Source: an optimization exercise on an open RTL-to-GDS flow (aim: small area, a short achievable clock period and few clock cycles per item). Production flows keep margins and buffers that such runs may drop. The RTL was checked by simulation tests, not by an equivalence proof against the original design. Not every run is shown, and edits may drop behaviour that the tests do not exercise.

**flow/design.v**
```verilog
module geofence ( clk,reset,X,Y,valid,is_inside);
    input clk;
    input reset;
    input [9:0] X;
    input [9:0] Y;
    output reg valid;
    output reg is_inside;
    reg [3:0] cnt;           
    reg [9:0] ox, oy;        
    reg signed [10:0] wx, wy;    
    reg signed [10:0] rx, ry;    
    reg signed [10:0] lx, ly;    
    reg full;
    wire signed [21:0] cr = rx * wy - ry * wx;
    wire signed [21:0] cl = lx * wy - ly * wx;
    wire cr_neg = cr[21];
    wire cl_neg = cl[21];
    wire cr_zero = (cr == 22'sd0);
    wire cl_zero = (cl == 22'sd0);
    wire cr_pos = !cr_neg && !cr_zero;
    wire cl_pos = !cl_neg && !cl_zero;
    wire w_zero = (wx == 11'sd0) && (wy == 11'sd0);
    wire w_opp = (wx[10] != rx[10]) || (wy[10] != ry[10]);
    wire first = (cnt == 4'd2);
    wire step = (cnt >= 4'd3) && (cnt <= 4'd7);
    wire set_l = cl_pos && cr_pos;
    wire set_r = !cl_pos && cr_neg && cl_neg;
    wire to_full = w_zero
                 || (cl_pos && !cr_pos)
                 || (cr_neg && !cl_neg)
                 || (cr_zero && cl_zero && w_opp);
    always @(posedge clk or posedge reset) begin
        if (reset) begin
            cnt <= 4'd0;
            valid <= 1'b0;
        end else begin
            cnt <= (cnt == 4'd8) ? 4'd0 : cnt + 4'd1;
            valid <= (cnt == 4'd7);
        end
    end
    always @(posedge clk) begin
        if (cnt == 4'd0) begin
            ox <= X;
            oy <= Y;
        end
        wx <= $signed({1'b0, X}) - $signed({1'b0, ox});
        wy <= $signed({1'b0, Y}) - $signed({1'b0, oy});
        if (first) begin
            rx <= wx; ry <= wy;
            lx <= wx; ly <= wy;
            full <= w_zero;
        end else if (step) begin
            if (set_l) begin
                lx <= wx; ly <= wy;
            end
            if (set_r) begin
                rx <= wx; ry <= wy;
            end
            full <= full || to_full;
        end
        is_inside <= full || to_full;
    end
endmodule
```
**flow/run.sh**
```bash
#!/bin/bash
# synth_recipe.tcl (not shown) runs the flow's synth.tcl, then flattens the netlist and writes it again
# the make line also repeats each setting of config.mk as NAME=value (left out here)
make -C /OpenROAD-flow-scripts/flow DESIGN_CONFIG=/design/flow/config.mk WORK_HOME=/design/flow/orfs CLKGATE_MAP_FILE= SYNTH_SCRIPT=/design/flow/synth_recipe.tcl finish
```
**flow/config.mk**
```make
export PLATFORM = sky130hd
export DESIGN_NAME = geofence
export DESIGN_NICKNAME = geofence
export VERILOG_FILES = /design/flow/design.v
export SDC_FILE = /design/flow/constraint.sdc
export NUM_CORES = 4
export LEC_CHECK = 0
export CAP_MARGIN = 20
export CORE_MARGIN = 2
export CORE_UTILIZATION = 40
export SLEW_MARGIN = 20
```
**flow/constraint.sdc**
```tcl
create_clock -name core_clock -period 11.0 [get_ports {clk}]
set_input_delay 2.2000 -clock core_clock [delete_from_list [all_inputs] [get_ports {clk}]]
set_output_delay 2.2000 -clock core_clock [all_outputs]
set_load 0.01 [all_outputs]
```
**Run 1: finished layout with every layer on**

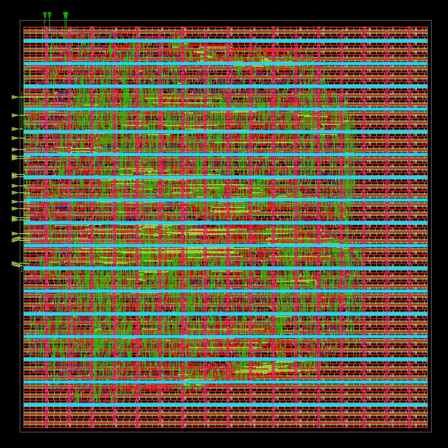
total I/O pin count: 24
Chip Height: 246 µm
Final Cell Area: 24700 µm²

**Run 1: the metal 2 layer**

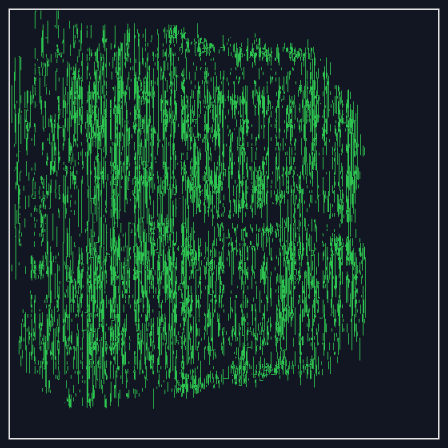
share of all routed wire: 49%
nets with wire on the layer: 2713

==> run summary, run 1 <==
ys async rst share=5.38%; Detail Route Antenna Nets=0; sequential cell count=93; flops & latches, synth=slightly above 90; setup TNS=0 ps; mux cell area share after synthesis=less than 1%; M1 GR Usage=between 20% and 30%; clk tree area frac=1.11%; Min-Delay Path Depth=1; wire length per cell=17.0 µm; most common cell in the netlist=inv_1; Simple-Gate Fraction of Synth Area=14.2%; TritonCTS clock tree=built; first-pass GRT wire length=90600 µm; wl on met1=roughly 23000 µm; total setup buffers inserted after CTS=0; most common cell after layout, fill and taps aside=inv_1; cts bufs inserted=9; WP buf/inv=4; CP Launch Type=flip-flop; DR vias=15500; largest net degree at the start of global routing=29; crit-path cells=nand2_1, inv_1, fa_1, fa_1, fa_1, inv_1, fa_1, fa_1, fa_1, inv_1, fa_1, inv_1, ha_1, a21oi_1, nand2_1, or3_1, o2111ai_1, a31oi_1, or2_0, xnor2_1, o21ai_0, and2_1; Non-CTS buffers=between 40 and 50; Initial Util=40.6%; final setup margin=2440 ps; Post-CTS Resized=0; H-tree depth=3; Endpoint, Worst Hold=cnt[0]; Least-Margin Pin Slew=1140 ps; headroom to the max-slew limit=about a quarter; Non-clock buffer share=1.51%; sequential cell area=2540 µm²; CTS max path bufs=2; register area share after synthesis=10.8%; average size of a mapped cell=9.62 µm²; max_cap viols=0; share of cells above drive strength 1=1.75%; DP Wirelength=43500 µm; Tcrit/Tclk final=~78%; Netlist Area Pre-Place=23500 µm²; Seq area share=10.3%; routed wl met2=26400 µm; reg2reg start=wx[0]; GR Util met2=32.4%; area occupied by multi-input gates=18000 µm²; PortBufs=23; reg2reg end=ry[4]; tap cells=765; dpl ws=approximately 2300 ps; Yosys top cell by area=fa_1; RSZ-0062 raised after global routing=no; final number of hold-violating endpoints=0; Slew Viols, Final=0; Hold Buf Count CTS=0; comb_multi_in=1567; synth unique cells=65; Synth Area in Adders=55.4%; number of DRC markers in iteration 0=approximately 850; Non-Clock Inverter Count=685; multi-input gate share of total cell area=roughly 73%; Setup crit end kind=flip-flop; commonest cells after routing, fill and taps aside=inv_1, fa_1, and2_1; Top class by area=multi-input gates; Worst EP required=10970 ps; final setup vio count=0; Worst path slowest cell=dfxtp_1; Synth top cells by count=inv_1, fa_1, and2_1; antenna cells=0; Fin Hold WS=489 ps; layout filler cell count=between 5000 and 6000; Critical Path Most Common Cell=fa_1; largest family of logic cells by synthesized area=adder cells; die width=246 µm; Congestion Overflow GR=0; DRT Wirelength=53900 µm; R2R Setup Slk=2440 ps; CP Class=flip-flop to flip-flop; Post-Synth XOR/XNOR Area=2.56%; Final Skew=10.3 ps; row cnt=88; synth top area cells=fa_1, inv_1, ha_1; Sink Count=93; max incr delay on CP=1000 ps; Main synth FF type=edfxtp_1; Post-synth EDFFs=between 60 and 70; vias in the first global route=between 15000 and 20000; Yosys Warn Count=1; Post-Synthesis Cells=between 2000 and 2500; Worst Setup EP=ry[4]; CLK BUF=9; final worst path period need=8560 ps; Post-Syn Nets=3179; status=finished clean; max layer used=met4; Clk Tree Root Cell=clkbuf_16; data arrival time of the critical path=8530 ps; crit-path max FO=25; GPL Wtd Cong=0.889; Post-DP Area=24400 µm²; post-layout util=42.8%; post-synthesis compound-gate area fraction=4.28%; Hold Crit Start=cnt[0]; Die ar.=60600 µm²; placed cell count=3150; Layout area overhead=5.37%; first-pass iteration count of the detailed router=6; post-DR vias/cell=4.89; layer with the highest usage=met2; DRC errors left=0; Hold Path Class=flip-flop to flip-flop; fin cells=3167; Nets=between 3000 and 4000; Crit. path cell count=22; WL met3=~2800 µm; CP top delay family=adder cells; Setup crit start=wx[0]; core area=57800 µm²; antenna violations before repair=0; Reg2Reg Depth=22; met3 Use GR=2.30%; Total Routing Usage GR=19.0%; Peak Freq=about 120 MHz; later-pin clock latency in the skew report=about 350 ps; Synth top area share=a little under half; Clock Pin Slew Worst Setup and Hold Paths=about 70 ps
Testbench counts for the RTL of run 1, summed over its fixed seeds: cycles 21,600, items 2,400.
**Run 1: the metal 3 layer**

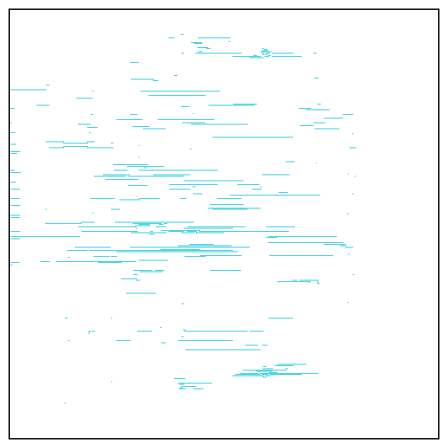
share of all routed wire: 5.2%
main direction: horizontal
longest straight run: 82.3 µm
wire length on this layer: 2780 µm

## Run 2: large edit since run 1, in outline
flow/design.v: 63 -> 818 lines; modules unchanged: 0
  geofence: edited, 63 -> 818 lines
**Run 2: the metal 2 layer**

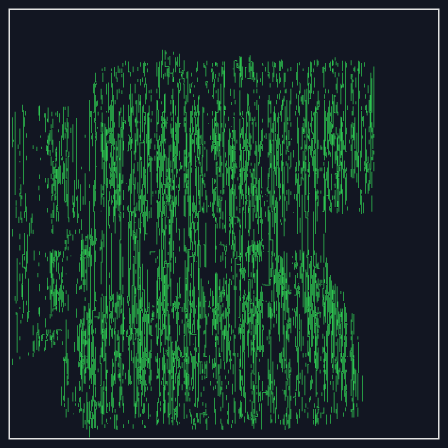
share of all routed wire: 49%
wire length on this layer: 18800 µm
main direction: vertical
longest straight run: 83.1 µm
nets with wire on the layer: 1886

**Run 2: finished layout with every layer on**

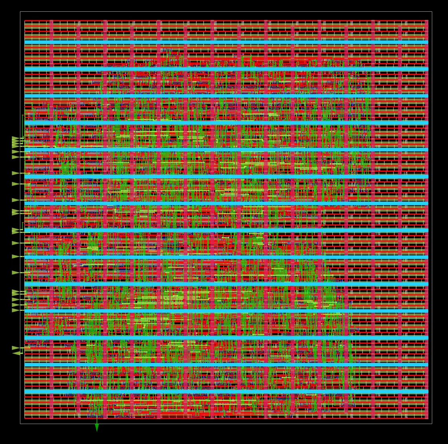
Final Cell Area: 17800 µm²
row cnt: 74

==> run summary, run 2 <==
setup TNS=0 ps; Worst Setup EP=rmx[5]; met3 Use GR=2.30%; Worst EP required=11030 ps; post-layout util=43.2%; max_cap viols=0; post-synthesis compound-gate area fraction=3.77%; final worst path period need=7780 ps; wl on met1=between 15000 and 20000 µm; WL met3=1850 µm; share of cells above drive strength 1=2.40%; data arrival time of the critical path=around 7800 ps; Least-Margin Pin Slew=1080 ps; CP Launch Type=flip-flop; Final Skew=10.7 ps; Clk Tree Root Cell=clkbuf_16; reg2reg start=wmy[9]; ys async rst share=5.05%; CP top delay family=adder cells; status=finished clean; M1 GR Usage=between 20% and 30%; Post-Syn Nets=between 2000 and 2500; Peak Freq=129 MHz; total I/O pin count=24; Synth top area share=about two fifths; Tcrit/Tclk final=70.7%; Simple-Gate Fraction of Synth Area=15.0%; Reg2Reg Depth=22; first-pass iteration count of the detailed router=5; Min-Delay Path Depth=1; DR vias=11200; Layout area overhead=6.13%; Critical Path Most Common Cell=fa_1; tap cells=532; headroom to the max-slew limit=27.9%; GPL Wtd Cong=between 0.8 and 0.9; comb_multi_in=1153; commonest cells after routing, fill and taps aside=inv_1, fa_1, nand2_1; Non-CTS buffers=38; sequential cell area=approximately 2700 µm²; clk tree area frac=1.76%; Post-Synth XOR/XNOR Area=3.82%; PortBufs=23; Sink Count=between 90 and 100; antenna violations before repair=1; max layer used=met4; Congestion Overflow GR=0; post-DR vias/cell=4.92; most common cell after layout, fill and taps aside=inv_1; placed cell count=2265; most common cell in the netlist=inv_1; fin cells=2281; Clock Pin Slew Worst Setup and Hold Paths=70 ps; Hold Buf Count CTS=0; CLK BUF=10; Hold Crit Start=cnt[0]; synth unique cells=55; largest net degree at the start of global routing=25; final setup vio count=0; max incr delay on CP=840 ps; Fin Hold WS=490 ps; Nets=between 2000 and 2500; Synth top cells by count=inv_1, fa_1, nand2_1; average size of a mapped cell=between 9 and 10 µm²; Detail Route Antenna Nets=0; R2R Setup Slk=around 3200 ps; layer with the highest usage=met2; antenna cells=0; final number of hold-violating endpoints=0; vias in the first global route=12800; Endpoint, Worst Hold=cnt[0]; core area=41100 µm²; sequential cell count=99; Initial Util=40.7%; die width=209 µm; Netlist Area Pre-Place=16700 µm²; Top class by area=multi-input gates; Hold Path Class=flip-flop to flip-flop; Post-CTS Resized=0; RSZ-0062 raised after global routing=no; reg2reg end=rmx[5]; GR Util met2=between 30% and 40%; Yosys top cell by area=fa_1; first-pass GRT wire length=65800 µm; crit-path max FO=22; Crit. path cell count=22; later-pin clock latency in the skew report=340 ps; H-tree depth=3
Testbench counts for the RTL of run 2, summed over its fixed seeds: cycles 21,600, items 2,400.
**Run 2: signal wires on met4**

Bar = 50 µm. Supply wires on this layer in grey.
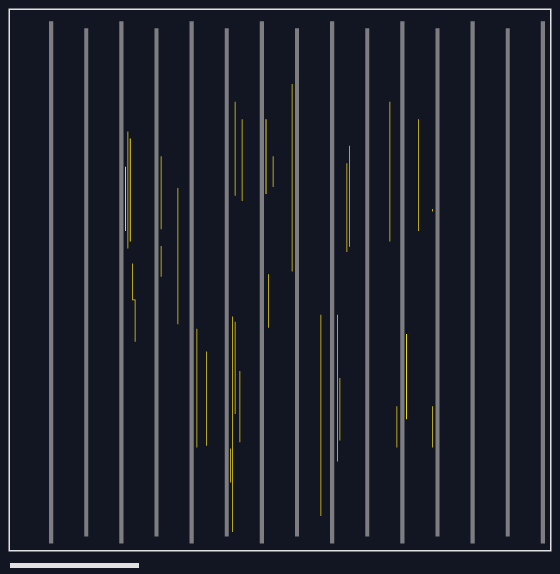
share of all routed wire: 2.8%
longest straight run: 83.0 µm

**Run 2: metal 1**

Supply wires on this layer in grey. Cells faint in the background.
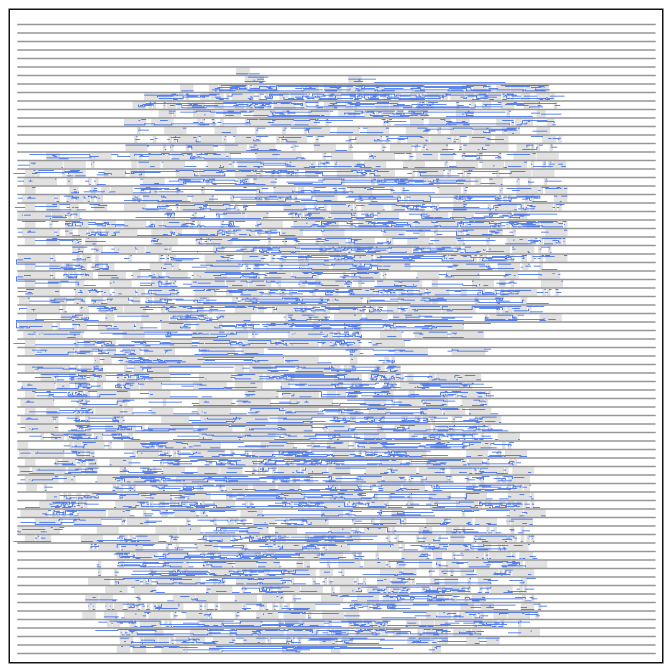

==> inputs of run 3 (changes only) <==
--- a/flow/design.v
+++ b/flow/design.v
@@ -792,4 +792,4 @@
         end else begin
-            cnt <= (cnt == 4'd8) ? 4'd0 : cnt + 4'd1;
-            valid <= (cnt == 4'd7);
+            cnt <= valid ? 4'd0 : cnt + 4'd1;
+            valid <= !valid && ((cnt == 4'd7) || ((cnt == 4'd5 || cnt == 4'd6) && (full || to_full)));
         end
--- a/flow/config.mk
+++ b/flow/config.mk
@@ -10,2 +10,3 @@
 export CORE_UTILIZATION = 40
+export SETUP_SLACK_MARGIN = 4.5
 export SLEW_MARGIN = 20
**Run 3: metal 1**

Supply wires on this layer in grey. Cells faint in the background.
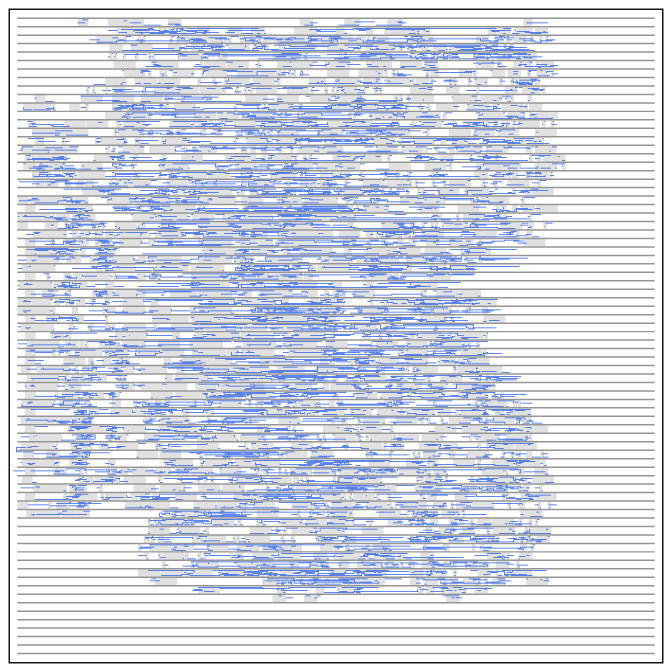
share of all routed wire: 42%
nets with wire on the layer: 2057
wire length on this layer: 17200 µm
main direction: horizontal
longest straight run: 56.1 µm

**Run 3: finished layout with every layer on**

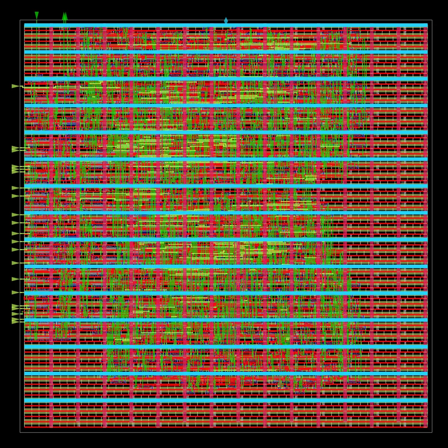
DRT Wirelength: 41000 µm
fin cells: 2345
Die ar.: 43800 µm²
Final Cell Area: 18600 µm²

**Run 3: the metal 3 layer**

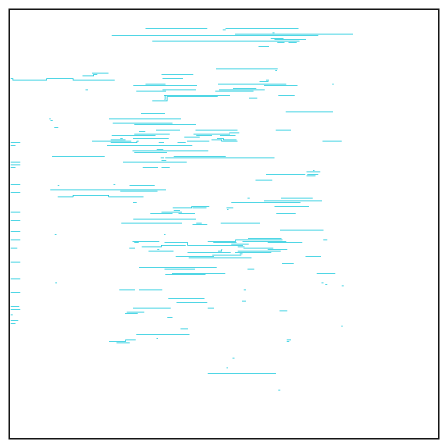
main direction: horizontal
nets with wire on the layer: 114

==> run summary, run 3 <==
antenna violations before repair=0; Synth top area share=38.5%; sequential cell area=around 2700 µm²; most common cell in the netlist=inv_1; vias in the first global route=12800; Seq area share=14.5%; TritonCTS clock tree=built; Reg2Reg Depth=24; average size of a mapped cell=9.43 µm²; post-synthesis compound-gate area fraction=3.25%; CLK BUF=9; Layout area overhead=10.3%; first-pass iteration count of the detailed router=5; Post-Synthesis Cells=1788; Hold Path Class=flip-flop to flip-flop; post-DR vias/cell=4.94; reg2reg end=lzx; CP Class=flip-flop to flip-flop; status=finished clean; M1 GR Usage=about a quarter; routed wl met2=20300 µm; RSZ-0062 raised after global routing=yes; Netlist Area Pre-Place=16900 µm²; mux cell area share after synthesis=less than 1%; Setup crit end kind=flip-flop; final setup vio count=0; die width=~210 µm; Worst EP required=11060 ps; share of cells above drive strength 1=7.81%; data arrival time of the critical path=between 6000 and 7000 ps; total setup buffers inserted after CTS=20; Post-DP Area=17600 µm²; Worst Setup EP=lzx; Initial Util=slightly above 40%; Chip Height=209 µm; flops & latches, synth=99; crit-path cells=buf_12, and2_4, fa_1, fa_2, inv_2, fa_2, inv_2, fa_2, inv_1, fa_2, inv_2, fa_1, inv_1, fa_1, inv_2, ha_4, xnor2_1, nor4_2, nand4_1, a21boi_2, a221o_1, a31oi_4, buf_4, nor2_4; Least-Margin Pin Slew=987 ps; CP top delay family=adder cells; Hold Crit Start=wmy[8]; max incr delay on CP=540 ps; Synth Area in Adders=roughly half; tap cells=539; placed cell count=2286; later-pin clock latency in the skew report=350 ps; Post-CTS Resized=38; max layer used=met4; reg2reg start=wmy[7]; final worst path period need=6520 ps; final number of hold-violating endpoints=0; Yosys Warn Count=1; first-pass GRT wire length=roughly 67000 µm; met3 Use GR=2.81%; PortBufs=23; largest net degree at the start of global routing=23; Non-CTS buffers=81; Synth top cells by count=inv_1, fa_1, nand2_1; Slew Viols, Final=0; Clock Pin Slew Worst Setup and Hold Paths=70 ps; max_cap viols=0; total I/O pin count=24; synth top area cells=fa_1, edfxtp_1, ha_1; antenna cells=0; Post-synth EDFFs=69; cts bufs inserted=9; H-tree depth=3; final setup margin=4480 ps
Testbench counts for the RTL of run 3, summed over its fixed seeds: cycles 20,369, items 2,400.
## Run 4: large edit since run 3, in outline
flow/design.v: 818 -> 650 lines; modules unchanged: 0
  geofence: edited, 818 -> 650 lines
--- a/flow/config.mk
+++ b/flow/config.mk
@@ -9,4 +9,3 @@
 export CORE_MARGIN = 2
 export CORE_UTILIZATION = 40
-export SETUP_SLACK_MARGIN = 4.5
 export SLEW_MARGIN = 20
**Run 4: metal 1**

Supply wires on this layer in grey. Cells faint in the background.
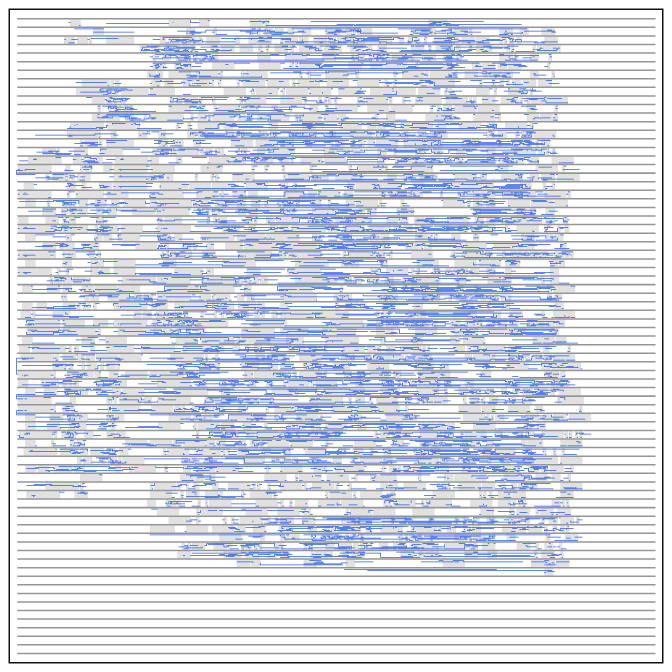
share of all routed wire: 42%
main direction: horizontal
nets with wire on the layer: 1910

**Run 4: finished layout with every layer on**

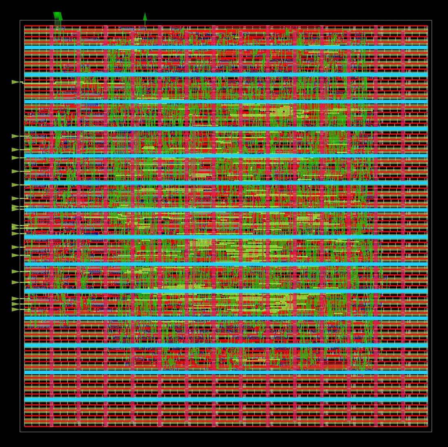
Die ar.: 42800 µm²
post-layout util: 42.8%
Final Cell Area: 17400 µm²

==> run summary, run 4 <==
H-tree depth=3; Reg2Reg Depth=23; fin cells=~2300; Non-CTS buffers=48; Total Routing Usage GR=21.1%; antenna cells=0; final worst path period need=8690 ps; largest family of logic cells by synthesized area=adder cells; Crit. path cell count=23; post-synthesis compound-gate area fraction=12.3%; sequential cell area=2700 µm²; crit-path max FO=14; placed cell count=2241; Critical Path Most Common Cell=fa_1; row cnt=74; Synth Area in Adders=36.6%; RSZ-0062 raised after global routing=no; max_cap viols=0; CP top delay family=adder cells; Fin Hold WS=492 ps; sequential cell count=between 90 and 100; Yosys Warn Count=1; Nets=2098; Congestion Overflow GR=0; total I/O pin count=24; met3 Use GR=2.53%; max layer used=met4; DP Wirelength=32100 µm; Synth top cells by count=inv_1, fa_1, xnor2_1; M1 GR Usage=28.8%; post-DR vias/cell=5.41; TritonCTS clock tree=built; synth unique cells=60; Clk Tree Root Cell=clkbuf_16; Seq area share=15.5%; number of DRC markers in iteration 0=1058; wl on met1=17900 µm; Synth top area share=25.3%; Post-Syn Nets=2150; tap cells=between 500 and 600; most common cell after layout, fill and taps aside=inv_1; Final Skew=16.0 ps; Setup crit end kind=flip-flop; register area share after synthesis=16.4%; Tcrit/Tclk final=79.0%; Endpoint, Worst Hold=lmx[8]; ys async rst share=5.05%; R2R Setup Slk=around 2300 ps; DRT Wirelength=42300 µm; setup TNS=0 ps; total setup buffers inserted after CTS=0; largest net degree at the start of global routing=39; multi-input gate share of total cell area=69.2%; vias in the first global route=approximately 13000; Post-DP Area=17100 µm²; commonest cells after routing, fill and taps aside=inv_1, fa_1, xnor2_1; die width=207 µm; average size of a mapped cell=9.28 µm²; Clock Pin Slew Worst Setup and Hold Paths=70 ps; Post-Synthesis Cells=1772; crit-path cells=ha_1, nand2b_1, clkinv_1, xnor2_1, fa_1, inv_1, fa_1, inv_1, fa_1, fa_1, inv_1, fa_1, inv_1, ha_1, nand4_1, nor4_1, a22oi_1, and4_1, or2_2, o22ai_1, nand2b_1, o31ai_4, buf_4; status=finished clean; DR vias=roughly 12000; Simple-Gate Fraction of Synth Area=8.43%; Netlist Area Pre-Place=around 16000 µm²; Post-Synth XOR/XNOR Area=14.2%; reg2reg end=lmx[2]; CTS max path bufs=2; Layout area overhead=6.06%; cts bufs inserted=9; Initial Util=40.4%; Worst Setup EP=lmx[2]; first-pass iteration count of the detailed router=5; CP Launch Type=flip-flop; GR Util met2=35.5%; Post-synth EDFFs=69; Top class by area=multi-input gates; synth top area cells=fa_1, edfxtp_1, ha_1; Hold Crit Start=wmx[8]; Worst path slowest cell=clkinv_1; clk tree area frac=1.76%; PortBufs=23; layer with the highest usage=met2; layout filler cell count=3956; Slew Viols, Final=0; mux cell area share after synthesis=roughly 1.8%; Setup crit start=wmy[7]; final setup vio count=0; CLK BUF=10; WP buf/inv=6; flops & latches, synth=99; routed wl met2=20500 µm; Peak Freq=115 MHz; wire length per cell=18.7 µm; Hold Path Class=flip-flop to flip-flop; reg2reg start=wmy[7]; Min-Delay Path Depth=0; DRC errors left=0; area occupied by multi-input gates=~12000 µm²; Yosys top cell by area=fa_1; Chip Height=around 210 µm; Non-Clock Inverter Count=340; Post-CTS Resized=0; headroom to the max-slew limit=between 20% and 30%; GPL Wtd Cong=0.903; Sink Count=99; Hold Buf Count CTS=0; share of cells above drive strength 1=3.54%; Non-clock buffer share=2.40%; final number of hold-violating endpoints=0; first-pass GRT wire length=about 69000 µm; most common cell in the netlist=inv_1; antenna violations before repair=0; Worst EP required=roughly 11000 ps; final setup margin=roughly 2300 ps; CP Class=flip-flop to flip-flop; Least-Margin Pin Slew=1150 ps; comb_multi_in=~1200; core area=around 41000 µm²; max incr delay on CP=between 900 and 1000 ps; Main synth FF type=edfxtp_1; later-pin clock latency in the skew report=350 ps; Detail Route Antenna Nets=0; WL met3=slightly below 3000 µm; dpl ws=2370 ps; data arrival time of the critical path=8740 ps
Testbench counts for the RTL of run 4, summed over its fixed seeds: cycles 21,600, items 2,400.
**Run 4: signal wires on met4**

Bar = 50 µm. Supply wires on this layer in grey.
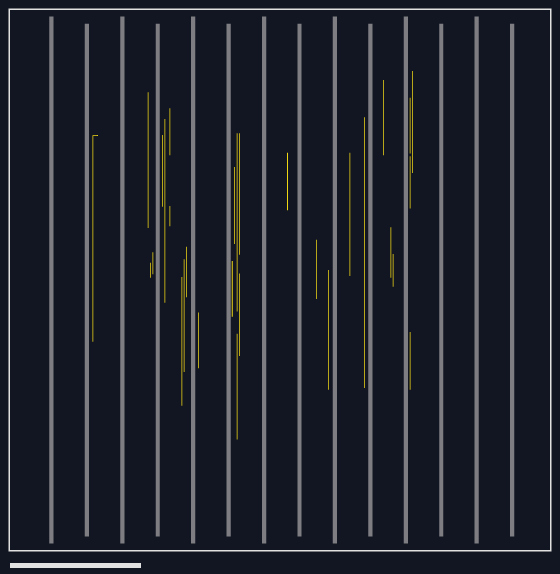
main direction: vertical
wire length on this layer: 1040 µm
longest straight run: 103 µm
nets with wire on the layer: 26
share of all routed wire: 2.5%

**Run 4: the metal 3 layer**

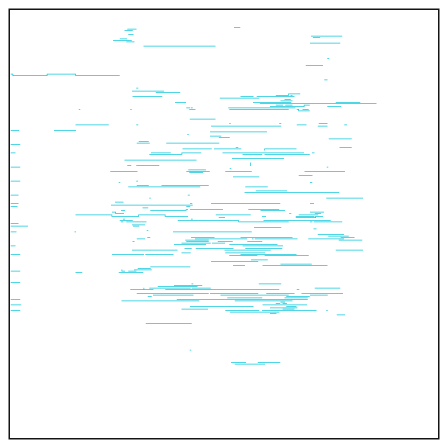

==> inputs of run 5 (changes only) <==
--- a/flow/design.v
+++ b/flow/design.v
@@ -624,4 +624,4 @@
         end else begin
-            cnt <= (cnt == 4'd8) ? 4'd0 : cnt + 4'd1;
-            valid <= (cnt == 4'd7);
+            cnt <= valid ? 4'd0 : cnt + 4'd1;
+            valid <= !valid && ((cnt == 4'd7) || ((cnt == 4'd5 || cnt == 4'd6) && (full || to_full)));
         end
--- a/flow/config.mk
+++ b/flow/config.mk
@@ -10,2 +10,3 @@
 export CORE_UTILIZATION = 40
+export SETUP_SLACK_MARGIN = 4.5
 export SLEW_MARGIN = 20
**Run 5: the metal 3 layer**

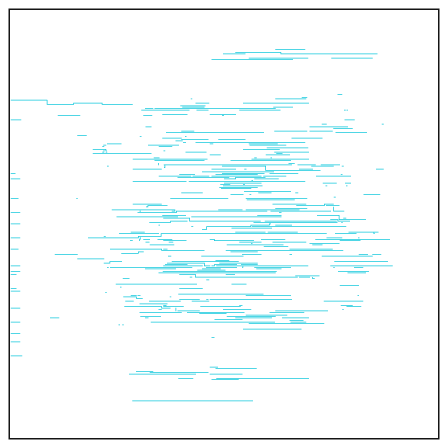
main direction: horizontal
nets with wire on the layer: 176
longest straight run: 80.0 µm

**Run 5: the metal 2 layer**

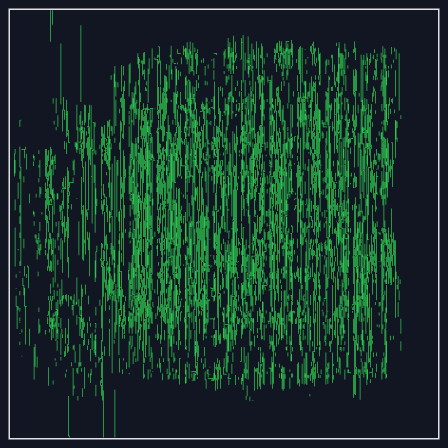
wire length on this layer: 22.2 mm
share of all routed wire: 47%
nets with wire on the layer: 1877
longest straight run: 55.8 µm

**Run 5: finished layout with every layer on**

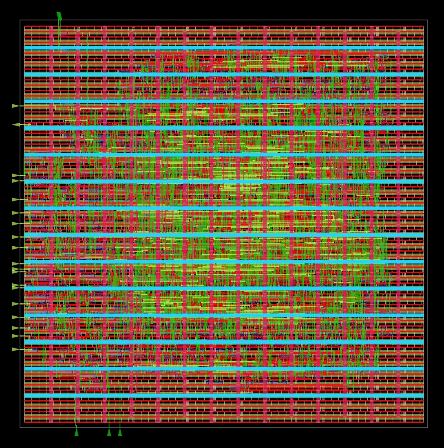
post-layout util: 46.7%
DRT Wirelength: 47300 µm
Chip Height: 207 µm
Final Cell Area: 19100 µm²
Die ar.: 42900 µm²

==> run summary, run 5 <==
DR vias=13000; cts bufs inserted=9; fin cells=~2300; Hold Buf Count CTS=0; later-pin clock latency in the skew report=350 ps; TritonCTS clock tree=built; GPL Wtd Cong=between 0.8 and 0.9; share of cells above drive strength 1=13.6%; final setup margin=4520 ps; Detail Route Antenna Nets=0; Peak Freq=154 MHz; WP buf/inv=8; reg2reg end=lsx; GR Util met2=35.2%; final worst path period need=about 6500 ps; Synth Area in Adders=36.5%; Congestion Overflow GR=0; Layout area overhead=15.4%; Synth top area share=around a quarter; commonest cells after routing, fill and taps aside=inv_1, fa_1, xnor2_1; most common cell in the netlist=inv_1; Fin Hold WS=507 ps; tap cells=approximately 530; Clock Pin Slew Worst Setup and Hold Paths=about 80 ps; Synth top cells by count=inv_1, fa_1, xnor2_1; setup TNS=0 ps; multi-input gate share of total cell area=66.9%; Post-synth EDFFs=69; ys async rst share=5.05%; Endpoint, Worst Hold=rmy[6]; first-pass iteration count of the detailed router=6; H-tree depth=3; met3 Use GR=under 10%; wl on met1=19100 µm; DP Wirelength=32900 µm; max layer used=met4; clk tree area frac=~1.5%; DRC errors left=0; CP top delay family=adder cells; Tcrit/Tclk final=~59%; Worst EP required=roughly 11000 ps; Main synth FF type=edfxtp_1; average size of a mapped cell=9.31 µm²; comb_multi_in=1223; largest net degree at the start of global routing=39; Post-Synthesis Cells=between 1500 and 2000; WL met3=between 4000 and 5000 µm; Hold Crit Start=wmy[6]; PortBufs=23; post-DR vias/cell=5.54; die width=207 µm; headroom to the max-slew limit=49.9%; Netlist Area Pre-Place=about 17000 µm²; crit-path max FO=11; Post-Syn Nets=2154; Final Skew=13.4 ps; CP Class=flip-flop to flip-flop; max incr delay on CP=540 ps; CLK BUF=13; Non-Clock Inverter Count=approximately 350; Non-clock buffer share=6.56%; Least-Margin Pin Slew=around 750 ps; row cnt=74; synth top area cells=fa_1, edfxtp_1, ha_1; Reg2Reg Depth=26; synth unique cells=68; antenna violations before repair=0; most common cell after layout, fill and taps aside=inv_1; dpl ws=2080 ps; number of DRC markers in iteration 0=1099; Worst path slowest cell=fa_2; max_cap viols=0; Total Routing Usage GR=21.7%; register area share after synthesis=16.3%; Initial Util=40.5%; Slew Viols, Final=0; Sink Count=99; status=finished clean; flops & latches, synth=99; CTS max path bufs=2; Min-Delay Path Depth=0; post-synthesis compound-gate area fraction=13.0%; CP Launch Type=flip-flop; Nets=between 2000 and 2500; Post-DP Area=17200 µm²; first-pass GRT wire length=73600 µm; Yosys top cell by area=fa_1; mux cell area share after synthesis=1.77%; area occupied by multi-input gates=12800 µm²; final number of hold-violating endpoints=0; layout filler cell count=3791; Post-CTS Resized=85; Setup crit start=wmx[1]; vias in the first global route=between 10000 and 15000; M1 GR Usage=just under 30%; antenna cells=0
Testbench counts for the RTL of run 5, summed over its fixed seeds: cycles 20,369, items 2,400.
==> inputs of run 6 (changes only) <==
--- a/flow/config.mk
+++ b/flow/config.mk
@@ -10,3 +10,2 @@
 export CORE_UTILIZATION = 40
-export SETUP_SLACK_MARGIN = 4.5
 export SLEW_MARGIN = 20
**Run 6: the metal 2 layer**

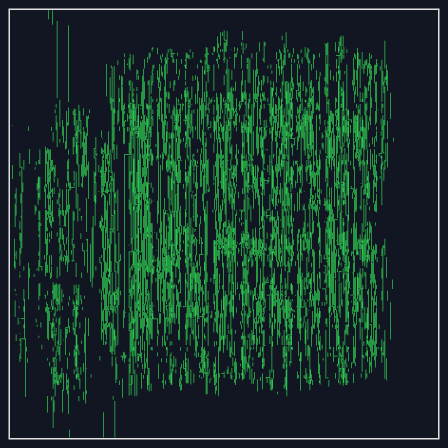
DR vias: 12300
DRT Wirelength: 43700 µm
GR Util met2: 34.7%

**Run 6: the metal 3 layer**

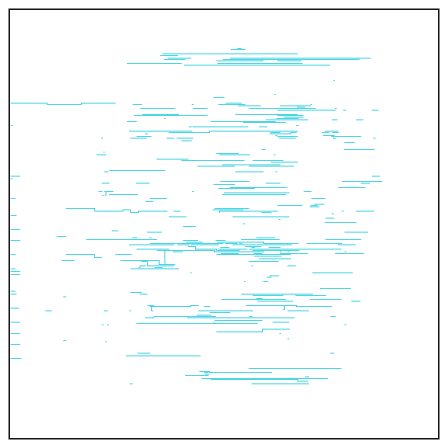
met3 Use GR: 3.24%

**Run 6: signal wires on met4**

Bar = 50 µm. Supply wires on this layer in grey.
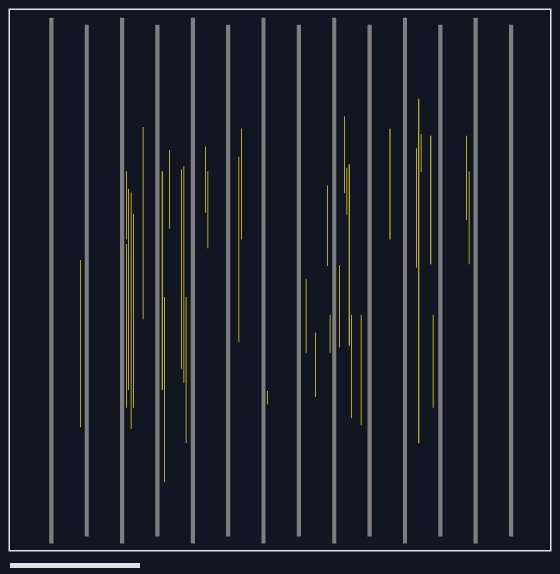

==> run summary, run 6 <==
routed wl met2=20800 µm; first-pass iteration count of the detailed router=6; reg2reg end=lmy[1]; mux cell area share after synthesis=1.77%; post-synthesis compound-gate area fraction=13.0%; final setup vio count=0; fin cells=2260; wire length per cell=a little under 20 µm; dpl ws=2220 ps; Reg2Reg Depth=21; placed cell count=approximately 2200; average size of a mapped cell=between 9 and 10 µm²; Crit. path cell count=21; Worst EP required=11050 ps; max incr delay on CP=980 ps; CP Class=flip-flop to flip-flop; most common cell in the netlist=inv_1; CP Launch Type=flip-flop; Critical Path Most Common Cell=fa_1; Clk Tree Root Cell=clkbuf_16; total I/O pin count=24; status=finished clean; Simple-Gate Fraction of Synth Area=7.85%; Top class by area=multi-input gates; Layout area overhead=5.87%; area occupied by multi-input gates=12100 µm²; Detail Route Antenna Nets=0; Clock Pin Slew Worst Setup and Hold Paths=approximately 70 ps; Setup crit start=wmy[9]; reg2reg start=wmy[9]; Yosys top cell by area=fa_1; Non-Clock Inverter Count=346; setup TNS=0 ps; flops & latches, synth=between 90 and 100; Min-Delay Path Depth=1; register area share after synthesis=16.3%; Post-Synthesis Cells=1775; layout filler cell count=between 3000 and 4000; Chip Height=207 µm; Hold Path Class=flip-flop to flip-flop; max_cap viols=0; antenna violations before repair=0; Total Routing Usage GR=21.0%; PortBufs=23; Initial Util=approximately 40%; Final Cell Area=roughly 17000 µm²; cts bufs inserted=9; row cnt=74; final worst path period need=between 8000 and 9000 ps; crit-path max FO=25; Sink Count=99; Non-CTS buffers=48; Die ar.=42900 µm²; TritonCTS clock tree=built; M1 GR Usage=27.6%; max layer used=met4; CLK BUF=11; Post-DP Area=17200 µm²; Tcrit/Tclk final=78.4%; vias in the first global route=13100; Synth top cells by count=inv_1, fa_1, xnor2_1; Setup crit end kind=flip-flop; R2R Setup Slk=2380 ps; crit-path cells=nand2b_1, clkinv_1, xnor2_1, fa_1, fa_1, inv_1, fa_1, inv_1, fa_1, fa_1, inv_1, ha_1, nand4_1, nor4_1, o311ai_1, a41o_1, or2_2, a31o_1, a21oi_1, o21ba_1, buf_8; clk tree area frac=under 10%; Post-Synth XOR/XNOR Area=~14%; synth unique cells=68; Synth top area share=25.2%; Slew Viols, Final=0; Fin Hold WS=~500 ps; multi-input gate share of total cell area=between 60% and 70%; H-tree depth=3; Peak Freq=approximately 120 MHz; comb_multi_in=1219; sequential cell area=approximately 2700 µm²; first-pass GRT wire length=approximately 71000 µm; Netlist Area Pre-Place=between 15000 and 20000 µm²; Congestion Overflow GR=0; Hold Crit Start=cnt[0]; share of cells above drive strength 1=3.41%; Seq area share=15.4%; Synth Area in Adders=between 30 and 40%; antenna cells=0; synth top area cells=fa_1, edfxtp_1, ha_1; Hold Buf Count CTS=0; Worst Setup EP=lmy[1]; largest family of logic cells by synthesized area=adder cells; data arrival time of the critical path=8670 ps; Least-Margin Pin Slew=about 1100 ps; number of DRC markers in iteration 0=around 1000; WL met3=3330 µm; Nets=2102; layer with the highest usage=met2; CTS max path bufs=2; GPL Wtd Cong=0.880; final setup margin=between 2000 and 2500 ps; ys async rst share=between 5 and 6%; sequential cell count=99; Post-CTS Resized=0; post-DR vias/cell=approximately 5.4; total setup buffers inserted after CTS=0; most common cell after layout, fill and taps aside=inv_1; Worst path slowest cell=clkinv_1; core area=40800 µm²; final number of hold-violating endpoints=0; post-layout util=42.8%; Endpoint, Worst Hold=cnt[0]; Final Skew=around 14 ps; Yosys Warn Count=1; tap cells=532; later-pin clock latency in the skew report=~350 ps; WP buf/inv=5; Post-Syn Nets=approximately 2200
==> inputs of run 7 (changes only) <==
--- a/flow/design.v
+++ b/flow/design.v
@@ -13,51 +13,13 @@
     reg full;
-    wire wmx_b0_one, wmx_b0_two, wmx_b0_neg, wmx_b0_pos, wmx_b1_one, wmx_b1_two, wmx_b1_neg, wmx_b1_pos, wmx_b2_one, wmx_b2_two, wmx_b2_neg, wmx_b2_pos, wmx_b3_one, wmx_b3_two, wmx_b3_neg, wmx_b3_pos, wmx_b4_one, wmx_b4_two, wmx_b4_neg, wmx_b4_pos, wmx_b5_one, wmx_b5_two, wmx_b5_neg, wmx_b5_pos, wmy_b0_one, wmy_b0_two, wmy_b0_neg, wmy_b0_pos, wmy_b1_one, wmy_b1_two, wmy_b1_neg, wmy_b1_pos, wmy_b2_one, wmy_b2_two, wmy_b2_neg, wmy_b2_pos, wmy_b3_one, wmy_b3_two, wmy_b3_neg, wmy_b3_pos, wmy_b4_one, wmy_b4_two, wmy_b4_neg, wmy_b4_pos, wmy_b5_one, wmy_b5_two, wmy_b5_neg, wmy_b5_pos, drs_1, drc_2, drs_3, drc_4, drs_5, drc_6, drs_7, drc_8, drs_9, drc_10, drs_11, drc_12, drs_13, drc_14, drs_15, drc_16, drs_17, drc_18, drs_19, drc_20, drs_21, drc_22, drs_23, drc_24, drs_25, drc_26, drs_27, drc_28, drs_29, drc_30, drs_31, drc_32, drs_33, drc_34, drs_35, drc_36, drs_37, drc_38, drs_39, drc_40, drs_41, drc_42, drs_43, drc_44, drs_45, drc_46, drs_47, drc_48, drs_49, drc_50, drs_51, drc_52, drs_53, drc_54, drs_55, drc_56, drs_57, drc_58, drs_59, drc_60, drs_61, drc_62, drs_63, drc_64, drs_65, drc_66, drs_67, drc_68, drs_69, drc_70, drs_71, drc_72, drs_73, drc_74, drs_75, drc_76, drs_77, drc_78, drs_79, drc_80, drs_81, drc_82, drs_83, drc_84, drs_85, drc_86, drs_87, drc_88, drs_89, drc_90, drs_91, drc_92, drs_93, drc_94, drs_95, drc_96, drs_97, drc_98, drs_99, drc_100, drs_101, drc_102, drs_103, drc_104, drs_105, drc_106, drs_107, drc_108, drs_109, drc_110, drs_111, drc_112, drs_113, drc_114, drs_115, drc_116, drs_117, drc_118, drs_119, drc_120, drs_121, drc_122, drs_123, drc_124, drs_125, drc_126, drs_127, drc_128, drs_129, drc_130, drs_131, drc_132, drs_133, drc_134, drs_135, drc_136, drs_137, drc_138, drs_139, drc_140, drs_141, drc_142, drs_143, drc_144, drs_145, drc_146, drs_147, drc_148, drs_149, drc_150, drs_151, drc_152, drs_153, drc_154, drs_155, drc_156, drs_157, drc_158, drs_159, drc_160, drs_161, drc_162, drs_163, drc_164, drs_165, drc_166, drs_167, drc_168, drs_169, drc_170, drs_171, drc_172, drs_173, drc_174, drs_175, drc_176, drs_177, drc_178, drs_179, drc_180, drs_181, drc_182, drs_183, drc_184, drs_185, drc_186, drs_187, drc_188, drs_189, drc_190, drs_191, drc_192, drs_193, drc_194, drs_195, drc_196, drs_197, drc_198, drs_199, drc_200, drs_201, drc_202, drs_203, drc_204, drs_205, drc_206, drs_207, drc_208, drs_209, drc_210, drs_211, drc_212, drs_213, drc_214, drs_215, drc_216, drs_217, drc_218, drs_219, drc_220, drs_221, drc_222, drs_223, drc_224, drs_225, drc_226, drs_227, drc_228, drs_229, drc_230, drs_231, drc_232, drs_233, drc_234, drs_235, drc_236, drs_237, drc_238, drs_239, drc_240, drs_241, drc_242, drs_243, drc_244, drs_245, drc_246, drs_247, drc_248, drs_249, drc_250, drs_251, drc_252, drs_253, drc_254, drs_255, drc_256, drs_257, drc_258, dls_259, dlc_260, dls_261, dlc_262, dls_263, dlc_264, dls_265, dlc_266, dls_267, dlc_268, dls_269, dlc_270, dls_271, dlc_272, dls_273, dlc_274, dls_275, dlc_276, dls_277, dlc_278, dls_279, dlc_280, dls_281, dlc_282, dls_283, dlc_284, dls_285, dlc_286, dls_287, dlc_288, dls_289, dlc_290, dls_291, dlc_292, dls_293, dlc_294, dls_295, dlc_296, dls_297, dlc_298, dls_299, dlc_300, dls_301, dlc_302, dls_303, dlc_304, dls_305, dlc_306, dls_307, dlc_308, dls_309, dlc_310, dls_311, dlc_312, dls_313, dlc_314, dls_315, dlc_316, dls_317, dlc_318, dls_319, dlc_320, dls_321, dlc_322, dls_323, dlc_324, dls_325, dlc_326, dls_327, dlc_328, dls_329, dlc_330, dls_331, dlc_332, dls_333, dlc_334, dls_335, dlc_336, dls_337, dlc_338, dls_339, dlc_340, dls_341, dlc_342, dls_343, dlc_344, dls_345, dlc_346, dls_347, dlc_348, dls_349, dlc_350, dls_351, dlc_352, dls_353, dlc_354, dls_355, dlc_356, dls_357, dlc_358, dls_359, dlc_360, dls_361, dlc_362, dls_363, dlc_364, dls_365, dlc_366, dls_367, dlc_368, dls_369, dlc_370, dls_371, dlc_372, dls_373, dlc_374, dls_375, dlc_376, dls_377, dlc_378, dls_379, dlc_380, dls_381, dlc_382, dls_383, dlc_384, dls_385, dlc_386, dls_387, dlc_388, dls_389, dlc_390, dls_391, dlc_392, dls_393, dlc_394, dls_395, dlc_396, dls_397, dlc_398, dls_399, dlc_400, dls_401, dlc_402, dls_403, dlc_404, dls_405, dlc_406, dls_407, dlc_408, dls_409, dlc_410, dls_411, dlc_412, dls_413, dlc_414, dls_415, dlc_416, dls_417, dlc_418, dls_419, dlc_420, dls_421, dlc_422, dls_423, dlc_424, dls_425, dlc_426, dls_427, dlc_428, dls_429, dlc_430, dls_431, dlc_432, dls_433, dlc_434, dls_435, dlc_436, dls_437, dlc_438, dls_439, dlc_440, dls_441, dlc_442, dls_443, dlc_444, dls_445, dlc_446, dls_447, dlc_448, dls_449, dlc_450, dls_451, dlc_452, dls_453, dlc_454, dls_455, dlc_456, dls_457, dlc_458, dls_459, dlc_460, dls_461, dlc_462, dls_463, dlc_464, dls_465, dlc_466, dls_467, dlc_468, dls_469, dlc_470, dls_471, dlc_472, dls_473, dlc_474, dls_475, dlc_476, dls_477, dlc_478, dls_479, dlc_480, dls_481, dlc_482, dls_483, dlc_484, dls_485, dlc_486, dls_487, dlc_488, dls_489, dlc_490, dls_491, dlc_492, dls_493, dlc_494, dls_495, dlc_496, dls_497, dlc_498, dls_499, dlc_500, dls_501, dlc_502, dls_503, dlc_504, dls_505, dlc_506, dls_507, dlc_508, dls_509, dlc_510, dls_511, dlc_512, dls_513, dlc_514, dls_515, dlc_516;
-    assign wmx_b0_one = wmx[0] ^ 1'b0;
-    assign wmx_b0_two = (wmx[1] & ~wmx[0] & ~1'b0) | (~wmx[1] & wmx[0] & 1'b0);
-    assign wmx_b0_neg = wmx[1] & ~(wmx[0] & 1'b0);
-    assign wmx_b0_pos = ~wmx[1] & (wmx[0] | 1'b0);
-    assign wmx_b1_one = wmx[2] ^ wmx[1];
-    assign wmx_b1_two = (wmx[3] & ~wmx[2] & ~wmx[1]) | (~wmx[3] & wmx[2] & wmx[1]);
-    assign wmx_b1_neg = wmx[3] & ~(wmx[2] & wmx[1]);
-    assign wmx_b1_pos = ~wmx[3] & (wmx[2] | wmx[1]);
-    assign wmx_b2_one = wmx[4] ^ wmx[3];
-    assign wmx_b2_two = (wmx[5] & ~wmx[4] & ~wmx[3]) | (~wmx[5] & wmx[4] & wmx[3]);
-    assign wmx_b2_neg = wmx[5] & ~(wmx[4] & wmx[3]);
-    assign wmx_b2_pos = ~wmx[5] & (wmx[4] | wmx[3]);
-    assign wmx_b3_one = wmx[6] ^ wmx[5];
-    assign wmx_b3_two = (wmx[7] & ~wmx[6] & ~wmx[5]) | (~wmx[7] & wmx[6] & wmx[5]);
-    assign wmx_b3_neg = wmx[7] & ~(wmx[6] & wmx[5]);
-    assign wmx_b3_pos = ~wmx[7] & (wmx[6] | wmx[5]);
-    assign wmx_b4_one = wmx[8] ^ wmx[7];
-    assign wmx_b4_two = (wmx[9] & ~wmx[8] & ~wmx[7]) | (~wmx[9] & wmx[8] & wmx[7]);
-    assign wmx_b4_neg = wmx[9] & ~(wmx[8] & wmx[7]);
-    assign wmx_b4_pos = ~wmx[9] & (wmx[8] | wmx[7]);
-    assign wmx_b5_one = 1'b0 ^ wmx[9];
-    assign wmx_b5_two = (1'b0 & ~1'b0 & ~wmx[9]) | (~1'b0 & 1'b0 & wmx[9]);
-    assign wmx_b5_neg = 1'b0 & ~(1'b0 & wmx[9]);
-    assign wmx_b5_pos = ~1'b0 & (1'b0 | wmx[9]);
-    assign wmy_b0_one = wmy[0] ^ 1'b0;
-    assign wmy_b0_two = (wmy[1] & ~wmy[0] & ~1'b0) | (~wmy[1] & wmy[0] & 1'b0);
-    assign wmy_b0_neg = wmy[1] & ~(wmy[0] & 1'b0);
-    assign wmy_b0_pos = ~wmy[1] & (wmy[0] | 1'b0);
-    assign wmy_b1_one = wmy[2] ^ wmy[1];
-    assign wmy_b1_two = (wmy[3] & ~wmy[2] & ~wmy[1]) | (~wmy[3] & wmy[2] & wmy[1]);
-    assign wmy_b1_neg = wmy[3] & ~(wmy[2] & wmy[1]);
-    assign wmy_b1_pos = ~wmy[3] & (wmy[2] | wmy[1]);
-    assign wmy_b2_one = wmy[4] ^ wmy[3];
-    assign wmy_b2_two = (wmy[5] & ~wmy[4] & ~wmy[3]) | (~wmy[5] & wmy[4] & wmy[3]);
-    assign wmy_b2_neg = wmy[5] & ~(wmy[4] & wmy[3]);
-    assign wmy_b2_pos = ~wmy[5] & (wmy[4] | wmy[3]);
-    assign wmy_b3_one = wmy[6] ^ wmy[5];
-    assign wmy_b3_two = (wmy[7] & ~wmy[6] & ~wmy[5]) | (~wmy[7] & wmy[6] & wmy[5]);
-    assign wmy_b3_neg = wmy[7] & ~(wmy[6] & wmy[5]);
-    assign wmy_b3_pos = ~wmy[7] & (wmy[6] | wmy[5]);
-    assign wmy_b4_one = wmy[8] ^ wmy[7];
-    assign wmy_b4_two = (wmy[9] & ~wmy[8] & ~wmy[7]) | (~wmy[9] & wmy[8] & wmy[7]);
-    assign wmy_b4_neg = wmy[9] & ~(wmy[8] & wmy[7]);
-    assign wmy_b4_pos = ~wmy[9] & (wmy[8] | wmy[7]);
-    assign wmy_b5_one = 1'b0 ^ wmy[9];
-    assign wmy_b5_two = (1'b0 & ~1'b0 & ~wmy[9]) | (~1'b0 & 1'b0 & wmy[9]);
-    assign wmy_b5_neg = 1'b0 & ~(1'b0 & wmy[9]);
-    assign wmy_b5_pos = ~1'b0 & (1'b0 | wmy[9]);
+    wire signed [10:0] dx = $signed({1'b0, X}) - $signed({1'b0, ox});
+    wire signed [10:0] dy = $signed({1'b0, Y}) - $signed({1'b0, oy});
+    wire [9:0] ax = dx[10] ? -dx[9:0] : dx[9:0];
+    wire [9:0] ay = dy[10] ? -dy[9:0] : dy[9:0];
+    wire wmx_b5_one, wmx_b5_two, wmx_b5_pos, wmy_b5_one, wmy_b5_two, wmy_b5_neg, drs_1, drc_2, drs_3, drc_4, drs_5, drc_6, drs_7, drc_8, drs_9, drc_10, drs_11, drc_12, drs_13, drc_14, drs_15, drc_16, drs_17, drc_18, drs_19, drc_20, drs_21, drc_22, drs_23, drc_24, drs_25, drc_26, drs_27, drc_28, drs_29, drc_30, drs_31, drc_32, drs_33, drc_34, drs_35, drc_36, drs_37, drc_38, drs_39, drc_40, drs_41, drc_42, drs_43, drc_44, drs_45, drc_46, drs_47, drc_48, drs_49, drc_50, drs_51, drc_52, drs_53, drc_54, drs_55, drc_56, drs_57, drc_58, drs_59, drc_60, drs_61, drc_62, drs_63, drc_64, drs_65, drc_66, drs_67, drc_68, drs_69, drc_70, drs_71, drc_72, drs_73, drc_74, drs_75, drc_76, drs_77, drc_78, drs_79, drc_80, drs_81, drc_82, drs_83, drc_84, drs_85, drc_86, drs_87, drc_88, drs_89, drc_90, drs_91, drc_92, drs_93, drc_94, drs_95, drc_96, drs_97, drc_98, drs_99, drc_100, drs_101, drc_102, drs_103, drc_104, drs_105, drc_106, drs_107, drc_108, drs_109, drc_110, drs_111, drc_112, drs_113, drc_114, drs_115, drc_116, drs_117, drc_118, drs_119, drc_120, drs_121, drc_122, drs_123, drc_124, drs_125, drc_126, drs_127, drc_128, drs_129, drc_130, drs_131, drc_132, drs_133, drc_134, drs_135, drc_136, drs_137, drc_138, drs_139, drc_140, drs_141, drc_142, drs_143, drc_144, drs_145, drc_146, drs_147, drc_148, drs_149, drc_150, drs_151, drc_152, drs_153, drc_154, drs_155, drc_156, drs_157, drc_158, drs_159, drc_160, drs_161, drc_162, drs_163, drc_164, drs_165, drc_166, drs_167, drc_168, drs_169, drc_170, drs_171, drc_172, drs_173, drc_174, drs_175, drc_176, drs_177, drc_178, drs_179, drc_180, drs_181, drc_182, drs_183, drc_184, drs_185, drc_186, drs_187, drc_188, drs_189, drc_190, drs_191, drc_192, drs_193, drc_194, drs_195, drc_196, drs_197, drc_198, drs_199, drc_200, drs_201, drc_202, drs_203, drc_204, drs_205, drc_206, drs_207, drc_208, drs_209, drc_210, drs_211, drc_212, drs_213, drc_214, drs_215, drc_216, drs_217, drc_218, drs_219, drc_220, drs_221, drc_222, drs_223, drc_224, drs_225, drc_226, drs_227, drc_228, drs_229, drc_230, drs_231, drc_232, drs_233, drc_234, drs_235, drc_236, drs_237, drc_238, drs_239, drc_240, drs_241, drc_242, drs_243, drc_244, drs_245, drc_246, drs_247, drc_248, drs_249, drc_250, drs_251, drc_252, drs_253, drc_254, drs_255, drc_256, drs_257, drc_258, dls_259, dlc_260, dls_261, dlc_262, dls_263, dlc_264, dls_265, dlc_266, dls_267, dlc_268, dls_269, dlc_270, dls_271, dlc_272, dls_273, dlc_274, dls_275, dlc_276, dls_277, dlc_278, dls_279, dlc_280, dls_281, dlc_282, dls_283, dlc_284, dls_285, dlc_286, dls_287, dlc_288, dls_289, dlc_290, dls_291, dlc_292, dls_293, dlc_294, dls_295, dlc_296, dls_297, dlc_298, dls_299, dlc_300, dls_301, dlc_302, dls_303, dlc_304, dls_305, dlc_306, dls_307, dlc_308, dls_309, dlc_310, dls_311, dlc_312, dls_313, dlc_314, dls_315, dlc_316, dls_317, dlc_318, dls_319, dlc_320, dls_321, dlc_322, dls_323, dlc_324, dls_325, dlc_326, dls_327, dlc_328, dls_329, dlc_330, dls_331, dlc_332, dls_333, dlc_334, dls_335, dlc_336, dls_337, dlc_338, dls_339, dlc_340, dls_341, dlc_342, dls_343, dlc_344, dls_345, dlc_346, dls_347, dlc_348, dls_349, dlc_350, dls_351, dlc_352, dls_353, dlc_354, dls_355, dlc_356, dls_357, dlc_358, dls_359, dlc_360, dls_361, dlc_362, dls_363, dlc_364, dls_365, dlc_366, dls_367, dlc_368, dls_369, dlc_370, dls_371, dlc_372, dls_373, dlc_374, dls_375, dlc_376, dls_377, dlc_378, dls_379, dlc_380, dls_381, dlc_382, dls_383, dlc_384, dls_385, dlc_386, dls_387, dlc_388, dls_389, dlc_390, dls_391, dlc_392, dls_393, dlc_394, dls_395, dlc_396, dls_397, dlc_398, dls_399, dlc_400, dls_401, dlc_402, dls_403, dlc_404, dls_405, dlc_406, dls_407, dlc_408, dls_409, dlc_410, dls_411, dlc_412, dls_413, dlc_414, dls_415, dlc_416, dls_417, dlc_418, dls_419, dlc_420, dls_421, dlc_422, dls_423, dlc_424, dls_425, dlc_426, dls_427, dlc_428, dls_429, dlc_430, dls_431, dlc_432, dls_433, dlc_434, dls_435, dlc_436, dls_437, dlc_438, dls_439, dlc_440, dls_441, dlc_442, dls_443, dlc_444, dls_445, dlc_446, dls_447, dlc_448, dls_449, dlc_450, dls_451, dlc_452, dls_453, dlc_454, dls_455, dlc_456, dls_457, dlc_458, dls_459, dlc_460, dls_461, dlc_462, dls_463, dlc_464, dls_465, dlc_466, dls_467, dlc_468, dls_469, dlc_470, dls_471, dlc_472, dls_473, dlc_474, dls_475, dlc_476, dls_477, dlc_478, dls_479, dlc_480, dls_481, dlc_482, dls_483, dlc_484, dls_485, dlc_486, dls_487, dlc_488, dls_489, dlc_490, dls_491, dlc_492, dls_493, dlc_494, dls_495, dlc_496, dls_497, dlc_498, dls_499, dlc_500, dls_501, dlc_502, dls_503, dlc_504, dls_505, dlc_506, dls_507, dlc_508, dls_509, dlc_510, dls_511, dlc_512, dls_513, dlc_514, dls_515, dlc_516;
+    assign wmx_b5_one = wmx[9];
+    assign wmx_b5_two = 1'b0;
+    assign wmx_b5_pos = wmx[9];
+    assign wmy_b5_one = wmy[9];
+    assign wmy_b5_two = 1'b0;
+    assign wmy_b5_neg = 1'b0;
     assign drs_1 = (((wmy_b0_one & rmx[6]) | (wmy_b0_two & rmx[5])) ^ wmy_b0_neg) ^ (((wmy_b1_one & rmx[4]) | (wmy_b1_two & rmx[3])) ^ wmy_b1_neg);
@@ -588,2 +550,35 @@
     wire dl_zero = ~|(dl_a ^ dl_b ^ {dl_a[19:0] | dl_b[19:0], 1'b0});
+    reg wmx_b0_one, wmx_b0_two, wmx_b0_pos, wmx_b1_one, wmx_b1_two, wmx_b1_pos, wmx_b2_one, wmx_b2_two, wmx_b2_pos, wmx_b3_one, wmx_b3_two, wmx_b3_pos, wmx_b4_one, wmx_b4_two, wmx_b4_pos, wmy_b0_one, wmy_b0_two, wmy_b0_neg, wmy_b1_one, wmy_b1_two, wmy_b1_neg, wmy_b2_one, wmy_b2_two, wmy_b2_neg, wmy_b3_one, wmy_b3_two, wmy_b3_neg, wmy_b4_one, wmy_b4_two, wmy_b4_neg;
+    always @(posedge clk) begin
+        wmx_b0_one <= ax[0] ^ 1'b0;
+        wmx_b0_two <= (ax[1] & ~ax[0] & ~1'b0) | (~ax[1] & ax[0] & 1'b0);
+        wmx_b0_pos <= ~ax[1] & (ax[0] | 1'b0);
+        wmx_b1_one <= ax[2] ^ ax[1];
+        wmx_b1_two <= (ax[3] & ~ax[2] & ~ax[1]) | (~ax[3] & ax[2] & ax[1]);
+        wmx_b1_pos <= ~ax[3] & (ax[2] | ax[1]);
+        wmx_b2_one <= ax[4] ^ ax[3];
+        wmx_b2_two <= (ax[5] & ~ax[4] & ~ax[3]) | (~ax[5] & ax[4] & ax[3]);
+        wmx_b2_pos <= ~ax[5] & (ax[4] | ax[3]);
+        wmx_b3_one <= ax[6] ^ ax[5];
+        wmx_b3_two <= (ax[7] & ~ax[6] & ~ax[5]) | (~ax[7] & ax[6] & ax[5]);
+        wmx_b3_pos <= ~ax[7] & (ax[6] | ax[5]);
+        wmx_b4_one <= ax[8] ^ ax[7];
+        wmx_b4_two <= (ax[9] & ~ax[8] & ~ax[7]) | (~ax[9] & ax[8] & ax[7]);
+        wmx_b4_pos <= ~ax[9] & (ax[8] | ax[7]);
+        wmy_b0_one <= ay[0] ^ 1'b0;
+        wmy_b0_two <= (ay[1] & ~ay[0] & ~1'b0) | (~ay[1] & ay[0] & 1'b0);
+        wmy_b0_neg <= ay[1] & ~(ay[0] & 1'b0);
+        wmy_b1_one <= ay[2] ^ ay[1];
+        wmy_b1_two <= (ay[3] & ~ay[2] & ~ay[1]) | (~ay[3] & ay[2] & ay[1]);
+        wmy_b1_neg <= ay[3] & ~(ay[2] & ay[1]);
+        wmy_b2_one <= ay[4] ^ ay[3];
+        wmy_b2_two <= (ay[5] & ~ay[4] & ~ay[3]) | (~ay[5] & ay[4] & ay[3]);
+        wmy_b2_neg <= ay[5] & ~(ay[4] & ay[3]);
+        wmy_b3_one <= ay[6] ^ ay[5];
+        wmy_b3_two <= (ay[7] & ~ay[6] & ~ay[5]) | (~ay[7] & ay[6] & ay[5]);
+        wmy_b3_neg <= ay[7] & ~(ay[6] & ay[5]);
+        wmy_b4_one <= ay[8] ^ ay[7];
+        wmy_b4_two <= (ay[9] & ~ay[8] & ~ay[7]) | (~ay[9] & ay[8] & ay[7]);
+        wmy_b4_neg <= ay[9] & ~(ay[8] & ay[7]);
+    end
     function [2:0] cross_sign;   
@@ -615,6 +610,2 @@
                  || (cr_zero && cl_zero && w_opp);
-    wire signed [10:0] dx = $signed({1'b0, X}) - $signed({1'b0, ox});
-    wire signed [10:0] dy = $signed({1'b0, Y}) - $signed({1'b0, oy});
-    wire [9:0] ax = dx[10] ? -dx[9:0] : dx[9:0];
-    wire [9:0] ay = dy[10] ? -dy[9:0] : dy[9:0];
     always @(posedge clk or posedge reset) begin
--- a/flow/config.mk
+++ b/flow/config.mk
@@ -10,2 +10,3 @@
 export CORE_UTILIZATION = 40
+export SETUP_SLACK_MARGIN = 4.5
 export SLEW_MARGIN = 20
**Run 7: metal 1**

Supply wires on this layer in grey. Cells faint in the background.
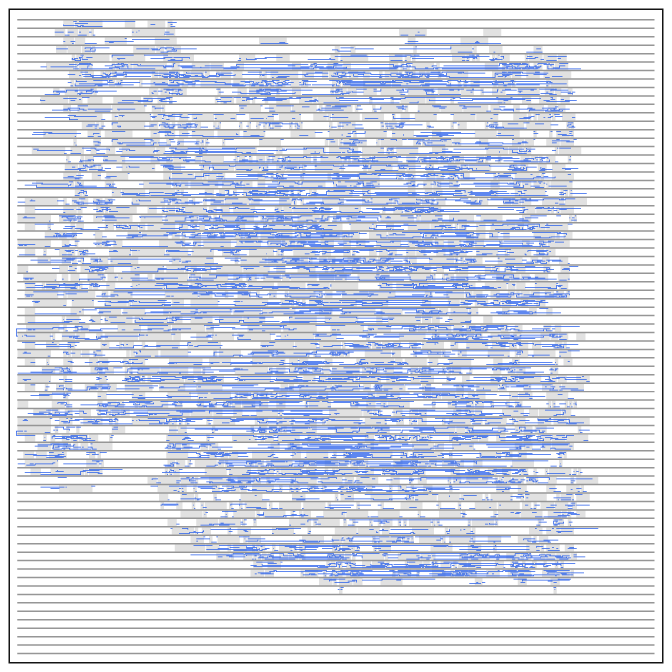
wire length on this layer: 19200 µm
main direction: horizontal
nets with wire on the layer: 1954
longest straight run: 72.7 µm

**Run 7: the metal 2 layer**

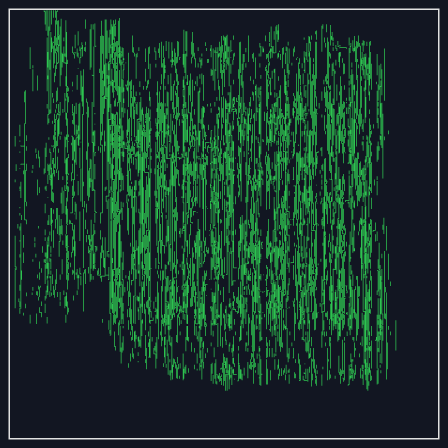
DR vias: 12700
DRT Wirelength: 46200 µm
GR Util met2: 35.0%

==> run summary, run 7 <==
status=finished clean; Min-Delay Path Depth=0; post-DR vias/cell=5.46; max incr delay on CP=~530 ps; Endpoint, Worst Hold=lmy[7]; Die ar.=44100 µm²; H-tree depth=4; Post-Synth XOR/XNOR Area=roughly 16%; antenna violations before repair=0; M1 GR Usage=28.2%; data arrival time of the critical path=between 6000 and 7000 ps; area occupied by multi-input gates=12500 µm²; largest net degree at the start of global routing=25; setup TNS=0 ps; max layer used=met4; total I/O pin count=24; Hold Buf Count CTS=0; Layout area overhead=14.0%; die width=210 µm; flops & latches, synth=~130; synth unique cells=69; Crit. path cell count=24; Clock Pin Slew Worst Setup and Hold Paths=50 ps; Hold Crit Start=wmy[7]; post-synthesis compound-gate area fraction=12.6%; Initial Util=40.5%; Post-Synthesis Cells=around 1800; Synth top cells by count=inv_1, xnor2_1, fa_1; Non-Clock Inverter Count=344; Sink Count=between 100 and 150; first-pass iteration count of the detailed router=6; final setup vio count=0; CP Launch Type=flip-flop; Critical Path Most Common Cell=fa_1; Setup crit start=rmx[8]; Slew Viols, Final=0; reg2reg end=lmy[6]; Seq area share=17.1%; Tcrit/Tclk final=57.7%; most common cell in the netlist=inv_1; Final Skew=approximately 14 ps; post-layout util=46.2%; Yosys Warn Count=1; vias in the first global route=~13000; DP Wirelength=32800 µm; Top class by area=multi-input gates; Netlist Area Pre-Place=17000 µm²; Peak Freq=158 MHz; CTS max path bufs=2; final worst path period need=6340 ps; Post-DP Area=17500 µm²; number of DRC markers in iteration 0=about 1200; CP top delay family=adder cells; final number of hold-violating endpoints=0; layer with the highest usage=met2; antenna cells=0; Nets=2158; headroom to the max-slew limit=40.5%; Worst Setup EP=lmy[6]; routed wl met2=22300 µm; Reg2Reg Depth=24; share of cells above drive strength 1=14.2%; crit-path max FO=7; R2R Setup Slk=4660 ps; largest family of logic cells by synthesized area=adder cells; sequential cell count=126; Hold Path Class=flip-flop to flip-flop; total setup buffers inserted after CTS=29; Setup crit end kind=flip-flop; wire length per cell=19.8 µm; reg2reg start=rmx[8]; average size of a mapped cell=slightly below 10 µm²; commonest cells after routing, fill and taps aside=inv_1, xnor2_1, fa_1; Simple-Gate Fraction of Synth Area=6.22%; multi-input gate share of total cell area=64.9%; Clk Tree Root Cell=clkbuf_16; wl on met1=19200 µm; DRC errors left=0; WL met3=3510 µm; cts bufs inserted=17; layout filler cell count=3929; first-pass GRT wire length=between 70000 and 80000 µm; Chip Height=210 µm; crit-path cells=buf_4, buf_4, a22oi_2, xnor2_2, fa_1, fa_2, inv_2, fa_1, fa_1, inv_1, fa_1, inv_1, ha_4, nand4_1, nor4_1, a222oi_1, buf_4, nand2_4, xor2_4, or3_1, o211a_1, nand4bb_4, a21oi_4, clkbuf_16; comb_multi_in=1189; dpl ws=3120 ps; most common cell after layout, fill and taps aside=inv_1; Least-Margin Pin Slew=885 ps
Testbench counts for the RTL of run 7, summed over its fixed seeds: cycles 20,369, items 2,400.
**Run 7: signal wires on met4**

Bar = 50 µm. Supply wires on this layer in grey.
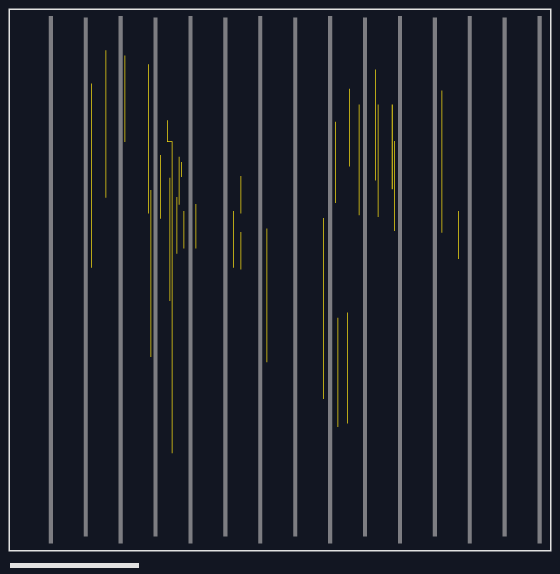
nets with wire on the layer: 25
wire length on this layer: 1150 µm
share of all routed wire: 2.5%

## Run 8: large edit since run 7, in outline
flow/design.v: 641 -> 445 lines; modules unchanged: 0
  geofence: edited, 641 -> 445 lines
--- a/flow/config.mk
+++ b/flow/config.mk
@@ -8,5 +8,5 @@
 export CAP_MARGIN = 20
 export CORE_MARGIN = 2
-export CORE_UTILIZATION = 40
-export SETUP_SLACK_MARGIN = 4.5
+export CORE_UTILIZATION = 60
+export SETUP_SLACK_MARGIN = 5
 export SLEW_MARGIN = 20
**Run 8: finished layout with every layer on**

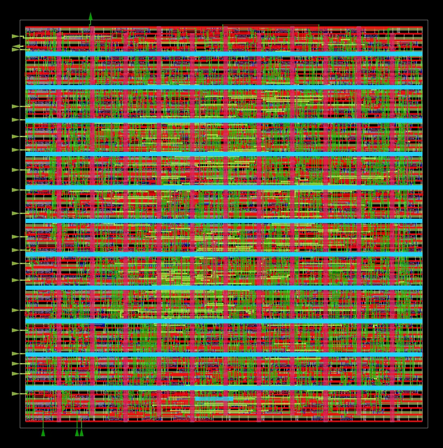
fin cells: 1863
post-layout util: 66.7%
Final Cell Area: 17300 µm²
DRT Wirelength: 38800 µm
Chip Height: 166 µm

**Run 8: the metal 2 layer**

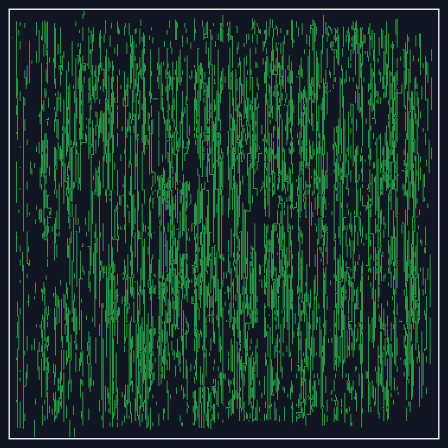
wire length on this layer: 19500 µm
longest straight run: 70.2 µm
main direction: vertical
nets with wire on the layer: 1727

==> run summary, run 8 <==
max incr delay on CP=540 ps; Nets=1993; Post-Syn Nets=1962; post-synthesis compound-gate area fraction=2.99%; max layer used=met5; Layout area overhead=9.68%; Worst Setup EP=rmy[0]; WP buf/inv=5; first-pass iteration count of the detailed router=7; Slew Viols, Final=0; later-pin clock latency in the skew report=about 340 ps; Simple-Gate Fraction of Synth Area=17.6%; status=finished clean; WL met3=2740 µm; Critical Path Most Common Cell=fa_1; Crit. path cell count=23; GPL Wtd Cong=0.881; synth unique cells=56; row cnt=59; Netlist Area Pre-Place=15800 µm²; die width=166 µm; Total Routing Usage GR=30.5%; Post-Synth XOR/XNOR Area=3.16%; CLK BUF=9; wire length per cell=between 20 and 25 µm; most common cell in the netlist=fa_1; vias in the first global route=11900; Clk Tree Root Cell=clkbuf_16; CP Launch Type=flip-flop; routed wl met2=slightly below 20000 µm; Synth top cells by count=fa_1, and2_1, inv_1; Post-DP Area=16400 µm²; average size of a mapped cell=10.6 µm²; multi-input gate share of total cell area=70.6%; Main synth FF type=edfxtp_1; share of cells above drive strength 1=between 8 and 9%; TritonCTS clock tree=built; setup TNS=0 ps; Congestion Overflow GR=0; comb_multi_in=1093; Hold Crit Start=cnt[0]; ys async rst share=5.05%; final setup vio count=0; largest net degree at the start of global routing=23; Setup crit start=rmx[1]; Endpoint, Worst Hold=cnt[0]; sequential cell area=around 2700 µm²; Initial Util=60.8%; CP Class=flip-flop to flip-flop; headroom to the max-slew limit=42.9%; final worst path period need=6470 ps; antenna cells=0; largest family of logic cells by synthesized area=adder cells; crit-path cells=nand2_4, fa_1, fa_1, inv_1, fa_1, inv_1, fa_2, fa_2, fa_1, fa_1, inv_1, ha_2, fa_2, a31oi_4, or3_1, o311ai_1, a21oi_2, mux2i_1, o31a_1, nand3b_1, buf_6, a21oi_4, buf_6; commonest cells after routing, fill and taps aside=fa_1, and2_1, inv_1; layer with the highest usage=met2; tap cells=between 300 and 400; Synth Area in Adders=51.8%; Min-Delay Path Depth=1; Synth top area share=43.4%; first-pass GRT wire length=64500 µm; Least-Margin Pin Slew=roughly 850 ps; reg2reg end=rmy[0]; synth top area cells=fa_1, edfxtp_1, and2_1
Testbench counts for the RTL of run 8, summed over its fixed seeds: cycles 20,369, items 2,400.
**Run 8: the metal 3 layer**

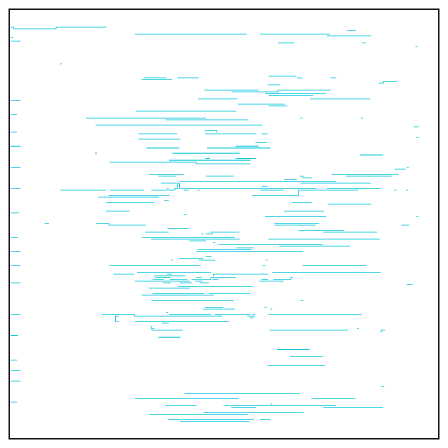
met3 Use GR: 4.36%
DR vias: 10500

==> inputs of run 9 (changes only) <==
--- a/flow/config.mk
+++ b/flow/config.mk
@@ -9,3 +9,3 @@
 export CORE_MARGIN = 2
-export CORE_UTILIZATION = 60
+export CORE_UTILIZATION = 40
 export SETUP_SLACK_MARGIN = 5
**Run 9: the metal 2 layer**

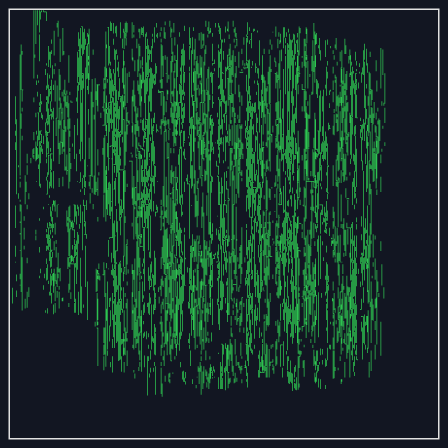
nets with wire on the layer: 1793
main direction: vertical
wire length on this layer: 19700 µm

**Run 9: signal wires on met4**

Bar = 50 µm. Supply wires on this layer in grey.
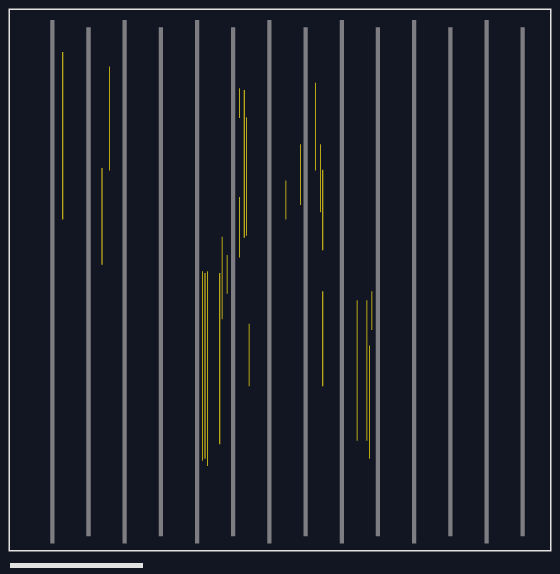
nets with wire on the layer: 19
share of all routed wire: 2.4%
wire length on this layer: 936 µm
main direction: vertical
longest straight run: 72.8 µm

==> run summary, run 9 <==
Slew Viols, Final=0; first-pass GRT wire length=64100 µm; most common cell in the netlist=fa_1; routed wl met2=19700 µm; Sink Count=just under 100; Setup crit end kind=flip-flop; Yosys top cell by area=fa_1; Final Cell Area=17900 µm²; Congestion Overflow GR=0; setup TNS=0 ps; max_cap viols=0; row cnt=72; final number of hold-violating endpoints=0; Netlist Area Pre-Place=roughly 16000 µm²; Reg2Reg Depth=19; Initial Util=about two fifths; CP top delay family=adder cells; Hold Crit Start=cnt[0]; sequential cell area=2720 µm²; Endpoint, Worst Hold=cnt[0]; M1 GR Usage=26.2%; later-pin clock latency in the skew report=340 ps; WL met3=between 2000 and 2500 µm; Nets=2018; Post-CTS Resized=58; share of cells above drive strength 1=10.8%; tap cells=518; final worst path period need=6400 ps; placed cell count=1984; Seq area share=15.2%; Yosys Warn Count=1; wl on met1=between 15000 and 20000 µm; Layout area overhead=13.5%; crit-path cells=and2_1, fa_1, fa_1, fa_2, fa_1, fa_1, fa_1, inv_1, ha_1, fa_1, a311oi_2, o311ai_4, a21oi_4, mux2i_1, o31a_1, nand3b_1, buf_4, a21oi_4, buf_6; DRC errors left=0; clk tree area frac=1.89%; mux cell area share after synthesis=0.0635%; Critical Path Most Common Cell=fa_1; final setup margin=4600 ps; RSZ-0062 raised after global routing=yes; fin cells=2071; Tcrit/Tclk final=58.2%; R2R Setup Slk=4600 ps; Worst EP required=11060 ps; GPL Wtd Cong=0.816; Worst Setup EP=rsx; register area share after synthesis=17.1%; die width=203 µm; headroom to the max-slew limit=39.1%; layout filler cell count=3641; reg2reg start=rmy[4]; Peak Freq=156 MHz; Synth Area in Adders=51.8%; CLK BUF=12; synth unique cells=56; DRT Wirelength=approximately 39000 µm; area occupied by multi-input gates=between 10000 and 15000 µm²; Hold Buf Count CTS=0; Synth top area share=43.4%; first-pass iteration count of the detailed router=5; flops & latches, synth=99; layer with the highest usage=met2; largest net degree at the start of global routing=23; TritonCTS clock tree=built; final setup vio count=0; Clock Pin Slew Worst Setup and Hold Paths=70 ps; Post-DP Area=16600 µm²; reg2reg end=rsx; Min-Delay Path Depth=1; Die ar.=roughly 41000 µm²; Setup crit start=rmy[4]; core area=around 39000 µm²; ys async rst share=around 5.1%; status=finished clean; total setup buffers inserted after CTS=between 50 and 60; cts bufs inserted=9; Hold Path Class=flip-flop to flip-flop; largest family of logic cells by synthesized area=adder cells; comb_multi_in=1093; dpl ws=3840 ps; synth top area cells=fa_1, edfxtp_1, and2_1; Crit. path cell count=19; Simple-Gate Fraction of Synth Area=17.6%; Top class by area=multi-input gates; sequential cell count=~100; DP Wirelength=28900 µm; wire length per cell=approximately 19 µm; H-tree depth=3
**Run 9: metal 1**

Supply wires on this layer in grey. Cells faint in the background.
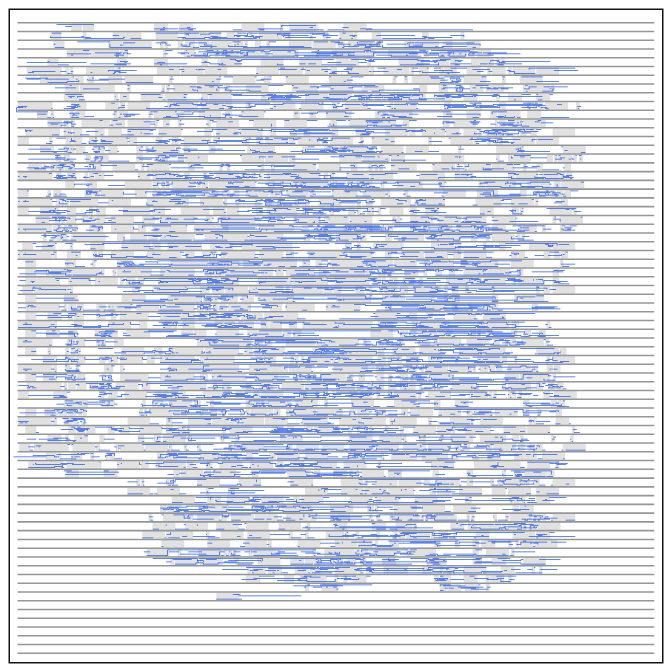
nets with wire on the layer: 1812
main direction: horizontal
longest straight run: 70.4 µm
share of all routed wire: 41%
wire length on this layer: 15800 µm

## Run 10: large edit since run 9, in outline
flow/design.v: 445 -> 441 lines; modules unchanged: 0
  geofence: edited, 445 -> 441 lines
--- a/flow/config.mk
+++ b/flow/config.mk
@@ -9,4 +9,4 @@
 export CORE_MARGIN = 2
 export CORE_UTILIZATION = 40
-export SETUP_SLACK_MARGIN = 5
+export SETUP_SLACK_MARGIN = 4.5
 export SLEW_MARGIN = 20
==> run summary, run 10 <==
TritonCTS clock tree=built; Synth top area share=43.0%; RSZ-0062 raised after global routing=yes; post-DR vias/cell=5.11; Yosys Warn Count=1; Post-Syn Nets=1938; average size of a mapped cell=10.8 µm²; vias in the first global route=around 12000; WL met3=2460 µm; CTS max path bufs=2; Reg2Reg Depth=20; Worst Setup EP=lmy[4]; most common cell in the netlist=fa_1; Main synth FF type=edfxtp_1; largest family of logic cells by synthesized area=adder cells; CP Class=flip-flop to flip-flop; comb_multi_in=approximately 1100; Sink Count=99; antenna violations before repair=1; Initial Util=40.7%; Post-synth EDFFs=69; later-pin clock latency in the skew report=340 ps; Critical Path Most Common Cell=fa_2; Synth Area in Adders=51.4%; Min-Delay Path Depth=2; max layer used=met4; Hold Path Class=flip-flop to flip-flop; layout filler cell count=3549; Fin Hold WS=514 ps; core area=38800 µm²; fin cells=between 2000 and 2500; Setup crit start=rmy[3]; H-tree depth=3; routed wl met2=20100 µm; sequential cell count=99; PortBufs=23; antenna cells=1; DR vias=10700; Final Skew=7.76 ps; most common cell after layout, fill and taps aside=fa_1; dpl ws=3700 ps; Detail Route Antenna Nets=0; Final Cell Area=18200 µm²; status=finished clean; total setup buffers inserted after CTS=82; Clock Pin Slew Worst Setup and Hold Paths=70 ps; Crit. path cell count=20; Congestion Overflow GR=0; synth top area cells=fa_1, edfxtp_1, and2_1; final worst path period need=6400 ps; crit-path cells=buf_6, and2_4, fa_1, fa_2, fa_2, fa_2, fa_2, fa_1, inv_1, fa_1, ha_2, fa_2, a31oi_1, o21ai_1, a31o_2, o32a_4, a211o_4, a21oi_4, buf_6, buf_16; Synth top cells by count=fa_1, and2_1, inv_1; Endpoint, Worst Hold=is_inside; Clk Tree Root Cell=clkbuf_16; share of cells above drive strength 1=approximately 15%; Post-Synth XOR/XNOR Area=3.48%; register area share after synthesis=roughly 17%; final setup vio count=0; crit-path max FO=6; number of DRC markers in iteration 0=754; R2R Setup Slk=4600 ps; first-pass iteration count of the detailed router=5; reg2reg start=rmy[3]; post-synthesis compound-gate area fraction=about 3.4%; cts bufs inserted=9; Netlist Area Pre-Place=between 15000 and 20000 µm²; Post-Synthesis Cells=1470; Least-Margin Pin Slew=845 ps; area occupied by multi-input gates=12400 µm²; synth unique cells=65; mux cell area share after synthesis=0.158%; wl on met1=between 15000 and 20000 µm; Nets=2030; commonest cells after routing, fill and taps aside=fa_1, and2_1, inv_1; max incr delay on CP=approximately 500 ps; Seq area share=15.1%; ys async rst share=5.05%; Tcrit/Tclk final=58.2%; M1 GR Usage=28.7%; GPL Wtd Cong=approximately 0.87; DRT Wirelength=~40000 µm; Simple-Gate Fraction of Synth Area=18.0%; Worst path slowest cell=edfxtp_1; Setup crit end kind=flip-flop; clk tree area frac=1.58%; max_cap viols=0; DRC errors left=0; Total Routing Usage GR=between 20% and 30%; Post-DP Area=16600 µm²; first-pass GRT wire length=66200 µm; CP Launch Type=flip-flop; Top class by area=multi-input gates; Non-Clock Inverter Count=213; reg2reg end=lmy[4]; Slew Viols, Final=0; flops & latches, synth=a little under 100; wire length per cell=19.7 µm; multi-input gate share of total cell area=68.4%; Non-CTS buffers=between 100 and 150; layer with the highest usage=met2; total I/O pin count=24; Peak Freq=156 MHz; Hold Crit Start=full; headroom to the max-slew limit=43.5%; Layout area overhead=14.8%; met3 Use GR=~2.6%; Die ar.=41100 µm²; row cnt=72; final setup margin=4600 ps; GR Util met2=between 30% and 40%; WP buf/inv=4
Testbench counts for the RTL of run 10, summed over its fixed seeds: cycles 20,369, items 2,400.
**Run 10: finished layout with every layer on**

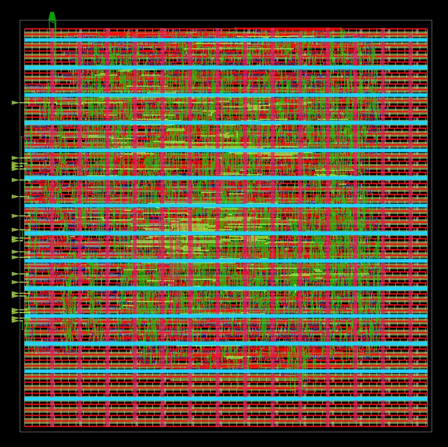
die width: 203 µm
post-layout util: 46.8%

**Run 10: metal 1**

Supply wires on this layer in grey. Cells faint in the background.
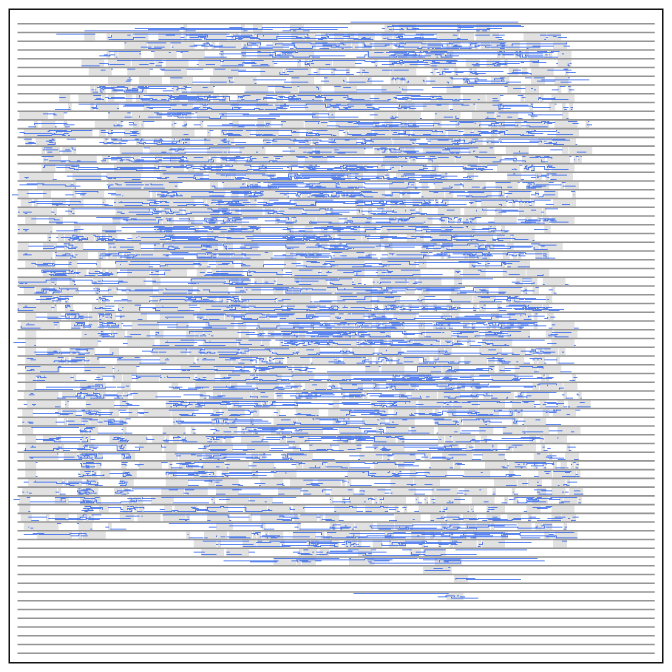
main direction: horizontal
longest straight run: 52.9 µm
nets with wire on the layer: 1816
share of all routed wire: 42%

**Run 10: signal wires on met4**

Bar = 50 µm. Supply wires on this layer in grey.
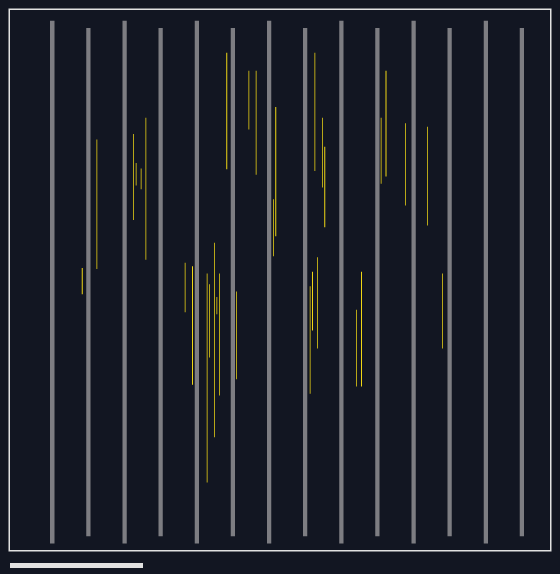
main direction: vertical
share of all routed wire: 2.6%
wire length on this layer: 1080 µm
longest straight run: 78.2 µm
nets with wire on the layer: 28

==> inputs of run 11 (changes only) <==
--- a/flow/config.mk
+++ b/flow/config.mk
@@ -10,3 +10,3 @@
 export CORE_UTILIZATION = 40
-export SETUP_SLACK_MARGIN = 4.5
+export SETUP_SLACK_MARGIN = 4.0
 export SLEW_MARGIN = 20
==> run summary, run 11 <==
routed wl met2=between 15000 and 20000 µm; RSZ-0062 raised after global routing=no; Congestion Overflow GR=0; core area=38800 µm²; layout filler cell count=3686; R2R Setup Slk=4240 ps; Post-Synthesis Cells=1470; post-DR vias/cell=5.11; Setup crit end kind=flip-flop; H-tree depth=3; sequential cell area=2710 µm²; Worst path slowest cell=edfxtp_1; PortBufs=23; most common cell after layout, fill and taps aside=fa_1; Clk Tree Root Cell=clkbuf_16; Total Routing Usage GR=about a fifth; Synth top area share=a little over two fifths; Seq area share=15.9%; TritonCTS clock tree=built; max incr delay on CP=600 ps; WP buf/inv=3; average size of a mapped cell=10.8 µm²; Main synth FF type=edfxtp_1; GR Util met2=about a third; Synth top cells by count=fa_1, and2_1, inv_1; Setup crit start=rmx[3]; Hold Crit Start=full; wire length per cell=19.2 µm; Post-Synth XOR/XNOR Area=3.48%; Final Skew=between 10 and 15 ps; Min-Delay Path Depth=2; headroom to the max-slew limit=20.3%; data arrival time of the critical path=6800 ps; max_cap viols=0; Clock Pin Slew Worst Setup and Hold Paths=approximately 80 ps; final number of hold-violating endpoints=0; sequential cell count=a little under 100; vias in the first global route=between 10000 and 15000; antenna cells=0; Worst Setup EP=lmy[0]; Endpoint, Worst Hold=is_inside; Yosys top cell by area=fa_1; setup TNS=0 ps; Nets=1945; first-pass GRT wire length=approximately 63000 µm; Non-Clock Inverter Count=213; synth unique cells=65; Detail Route Antenna Nets=0; CP Launch Type=flip-flop; largest net degree at the start of global routing=25; Post-synth EDFFs=69; CTS max path bufs=2; CP top delay family=adder cells; Post-Syn Nets=approximately 1900; Simple-Gate Fraction of Synth Area=18.0%; Hold Path Class=flip-flop to flip-flop; Least-Margin Pin Slew=1180 ps; crit-path cells=and2_1, fa_1, inv_1, fa_1, fa_1, fa_1, fa_1, fa_1, inv_1, fa_1, ha_1, fa_1, a31oi_1, o21ai_0, a31o_2, o32a_4, a211o_1, a21oi_2, buf_6; Post-DP Area=16600 µm²; DRC errors left=0; Post-CTS Resized=2; post-synthesis compound-gate area fraction=3.40%; reg2reg end=lmy[0]; Reg2Reg Depth=19; Peak Freq=148 MHz; Hold Buf Count CTS=0; flops & latches, synth=around 100; final setup margin=around 4200 ps; DP Wirelength=30100 µm; DR vias=around 10000; M1 GR Usage=a little over a quarter; Synth Area in Adders=51.4%; CLK BUF=9; met3 Use GR=roughly 2.5%; tap cells=518; layer with the highest usage=met2; GPL Wtd Cong=approximately 0.85; Worst EP required=around 11000 ps; share of cells above drive strength 1=5.33%; crit-path max FO=24; WL met3=2060 µm; Initial Util=40.7%; status=finished clean; synth top area cells=fa_1, edfxtp_1, and2_1; CP Class=flip-flop to flip-flop; Netlist Area Pre-Place=15800 µm²; Layout area overhead=7.86%; most common cell in the netlist=fa_1; clk tree area frac=1.84%; final setup vio count=0; first-pass iteration count of the detailed router=5; Fin Hold WS=496 ps; commonest cells after routing, fill and taps aside=fa_1, and2_1, inv_1; antenna violations before repair=0; Non-CTS buffers=55; placed cell count=1971; Slew Viols, Final=0; Tcrit/Tclk final=61.4%; register area share after synthesis=17.1%; total setup buffers inserted after CTS=1; cts bufs inserted=9; Non-clock buffer share=2.78%; dpl ws=3790 ps; ys async rst share=5.05%; wl on met1=between 15000 and 20000 µm; final worst path period need=around 6800 ps; Chip Height=203 µm; area occupied by multi-input gates=12100 µm²; row cnt=72; multi-input gate share of total cell area=between 70% and 80%; number of DRC markers in iteration 0=between 500 and 600; total I/O pin count=24; Top class by area=multi-input gates; reg2reg start=rmx[3]; Critical Path Most Common Cell=fa_1; Sink Count=99; Crit. path cell count=19; later-pin clock latency in the skew report=360 ps; max layer used=met4; die width=203 µm; Yosys Warn Count=1; comb_multi_in=1099; mux cell area share after synthesis=0.158%; largest family of logic cells by synthesized area=adder cells
**Run 11: signal wires on met4**

Bar = 50 µm. Supply wires on this layer in grey.
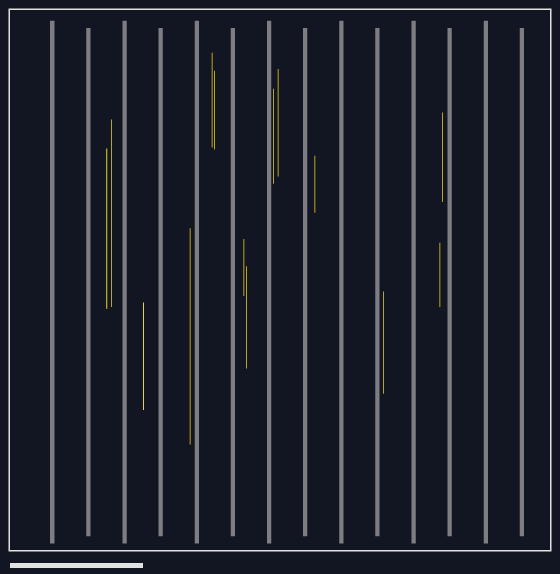
longest straight run: 80.9 µm
share of all routed wire: 1.5%
main direction: vertical
wire length on this layer: 566 µm
nets with wire on the layer: 13

**Run 11: finished layout with every layer on**

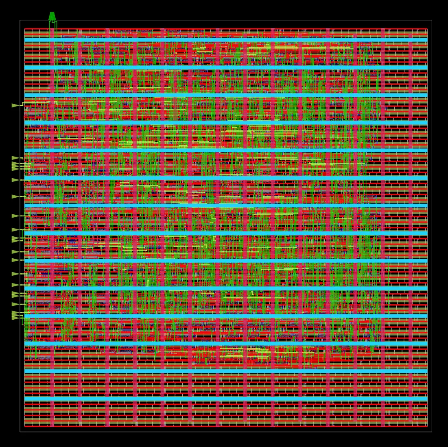
fin cells: 2000
post-layout util: 43.9%
DRT Wirelength: 38400 µm
Final Cell Area: 17100 µm²
Die ar.: 41100 µm²

**Run 11: metal 1**

Supply wires on this layer in grey. Cells faint in the background.
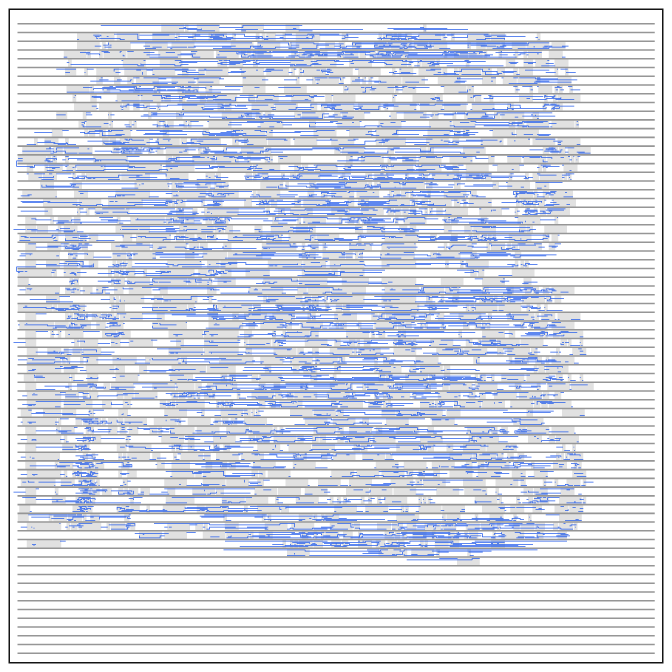
longest straight run: 52.9 µm
wire length on this layer: 16400 µm
share of all routed wire: 43%
main direction: horizontal
nets with wire on the layer: 1740

==> inputs of run 12 (changes only) <==
--- a/flow/config.mk
+++ b/flow/config.mk
@@ -7,2 +7,3 @@
 export LEC_CHECK = 0
+export ABC_AREA = 1
 export CAP_MARGIN = 20
@@ -10,3 +11,3 @@
 export CORE_UTILIZATION = 40
-export SETUP_SLACK_MARGIN = 4.0
+export SETUP_SLACK_MARGIN = 5
 export SLEW_MARGIN = 20
**Run 12: metal 1**

Supply wires on this layer in grey. Cells faint in the background.
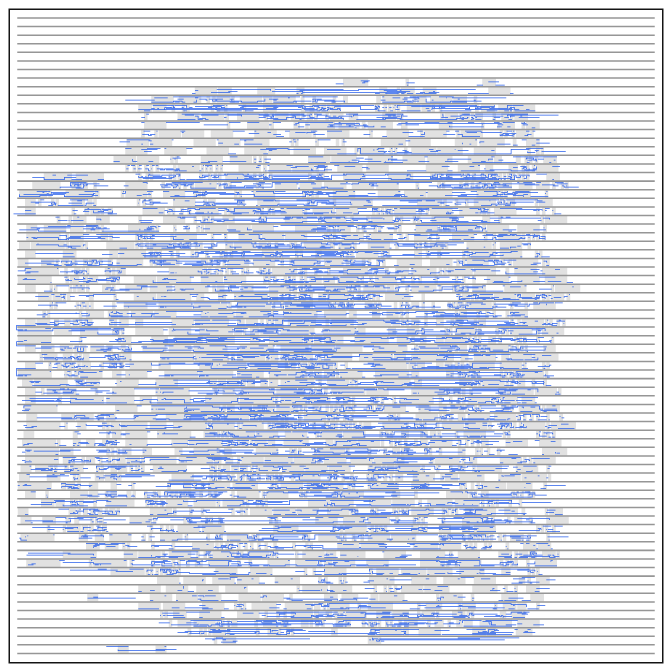
DR vias: 12300
M1 GR Usage: 28.5%
DRT Wirelength: 44000 µm

**Run 12: finished layout with every layer on**

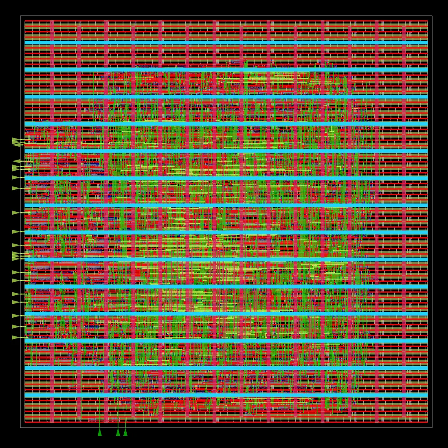
fin cells: 2510
post-layout util: 46.8%
Die ar.: 42700 µm²
Chip Height: 207 µm
die width: 207 µm

**Run 12: the metal 2 layer**

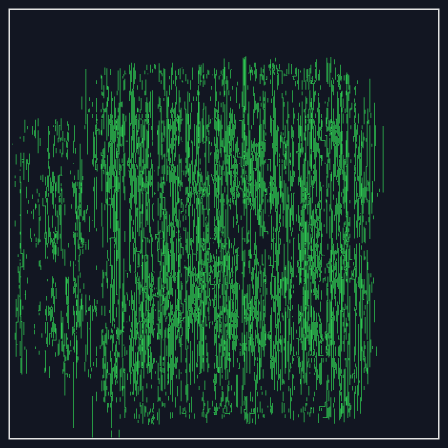
GR Util met2: 36.4%

==> run summary, run 12 <==
Non-Clock Inverter Count=541; vias in the first global route=roughly 13000; Final Skew=7.90 ps; Total Routing Usage GR=21.5%; max incr delay on CP=580 ps; Post-synth EDFFs=69; Least-Margin Pin Slew=1070 ps; PortBufs=23; WP buf/inv=6; wire length per cell=17.5 µm; sequential cell count=roughly 100; R2R Setup Slk=5090 ps; Yosys top cell by area=fa_1; Crit. path cell count=23; synth top area cells=fa_1, edfxtp_1, inv_1; antenna violations before repair=0; Reg2Reg Depth=23; most common cell in the netlist=inv_1; Worst EP required=11040 ps; max layer used=met4; Hold Crit Start=valid; data arrival time of the critical path=about 6000 ps; Synth top area share=around two fifths; layer with the highest usage=met2; Nets=~2400; CLK BUF=12; largest family of logic cells by synthesized area=adder cells; TritonCTS clock tree=built; post-synthesis compound-gate area fraction=2.17%; CP Launch Type=flip-flop; commonest cells after routing, fill and taps aside=inv_1, nand2_1, fa_1; flops & latches, synth=99; mux cell area share after synthesis=0%; final setup vio count=0; CP top delay family=adder cells; number of DRC markers in iteration 0=1151; WL met3=~3600 µm; Worst path slowest cell=fa_2; crit-path max FO=7; tap cells=532; Congestion Overflow GR=0; CTS max path bufs=2; row cnt=74; Worst Setup EP=lmx[6]; DP Wirelength=31600 µm; final number of hold-violating endpoints=0; Initial Util=40.4%; routed wl met2=21300 µm; Sink Count=99; Post-Synthesis Cells=1880; total setup buffers inserted after CTS=between 70 and 80; Synth top cells by count=inv_1, nand2_1, fa_1; post-DR vias/cell=between 4 and 5; cts bufs inserted=9; Seq area share=14.4%; first-pass iteration count of the detailed router=6; sequential cell area=2740 µm²; Detail Route Antenna Nets=0; layout filler cell count=between 3000 and 4000; Endpoint, Worst Hold=cnt[0]; most common cell after layout, fill and taps aside=inv_1; antenna cells=0; comb_multi_in=1164; share of cells above drive strength 1=approximately 16%; Netlist Area Pre-Place=about 16000 µm²; core area=40600 µm²; Non-clock buffer share=8.01%; Simple-Gate Fraction of Synth Area=14.9%; Tcrit/Tclk final=between 50% and 60%; ys async rst share=5.05%; final setup margin=5090 ps; multi-input gate share of total cell area=around three fifths; headroom to the max-slew limit=28.5%; setup TNS=0 ps; Peak Freq=169 MHz; synth unique cells=43; Setup crit start=lmx[6]; Hold Path Class=flip-flop to flip-flop; Clock Pin Slew Worst Setup and Hold Paths=70 ps; reg2reg end=lmx[6]; final worst path period need=5910 ps; GPL Wtd Cong=0.900; met3 Use GR=approximately 2.6%; crit-path cells=buf_4, buf_4, nand2_1, inv_1, fa_1, inv_1, fa_2, fa_2, fa_2, fa_2, inv_1, fa_2, ha_4, nand2_1, inv_1, nand4_1, nor4_2, nand2_1, nand2_1, nand2_1, nand3_4, nand3_4, nand2_4; RSZ-0062 raised after global routing=yes; average size of a mapped cell=8.73 µm²; clk tree area frac=1.51%; Post-Syn Nets=2348; Final Cell Area=19000 µm²; dpl ws=3990 ps; Main synth FF type=edfxtp_1; Clk Tree Root Cell=clkbuf_16; Post-DP Area=17200 µm²; CP Class=flip-flop to flip-flop; total I/O pin count=24; register area share after synthesis=16.4%; first-pass GRT wire length=69200 µm; largest net degree at the start of global routing=23; Top class by area=multi-input gates; DRC errors left=0; Slew Viols, Final=0; Min-Delay Path Depth=1; Non-CTS buffers=158; Yosys Warn Count=1; max_cap viols=0; Post-Synth XOR/XNOR Area=under 10%; status=finished clean; Synth Area in Adders=between 40% and 50%; placed cell count=between 2000 and 2500; Layout area overhead=16.0%; later-pin clock latency in the skew report=350 ps; area occupied by multi-input gates=between 10000 and 15000 µm²; Fin Hold WS=about 470 ps; reg2reg start=lmx[6]; H-tree depth=3; Setup crit end kind=flip-flop; Hold Buf Count CTS=0; wl on met1=17400 µm; Post-CTS Resized=43
==> inputs of run 13 (changes only) <==
--- a/flow/config.mk
+++ b/flow/config.mk
@@ -7,3 +7,2 @@
 export LEC_CHECK = 0
-export ABC_AREA = 1
 export CAP_MARGIN = 20
@@ -13 +12,2 @@
 export SLEW_MARGIN = 20
+export TNS_END_PERCENT = 0
**Run 13: the metal 2 layer**

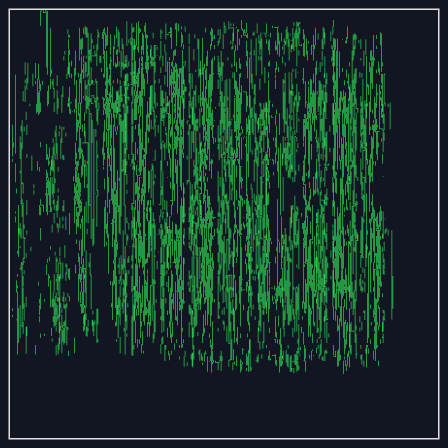
DR vias: 10500
DRT Wirelength: 39600 µm
GR Util met2: 35.9%

**Run 13: metal 1**

Supply wires on this layer in grey. Cells faint in the background.
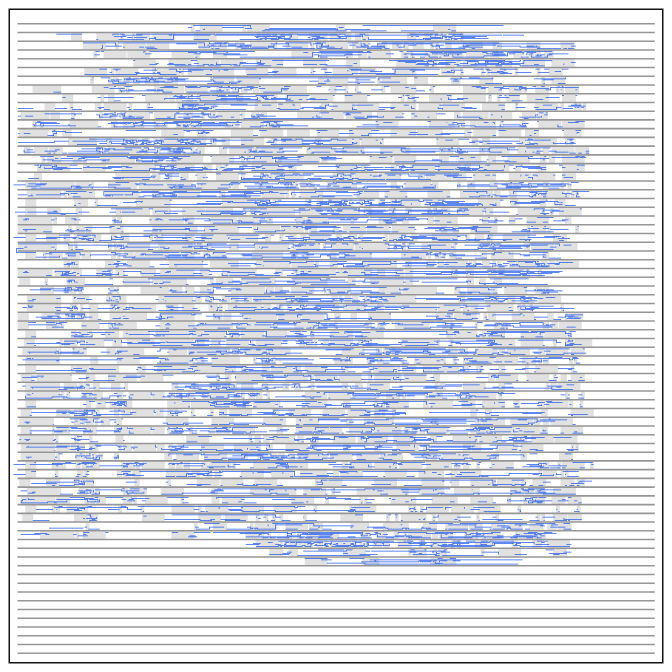
M1 GR Usage: 27.7%

==> run summary, run 13 <==
status=finished clean; Layout area overhead=11.7%; Reg2Reg Depth=20; CLK BUF=10; Hold Crit Start=full; Die ar.=around 40000 µm²; share of cells above drive strength 1=11.9%; headroom to the max-slew limit=44.1%; number of DRC markers in iteration 0=545; DP Wirelength=29800 µm; Hold Buf Count CTS=0; synth unique cells=65; Tcrit/Tclk final=57.8%; first-pass GRT wire length=64900 µm; largest family of logic cells by synthesized area=adder cells; Synth Area in Adders=between 50% and 60%; flops & latches, synth=99; Post-DP Area=16700 µm²; PortBufs=23; tap cells=518; antenna violations before repair=0; register area share after synthesis=between 10% and 20%; CP Launch Type=flip-flop; area occupied by multi-input gates=12300 µm²; row cnt=72; antenna cells=0; CP top delay family=adder cells; routed wl met2=19800 µm; die width=203 µm; crit-path max FO=7; total setup buffers inserted after CTS=54; layer with the highest usage=met2; CP Class=flip-flop to flip-flop; Total Routing Usage GR=between 20% and 30%; Final Cell Area=about 18000 µm²; Seq area share=15.5%; WP buf/inv=4; commonest cells after routing, fill and taps aside=fa_1, and2_1, inv_1; Yosys top cell by area=fa_1; wire length per cell=19.4 µm; Netlist Area Pre-Place=between 15000 and 20000 µm²; final number of hold-violating endpoints=0; core area=38800 µm²; CTS max path bufs=2; Crit. path cell count=20; Main synth FF type=edfxtp_1; R2R Setup Slk=4640 ps; clk tree area frac=1.63%; Yosys Warn Count=1; crit-path cells=and2_1, fa_1, inv_1, fa_2, fa_2, fa_2, fa_2, fa_1, inv_1, fa_1, ha_2, fa_2, a31oi_1, o21ai_1, a31o_2, o32a_4, a211o_1, buf_4, a21oi_4, buf_6; Nets=1989; fin cells=2044
**Run 13: the metal 3 layer**

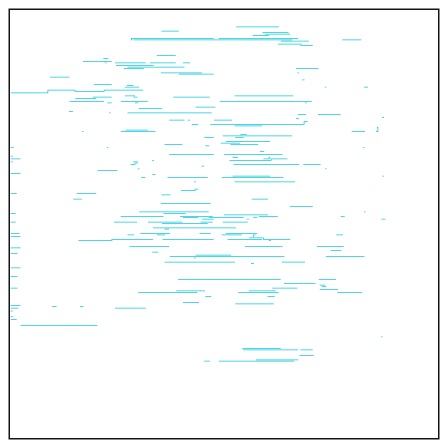
met3 Use GR: 2.01%

==> inputs of run 14 (changes only) <==
--- a/flow/config.mk
+++ b/flow/config.mk
@@ -12,2 +12 @@
 export SLEW_MARGIN = 20
-export TNS_END_PERCENT = 0
**Run 14: metal 1**

Supply wires on this layer in grey. Cells faint in the background.
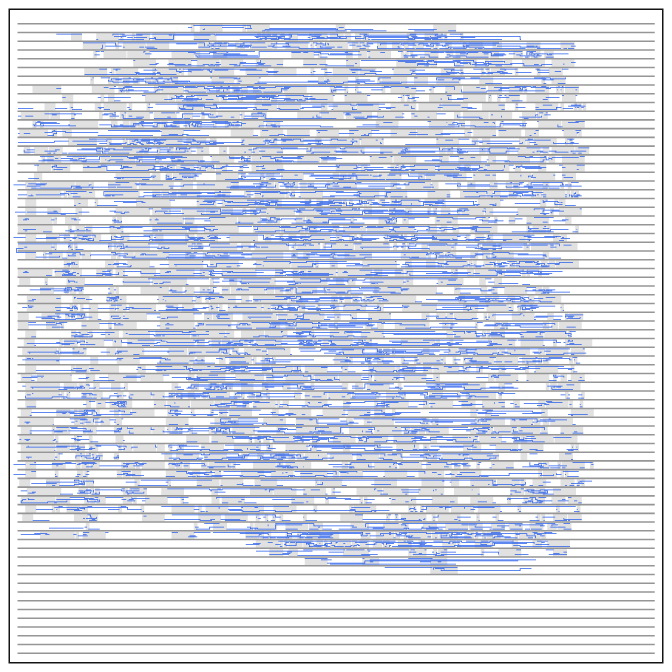
M1 GR Usage: 27.9%
DRT Wirelength: 39900 µm
DR vias: 10600

**Run 14: signal wires on met4**

Bar = 50 µm. Supply wires on this layer in grey.
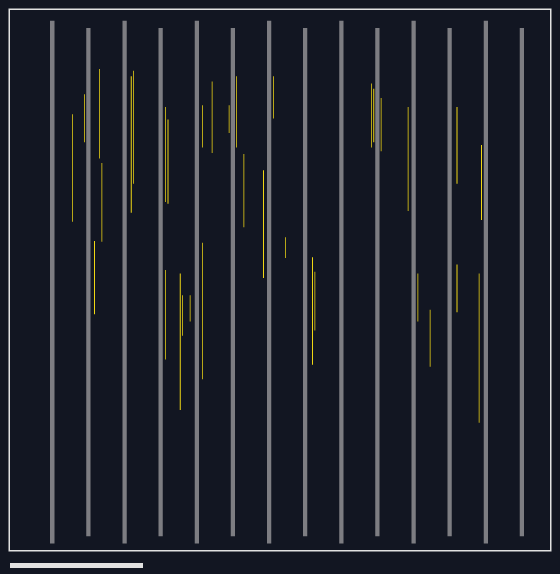
main direction: vertical
nets with wire on the layer: 27
wire length on this layer: 969 µm
longest straight run: 55.8 µm

==> run summary, run 14 <==
status=finished clean; CP top delay family=adder cells; Netlist Area Pre-Place=between 15000 and 20000 µm²; Non-Clock Inverter Count=213; Post-DP Area=16700 µm²; Clk Tree Root Cell=clkbuf_16; CP Class=flip-flop to flip-flop; number of DRC markers in iteration 0=around 610; tap cells=518; post-synthesis compound-gate area fraction=3.40%; headroom to the max-slew limit=44.9%; Crit. path cell count=19; Post-Syn Nets=1938; most common cell after layout, fill and taps aside=fa_1; crit-path max FO=10; antenna violations before repair=0; Main synth FF type=edfxtp_1; largest net degree at the start of global routing=23; Initial Util=40.7%; Hold Crit Start=full; Clock Pin Slew Worst Setup and Hold Paths=70 ps; GR Util met2=36.0%; Worst EP required=11070 ps; Worst path slowest cell=fa_2; core area=slightly below 40000 µm²; Die ar.=41100 µm²; area occupied by multi-input gates=12400 µm²; Detail Route Antenna Nets=0; Yosys top cell by area=fa_1; most common cell in the netlist=fa_1; GPL Wtd Cong=0.880; Min-Delay Path Depth=2; register area share after synthesis=approximately 17%; Post-Synthesis Cells=1470; synth unique cells=65; synth top area cells=fa_1, edfxtp_1, and2_1; fin cells=2062; Setup crit end kind=flip-flop; Nets=2007; max layer used=met4; DP Wirelength=~30000 µm; Critical Path Most Common Cell=fa_2; data arrival time of the critical path=about 6400 ps; TritonCTS clock tree=built; Chip Height=203 µm; max_cap viols=0; Least-Margin Pin Slew=slightly above 800 ps; later-pin clock latency in the skew report=350 ps; crit-path cells=and2_1, fa_1, fa_2, fa_2, fa_2, fa_2, inv_1, fa_2, fa_2, ha_4, nand4_1, o221ai_1, a21oi_1, a21oi_2, o32a_4, a211o_4, buf_6, a21oi_4, buf_6; first-pass GRT wire length=65300 µm; flops & latches, synth=99; CLK BUF=10; final number of hold-violating endpoints=0; Final Skew=12.3 ps; Reg2Reg Depth=19; post-DR vias/cell=approximately 5.1; CP Launch Type=flip-flop; Synth top area share=43.0%; Worst Setup EP=lsx; mux cell area share after synthesis=0.158%; max incr delay on CP=about 580 ps; setup TNS=0 ps; dpl ws=3780 ps; RSZ-0062 raised after global routing=yes; Fin Hold WS=~490 ps; Hold Path Class=flip-flop to flip-flop; Tcrit/Tclk final=57.3%; layer with the highest usage=met2; Yosys Warn Count=1; Congestion Overflow GR=0; Setup crit start=rmy[7]; placed cell count=1961; Seq area share=15.3%; Final Cell Area=17900 µm²; total setup buffers inserted after CTS=73; wl on met1=between 15000 and 20000 µm; Non-CTS buffers=115; reg2reg start=rmy[7]
**Run 14: the metal 3 layer**

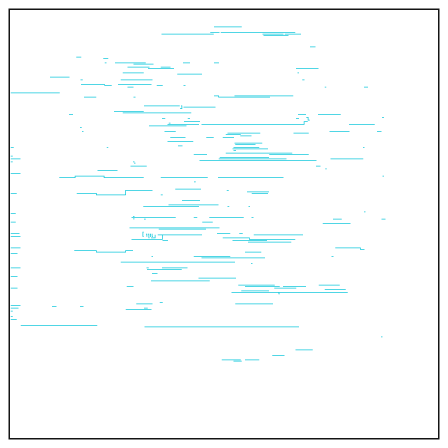
met3 Use GR: 2.28%

==> inputs of run 15 (changes only) <==
--- a/flow/config.mk
+++ b/flow/config.mk
@@ -12 +12,2 @@
 export SLEW_MARGIN = 20
+export TNS_END_PERCENT = 20
==> run summary, run 15 <==
crit-path cells=buf_4, buf_4, nand2_1, fa_2, fa_1, fa_1, fa_2, fa_1, inv_1, fa_1, ha_1, fa_1, a31oi_1, o221ai_1, a21oi_1, a21bo_4, mux2i_2, a211o_1, buf_6, a21oi_4, buf_6; Hold Crit Start=full; first-pass GRT wire length=between 60000 and 70000 µm; final number of hold-violating endpoints=0; CLK BUF=10; Worst EP required=11080 ps; Total Routing Usage GR=between 20% and 30%; Yosys top cell by area=fa_1; Chip Height=about 200 µm; Netlist Area Pre-Place=between 15000 and 20000 µm²; Synth Area in Adders=between 50% and 60%; R2R Setup Slk=4660 ps; largest family of logic cells by synthesized area=adder cells; Endpoint, Worst Hold=is_inside; Post-Synthesis Cells=1470; Non-CTS buffers=106; Min-Delay Path Depth=2; final worst path period need=6340 ps; Hold Path Class=flip-flop to flip-flop; H-tree depth=3; comb_multi_in=between 1000 and 1500; Critical Path Most Common Cell=fa_1; sequential cell area=2740 µm²; clk tree area frac=under 10%; average size of a mapped cell=10.8 µm²; Worst path slowest cell=fa_1; register area share after synthesis=between 10% and 20%; Post-Syn Nets=1938; placed cell count=1961; reg2reg start=lmx[5]; antenna violations before repair=0; Post-synth EDFFs=69; Seq area share=15.4%; Least-Margin Pin Slew=roughly 830 ps; post-synthesis compound-gate area fraction=3.40%; data arrival time of the critical path=6410 ps; Post-Synth XOR/XNOR Area=3.48%; Synth top area share=43.0%; Hold Buf Count CTS=0; Nets=1998; Initial Util=between 40% and 50%; Post-CTS Resized=42; Crit. path cell count=21; share of cells above drive strength 1=about an eighth; Setup crit start=lmx[5]; DP Wirelength=29800 µm; multi-input gate share of total cell area=69.6%; cts bufs inserted=9; crit-path max FO=6; commonest cells after routing, fill and taps aside=fa_1, and2_1, inv_1; WL met3=approximately 2200 µm; core area=38800 µm²; reg2reg end=lmy[3]; routed wl met2=20000 µm; Yosys Warn Count=1; most common cell in the netlist=fa_1; most common cell after layout, fill and taps aside=fa_1; GR Util met2=35.8%; wire length per cell=19.4 µm; number of DRC markers in iteration 0=520; Sink Count=99; headroom to the max-slew limit=44.5%; DRC errors left=0; antenna cells=0; met3 Use GR=2.01%; Detail Route Antenna Nets=0; Clk Tree Root Cell=clkbuf_16; Non-Clock Inverter Count=213; final setup margin=around 4700 ps; mux cell area share after synthesis=less than 1%; flops & latches, synth=99; max_cap viols=0; Congestion Overflow GR=0; Fin Hold WS=492 ps; CP Class=flip-flop to flip-flop; RSZ-0062 raised after global routing=yes; total I/O pin count=24; layer with the highest usage=met2; Setup crit end kind=flip-flop; die width=203 µm; Reg2Reg Depth=21; Slew Viols, Final=0; final setup vio count=0; vias in the first global route=11900; CTS max path bufs=2; CP Launch Type=flip-flop; PortBufs=23; layout filler cell count=between 3000 and 4000; status=finished clean; TritonCTS clock tree=built; Final Skew=9.38 ps; Top class by area=multi-input gates; fin cells=2053; area occupied by multi-input gates=12400 µm²; row cnt=a little over 70; synth top area cells=fa_1, edfxtp_1, and2_1; CP top delay family=adder cells; setup TNS=0 ps; max layer used=met4; Worst Setup EP=lmy[3]; WP buf/inv=5; GPL Wtd Cong=0.880; wl on met1=16700 µm; ys async rst share=5.05%; Post-DP Area=16700 µm²; total setup buffers inserted after CTS=54; Peak Freq=158 MHz; Non-clock buffer share=under 10%; Synth top cells by count=fa_1, and2_1, inv_1; synth unique cells=65; first-pass iteration count of the detailed router=5; Clock Pin Slew Worst Setup and Hold Paths=70 ps; Layout area overhead=12.5%; Final Cell Area=17800 µm²; Simple-Gate Fraction of Synth Area=18.0%; max incr delay on CP=610 ps; Tcrit/Tclk final=57.6%; sequential cell count=99; largest net degree at the start of global routing=23; later-pin clock latency in the skew report=350 ps; Main synth FF type=edfxtp_1; post-DR vias/cell=5.13; tap cells=518; dpl ws=3780 ps; M1 GR Usage=between 20% and 30%
**Run 15: finished layout with every layer on**

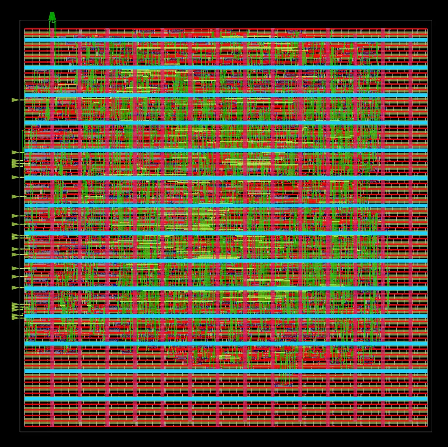
post-layout util: 45.8%
Die ar.: 41100 µm²

**Run 15: metal 1**

Supply wires on this layer in grey. Cells faint in the background.
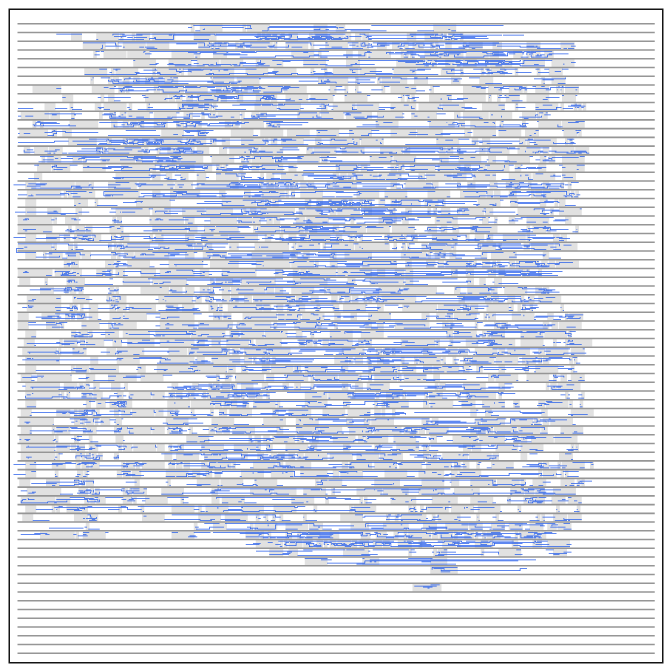
wire length on this layer: 16700 µm
longest straight run: 51.5 µm
main direction: horizontal
nets with wire on the layer: 1780
share of all routed wire: 42%

**Run 15: signal wires on met4**

Bar = 50 µm. Supply wires on this layer in grey.
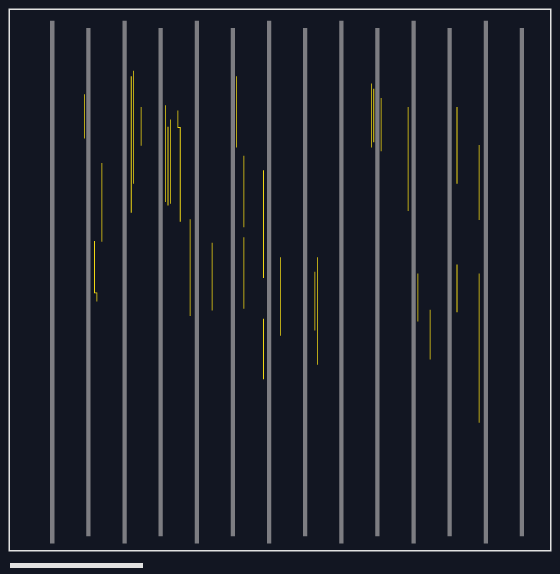
DR vias: 10500
DRT Wirelength: 39800 µm


## Gallery

The metal 2 layer.
shot_01.png
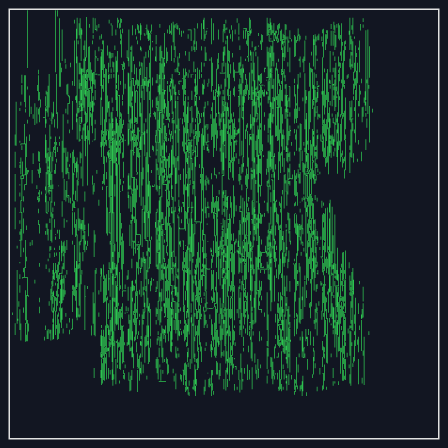
shot_02.png
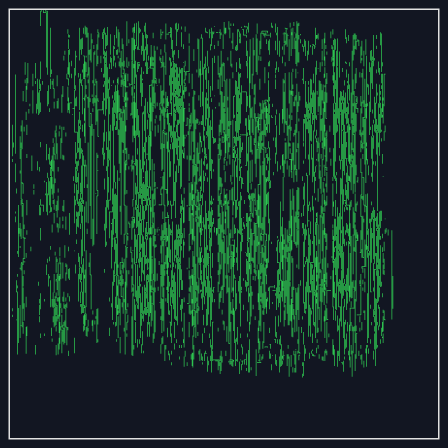
shot_02.png comes from run 14.
shot_01.png comes from run 3.

Key to shot_02.png:
main direction: vertical
nets with wire on the layer: 1744


==> layout pictures side by side <==
Metal 1.
Supply wires on this layer in grey. Cells faint in the background.
panel A
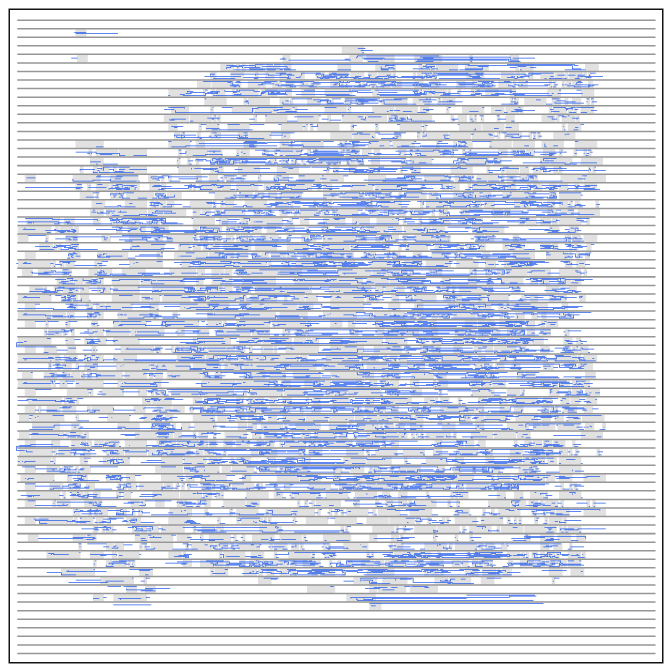
panel B
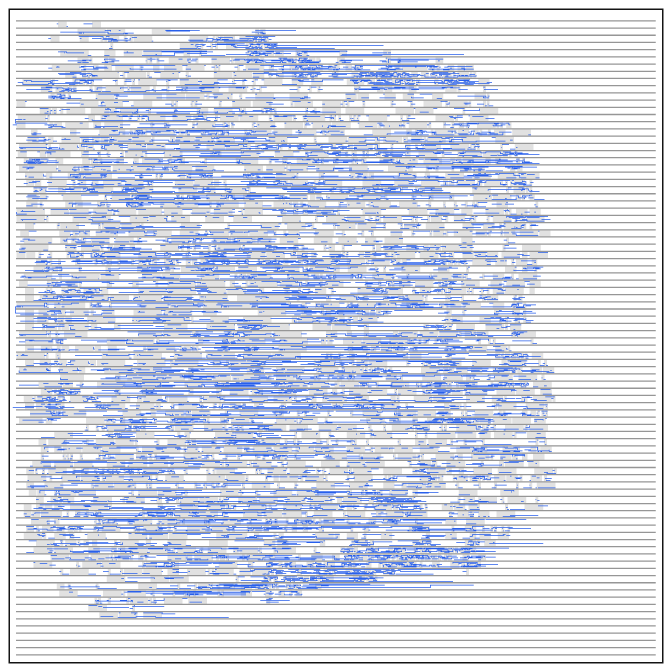
panel C
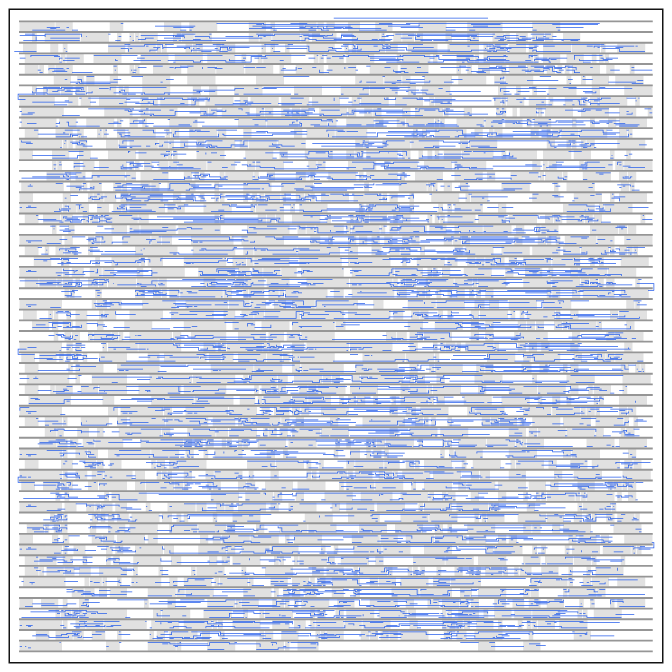
Run 5 is panel A.
Run 8 is panel C.
Run 1 is panel B.

==> afterwards: timing with drivers on the ports <==
The flow's constraints put no driver on any port. The routed layouts listed below were extracted and timed again, unchanged, in two steps. Step 1 (the two cells are an assumption about what drives the block):
set clk [get_ports {clk}]
set_driving_cell -lib_cell sky130_fd_sc_hd__clkbuf_16 $clk
set_driving_cell -lib_cell sky130_fd_sc_hd__buf_2 [delete_from_list [all_inputs] $clk]
Step 2 also shifts input and output timing later by t, the mid clock arrival at the registers, as if the neighbouring blocks saw the same clock. a / b / c = ideal / step 1 / step 2; a / b = the first two.
| run | shift t [ns] | setup WS [ns] | worst data-port slew with drivers (ns) |
|---|---|---|---|
| run 1 | 0.380 | 2.440 / 2.440 / 2.440 | 0.04 |
| run 2 | 0.385 | 3.222 / 3.222 / 3.222 | 0.03 |
| run 3 | 0.385 | 4.484 / 4.484 / 4.484 | 0.04 |
| run 4 | 0.386 | 2.306 / 2.306 / 2.306 | 0.03 |
| run 5 | 0.392 | 4.523 / 4.523 / 4.523 | 0.04 |
| run 6 | 0.384 | 2.381 / 2.381 / 2.381 | 0.04 |
| run 7 | 0.453 | 4.657 / 4.657 / 4.657 | 0.03 |
| run 8 | 0.380 | 4.527 / 4.527 / 4.527 | 0.03 |
| run 9 | 0.374 | 4.602 / 4.602 / 4.602 | 0.04 |
| run 10 | 0.383 | 4.600 / 4.600 / 4.600 | 0.04 |
| run 11 | 0.397 | 4.242 / 4.242 / 4.242 | 0.04 |
| run 12 | 0.393 | 5.085 / 5.085 / 5.085 | 0.04 |
| run 13 | 0.384 | 4.638 / 4.638 / 4.638 | 0.04 |
| run 14 | 0.383 | 4.697 / 4.697 / 4.697 | 0.04 |
| run 15 | 0.387 | 4.662 / 4.662 / 4.662 | 0.04 |
After both steps every run listed still meets setup and hold.
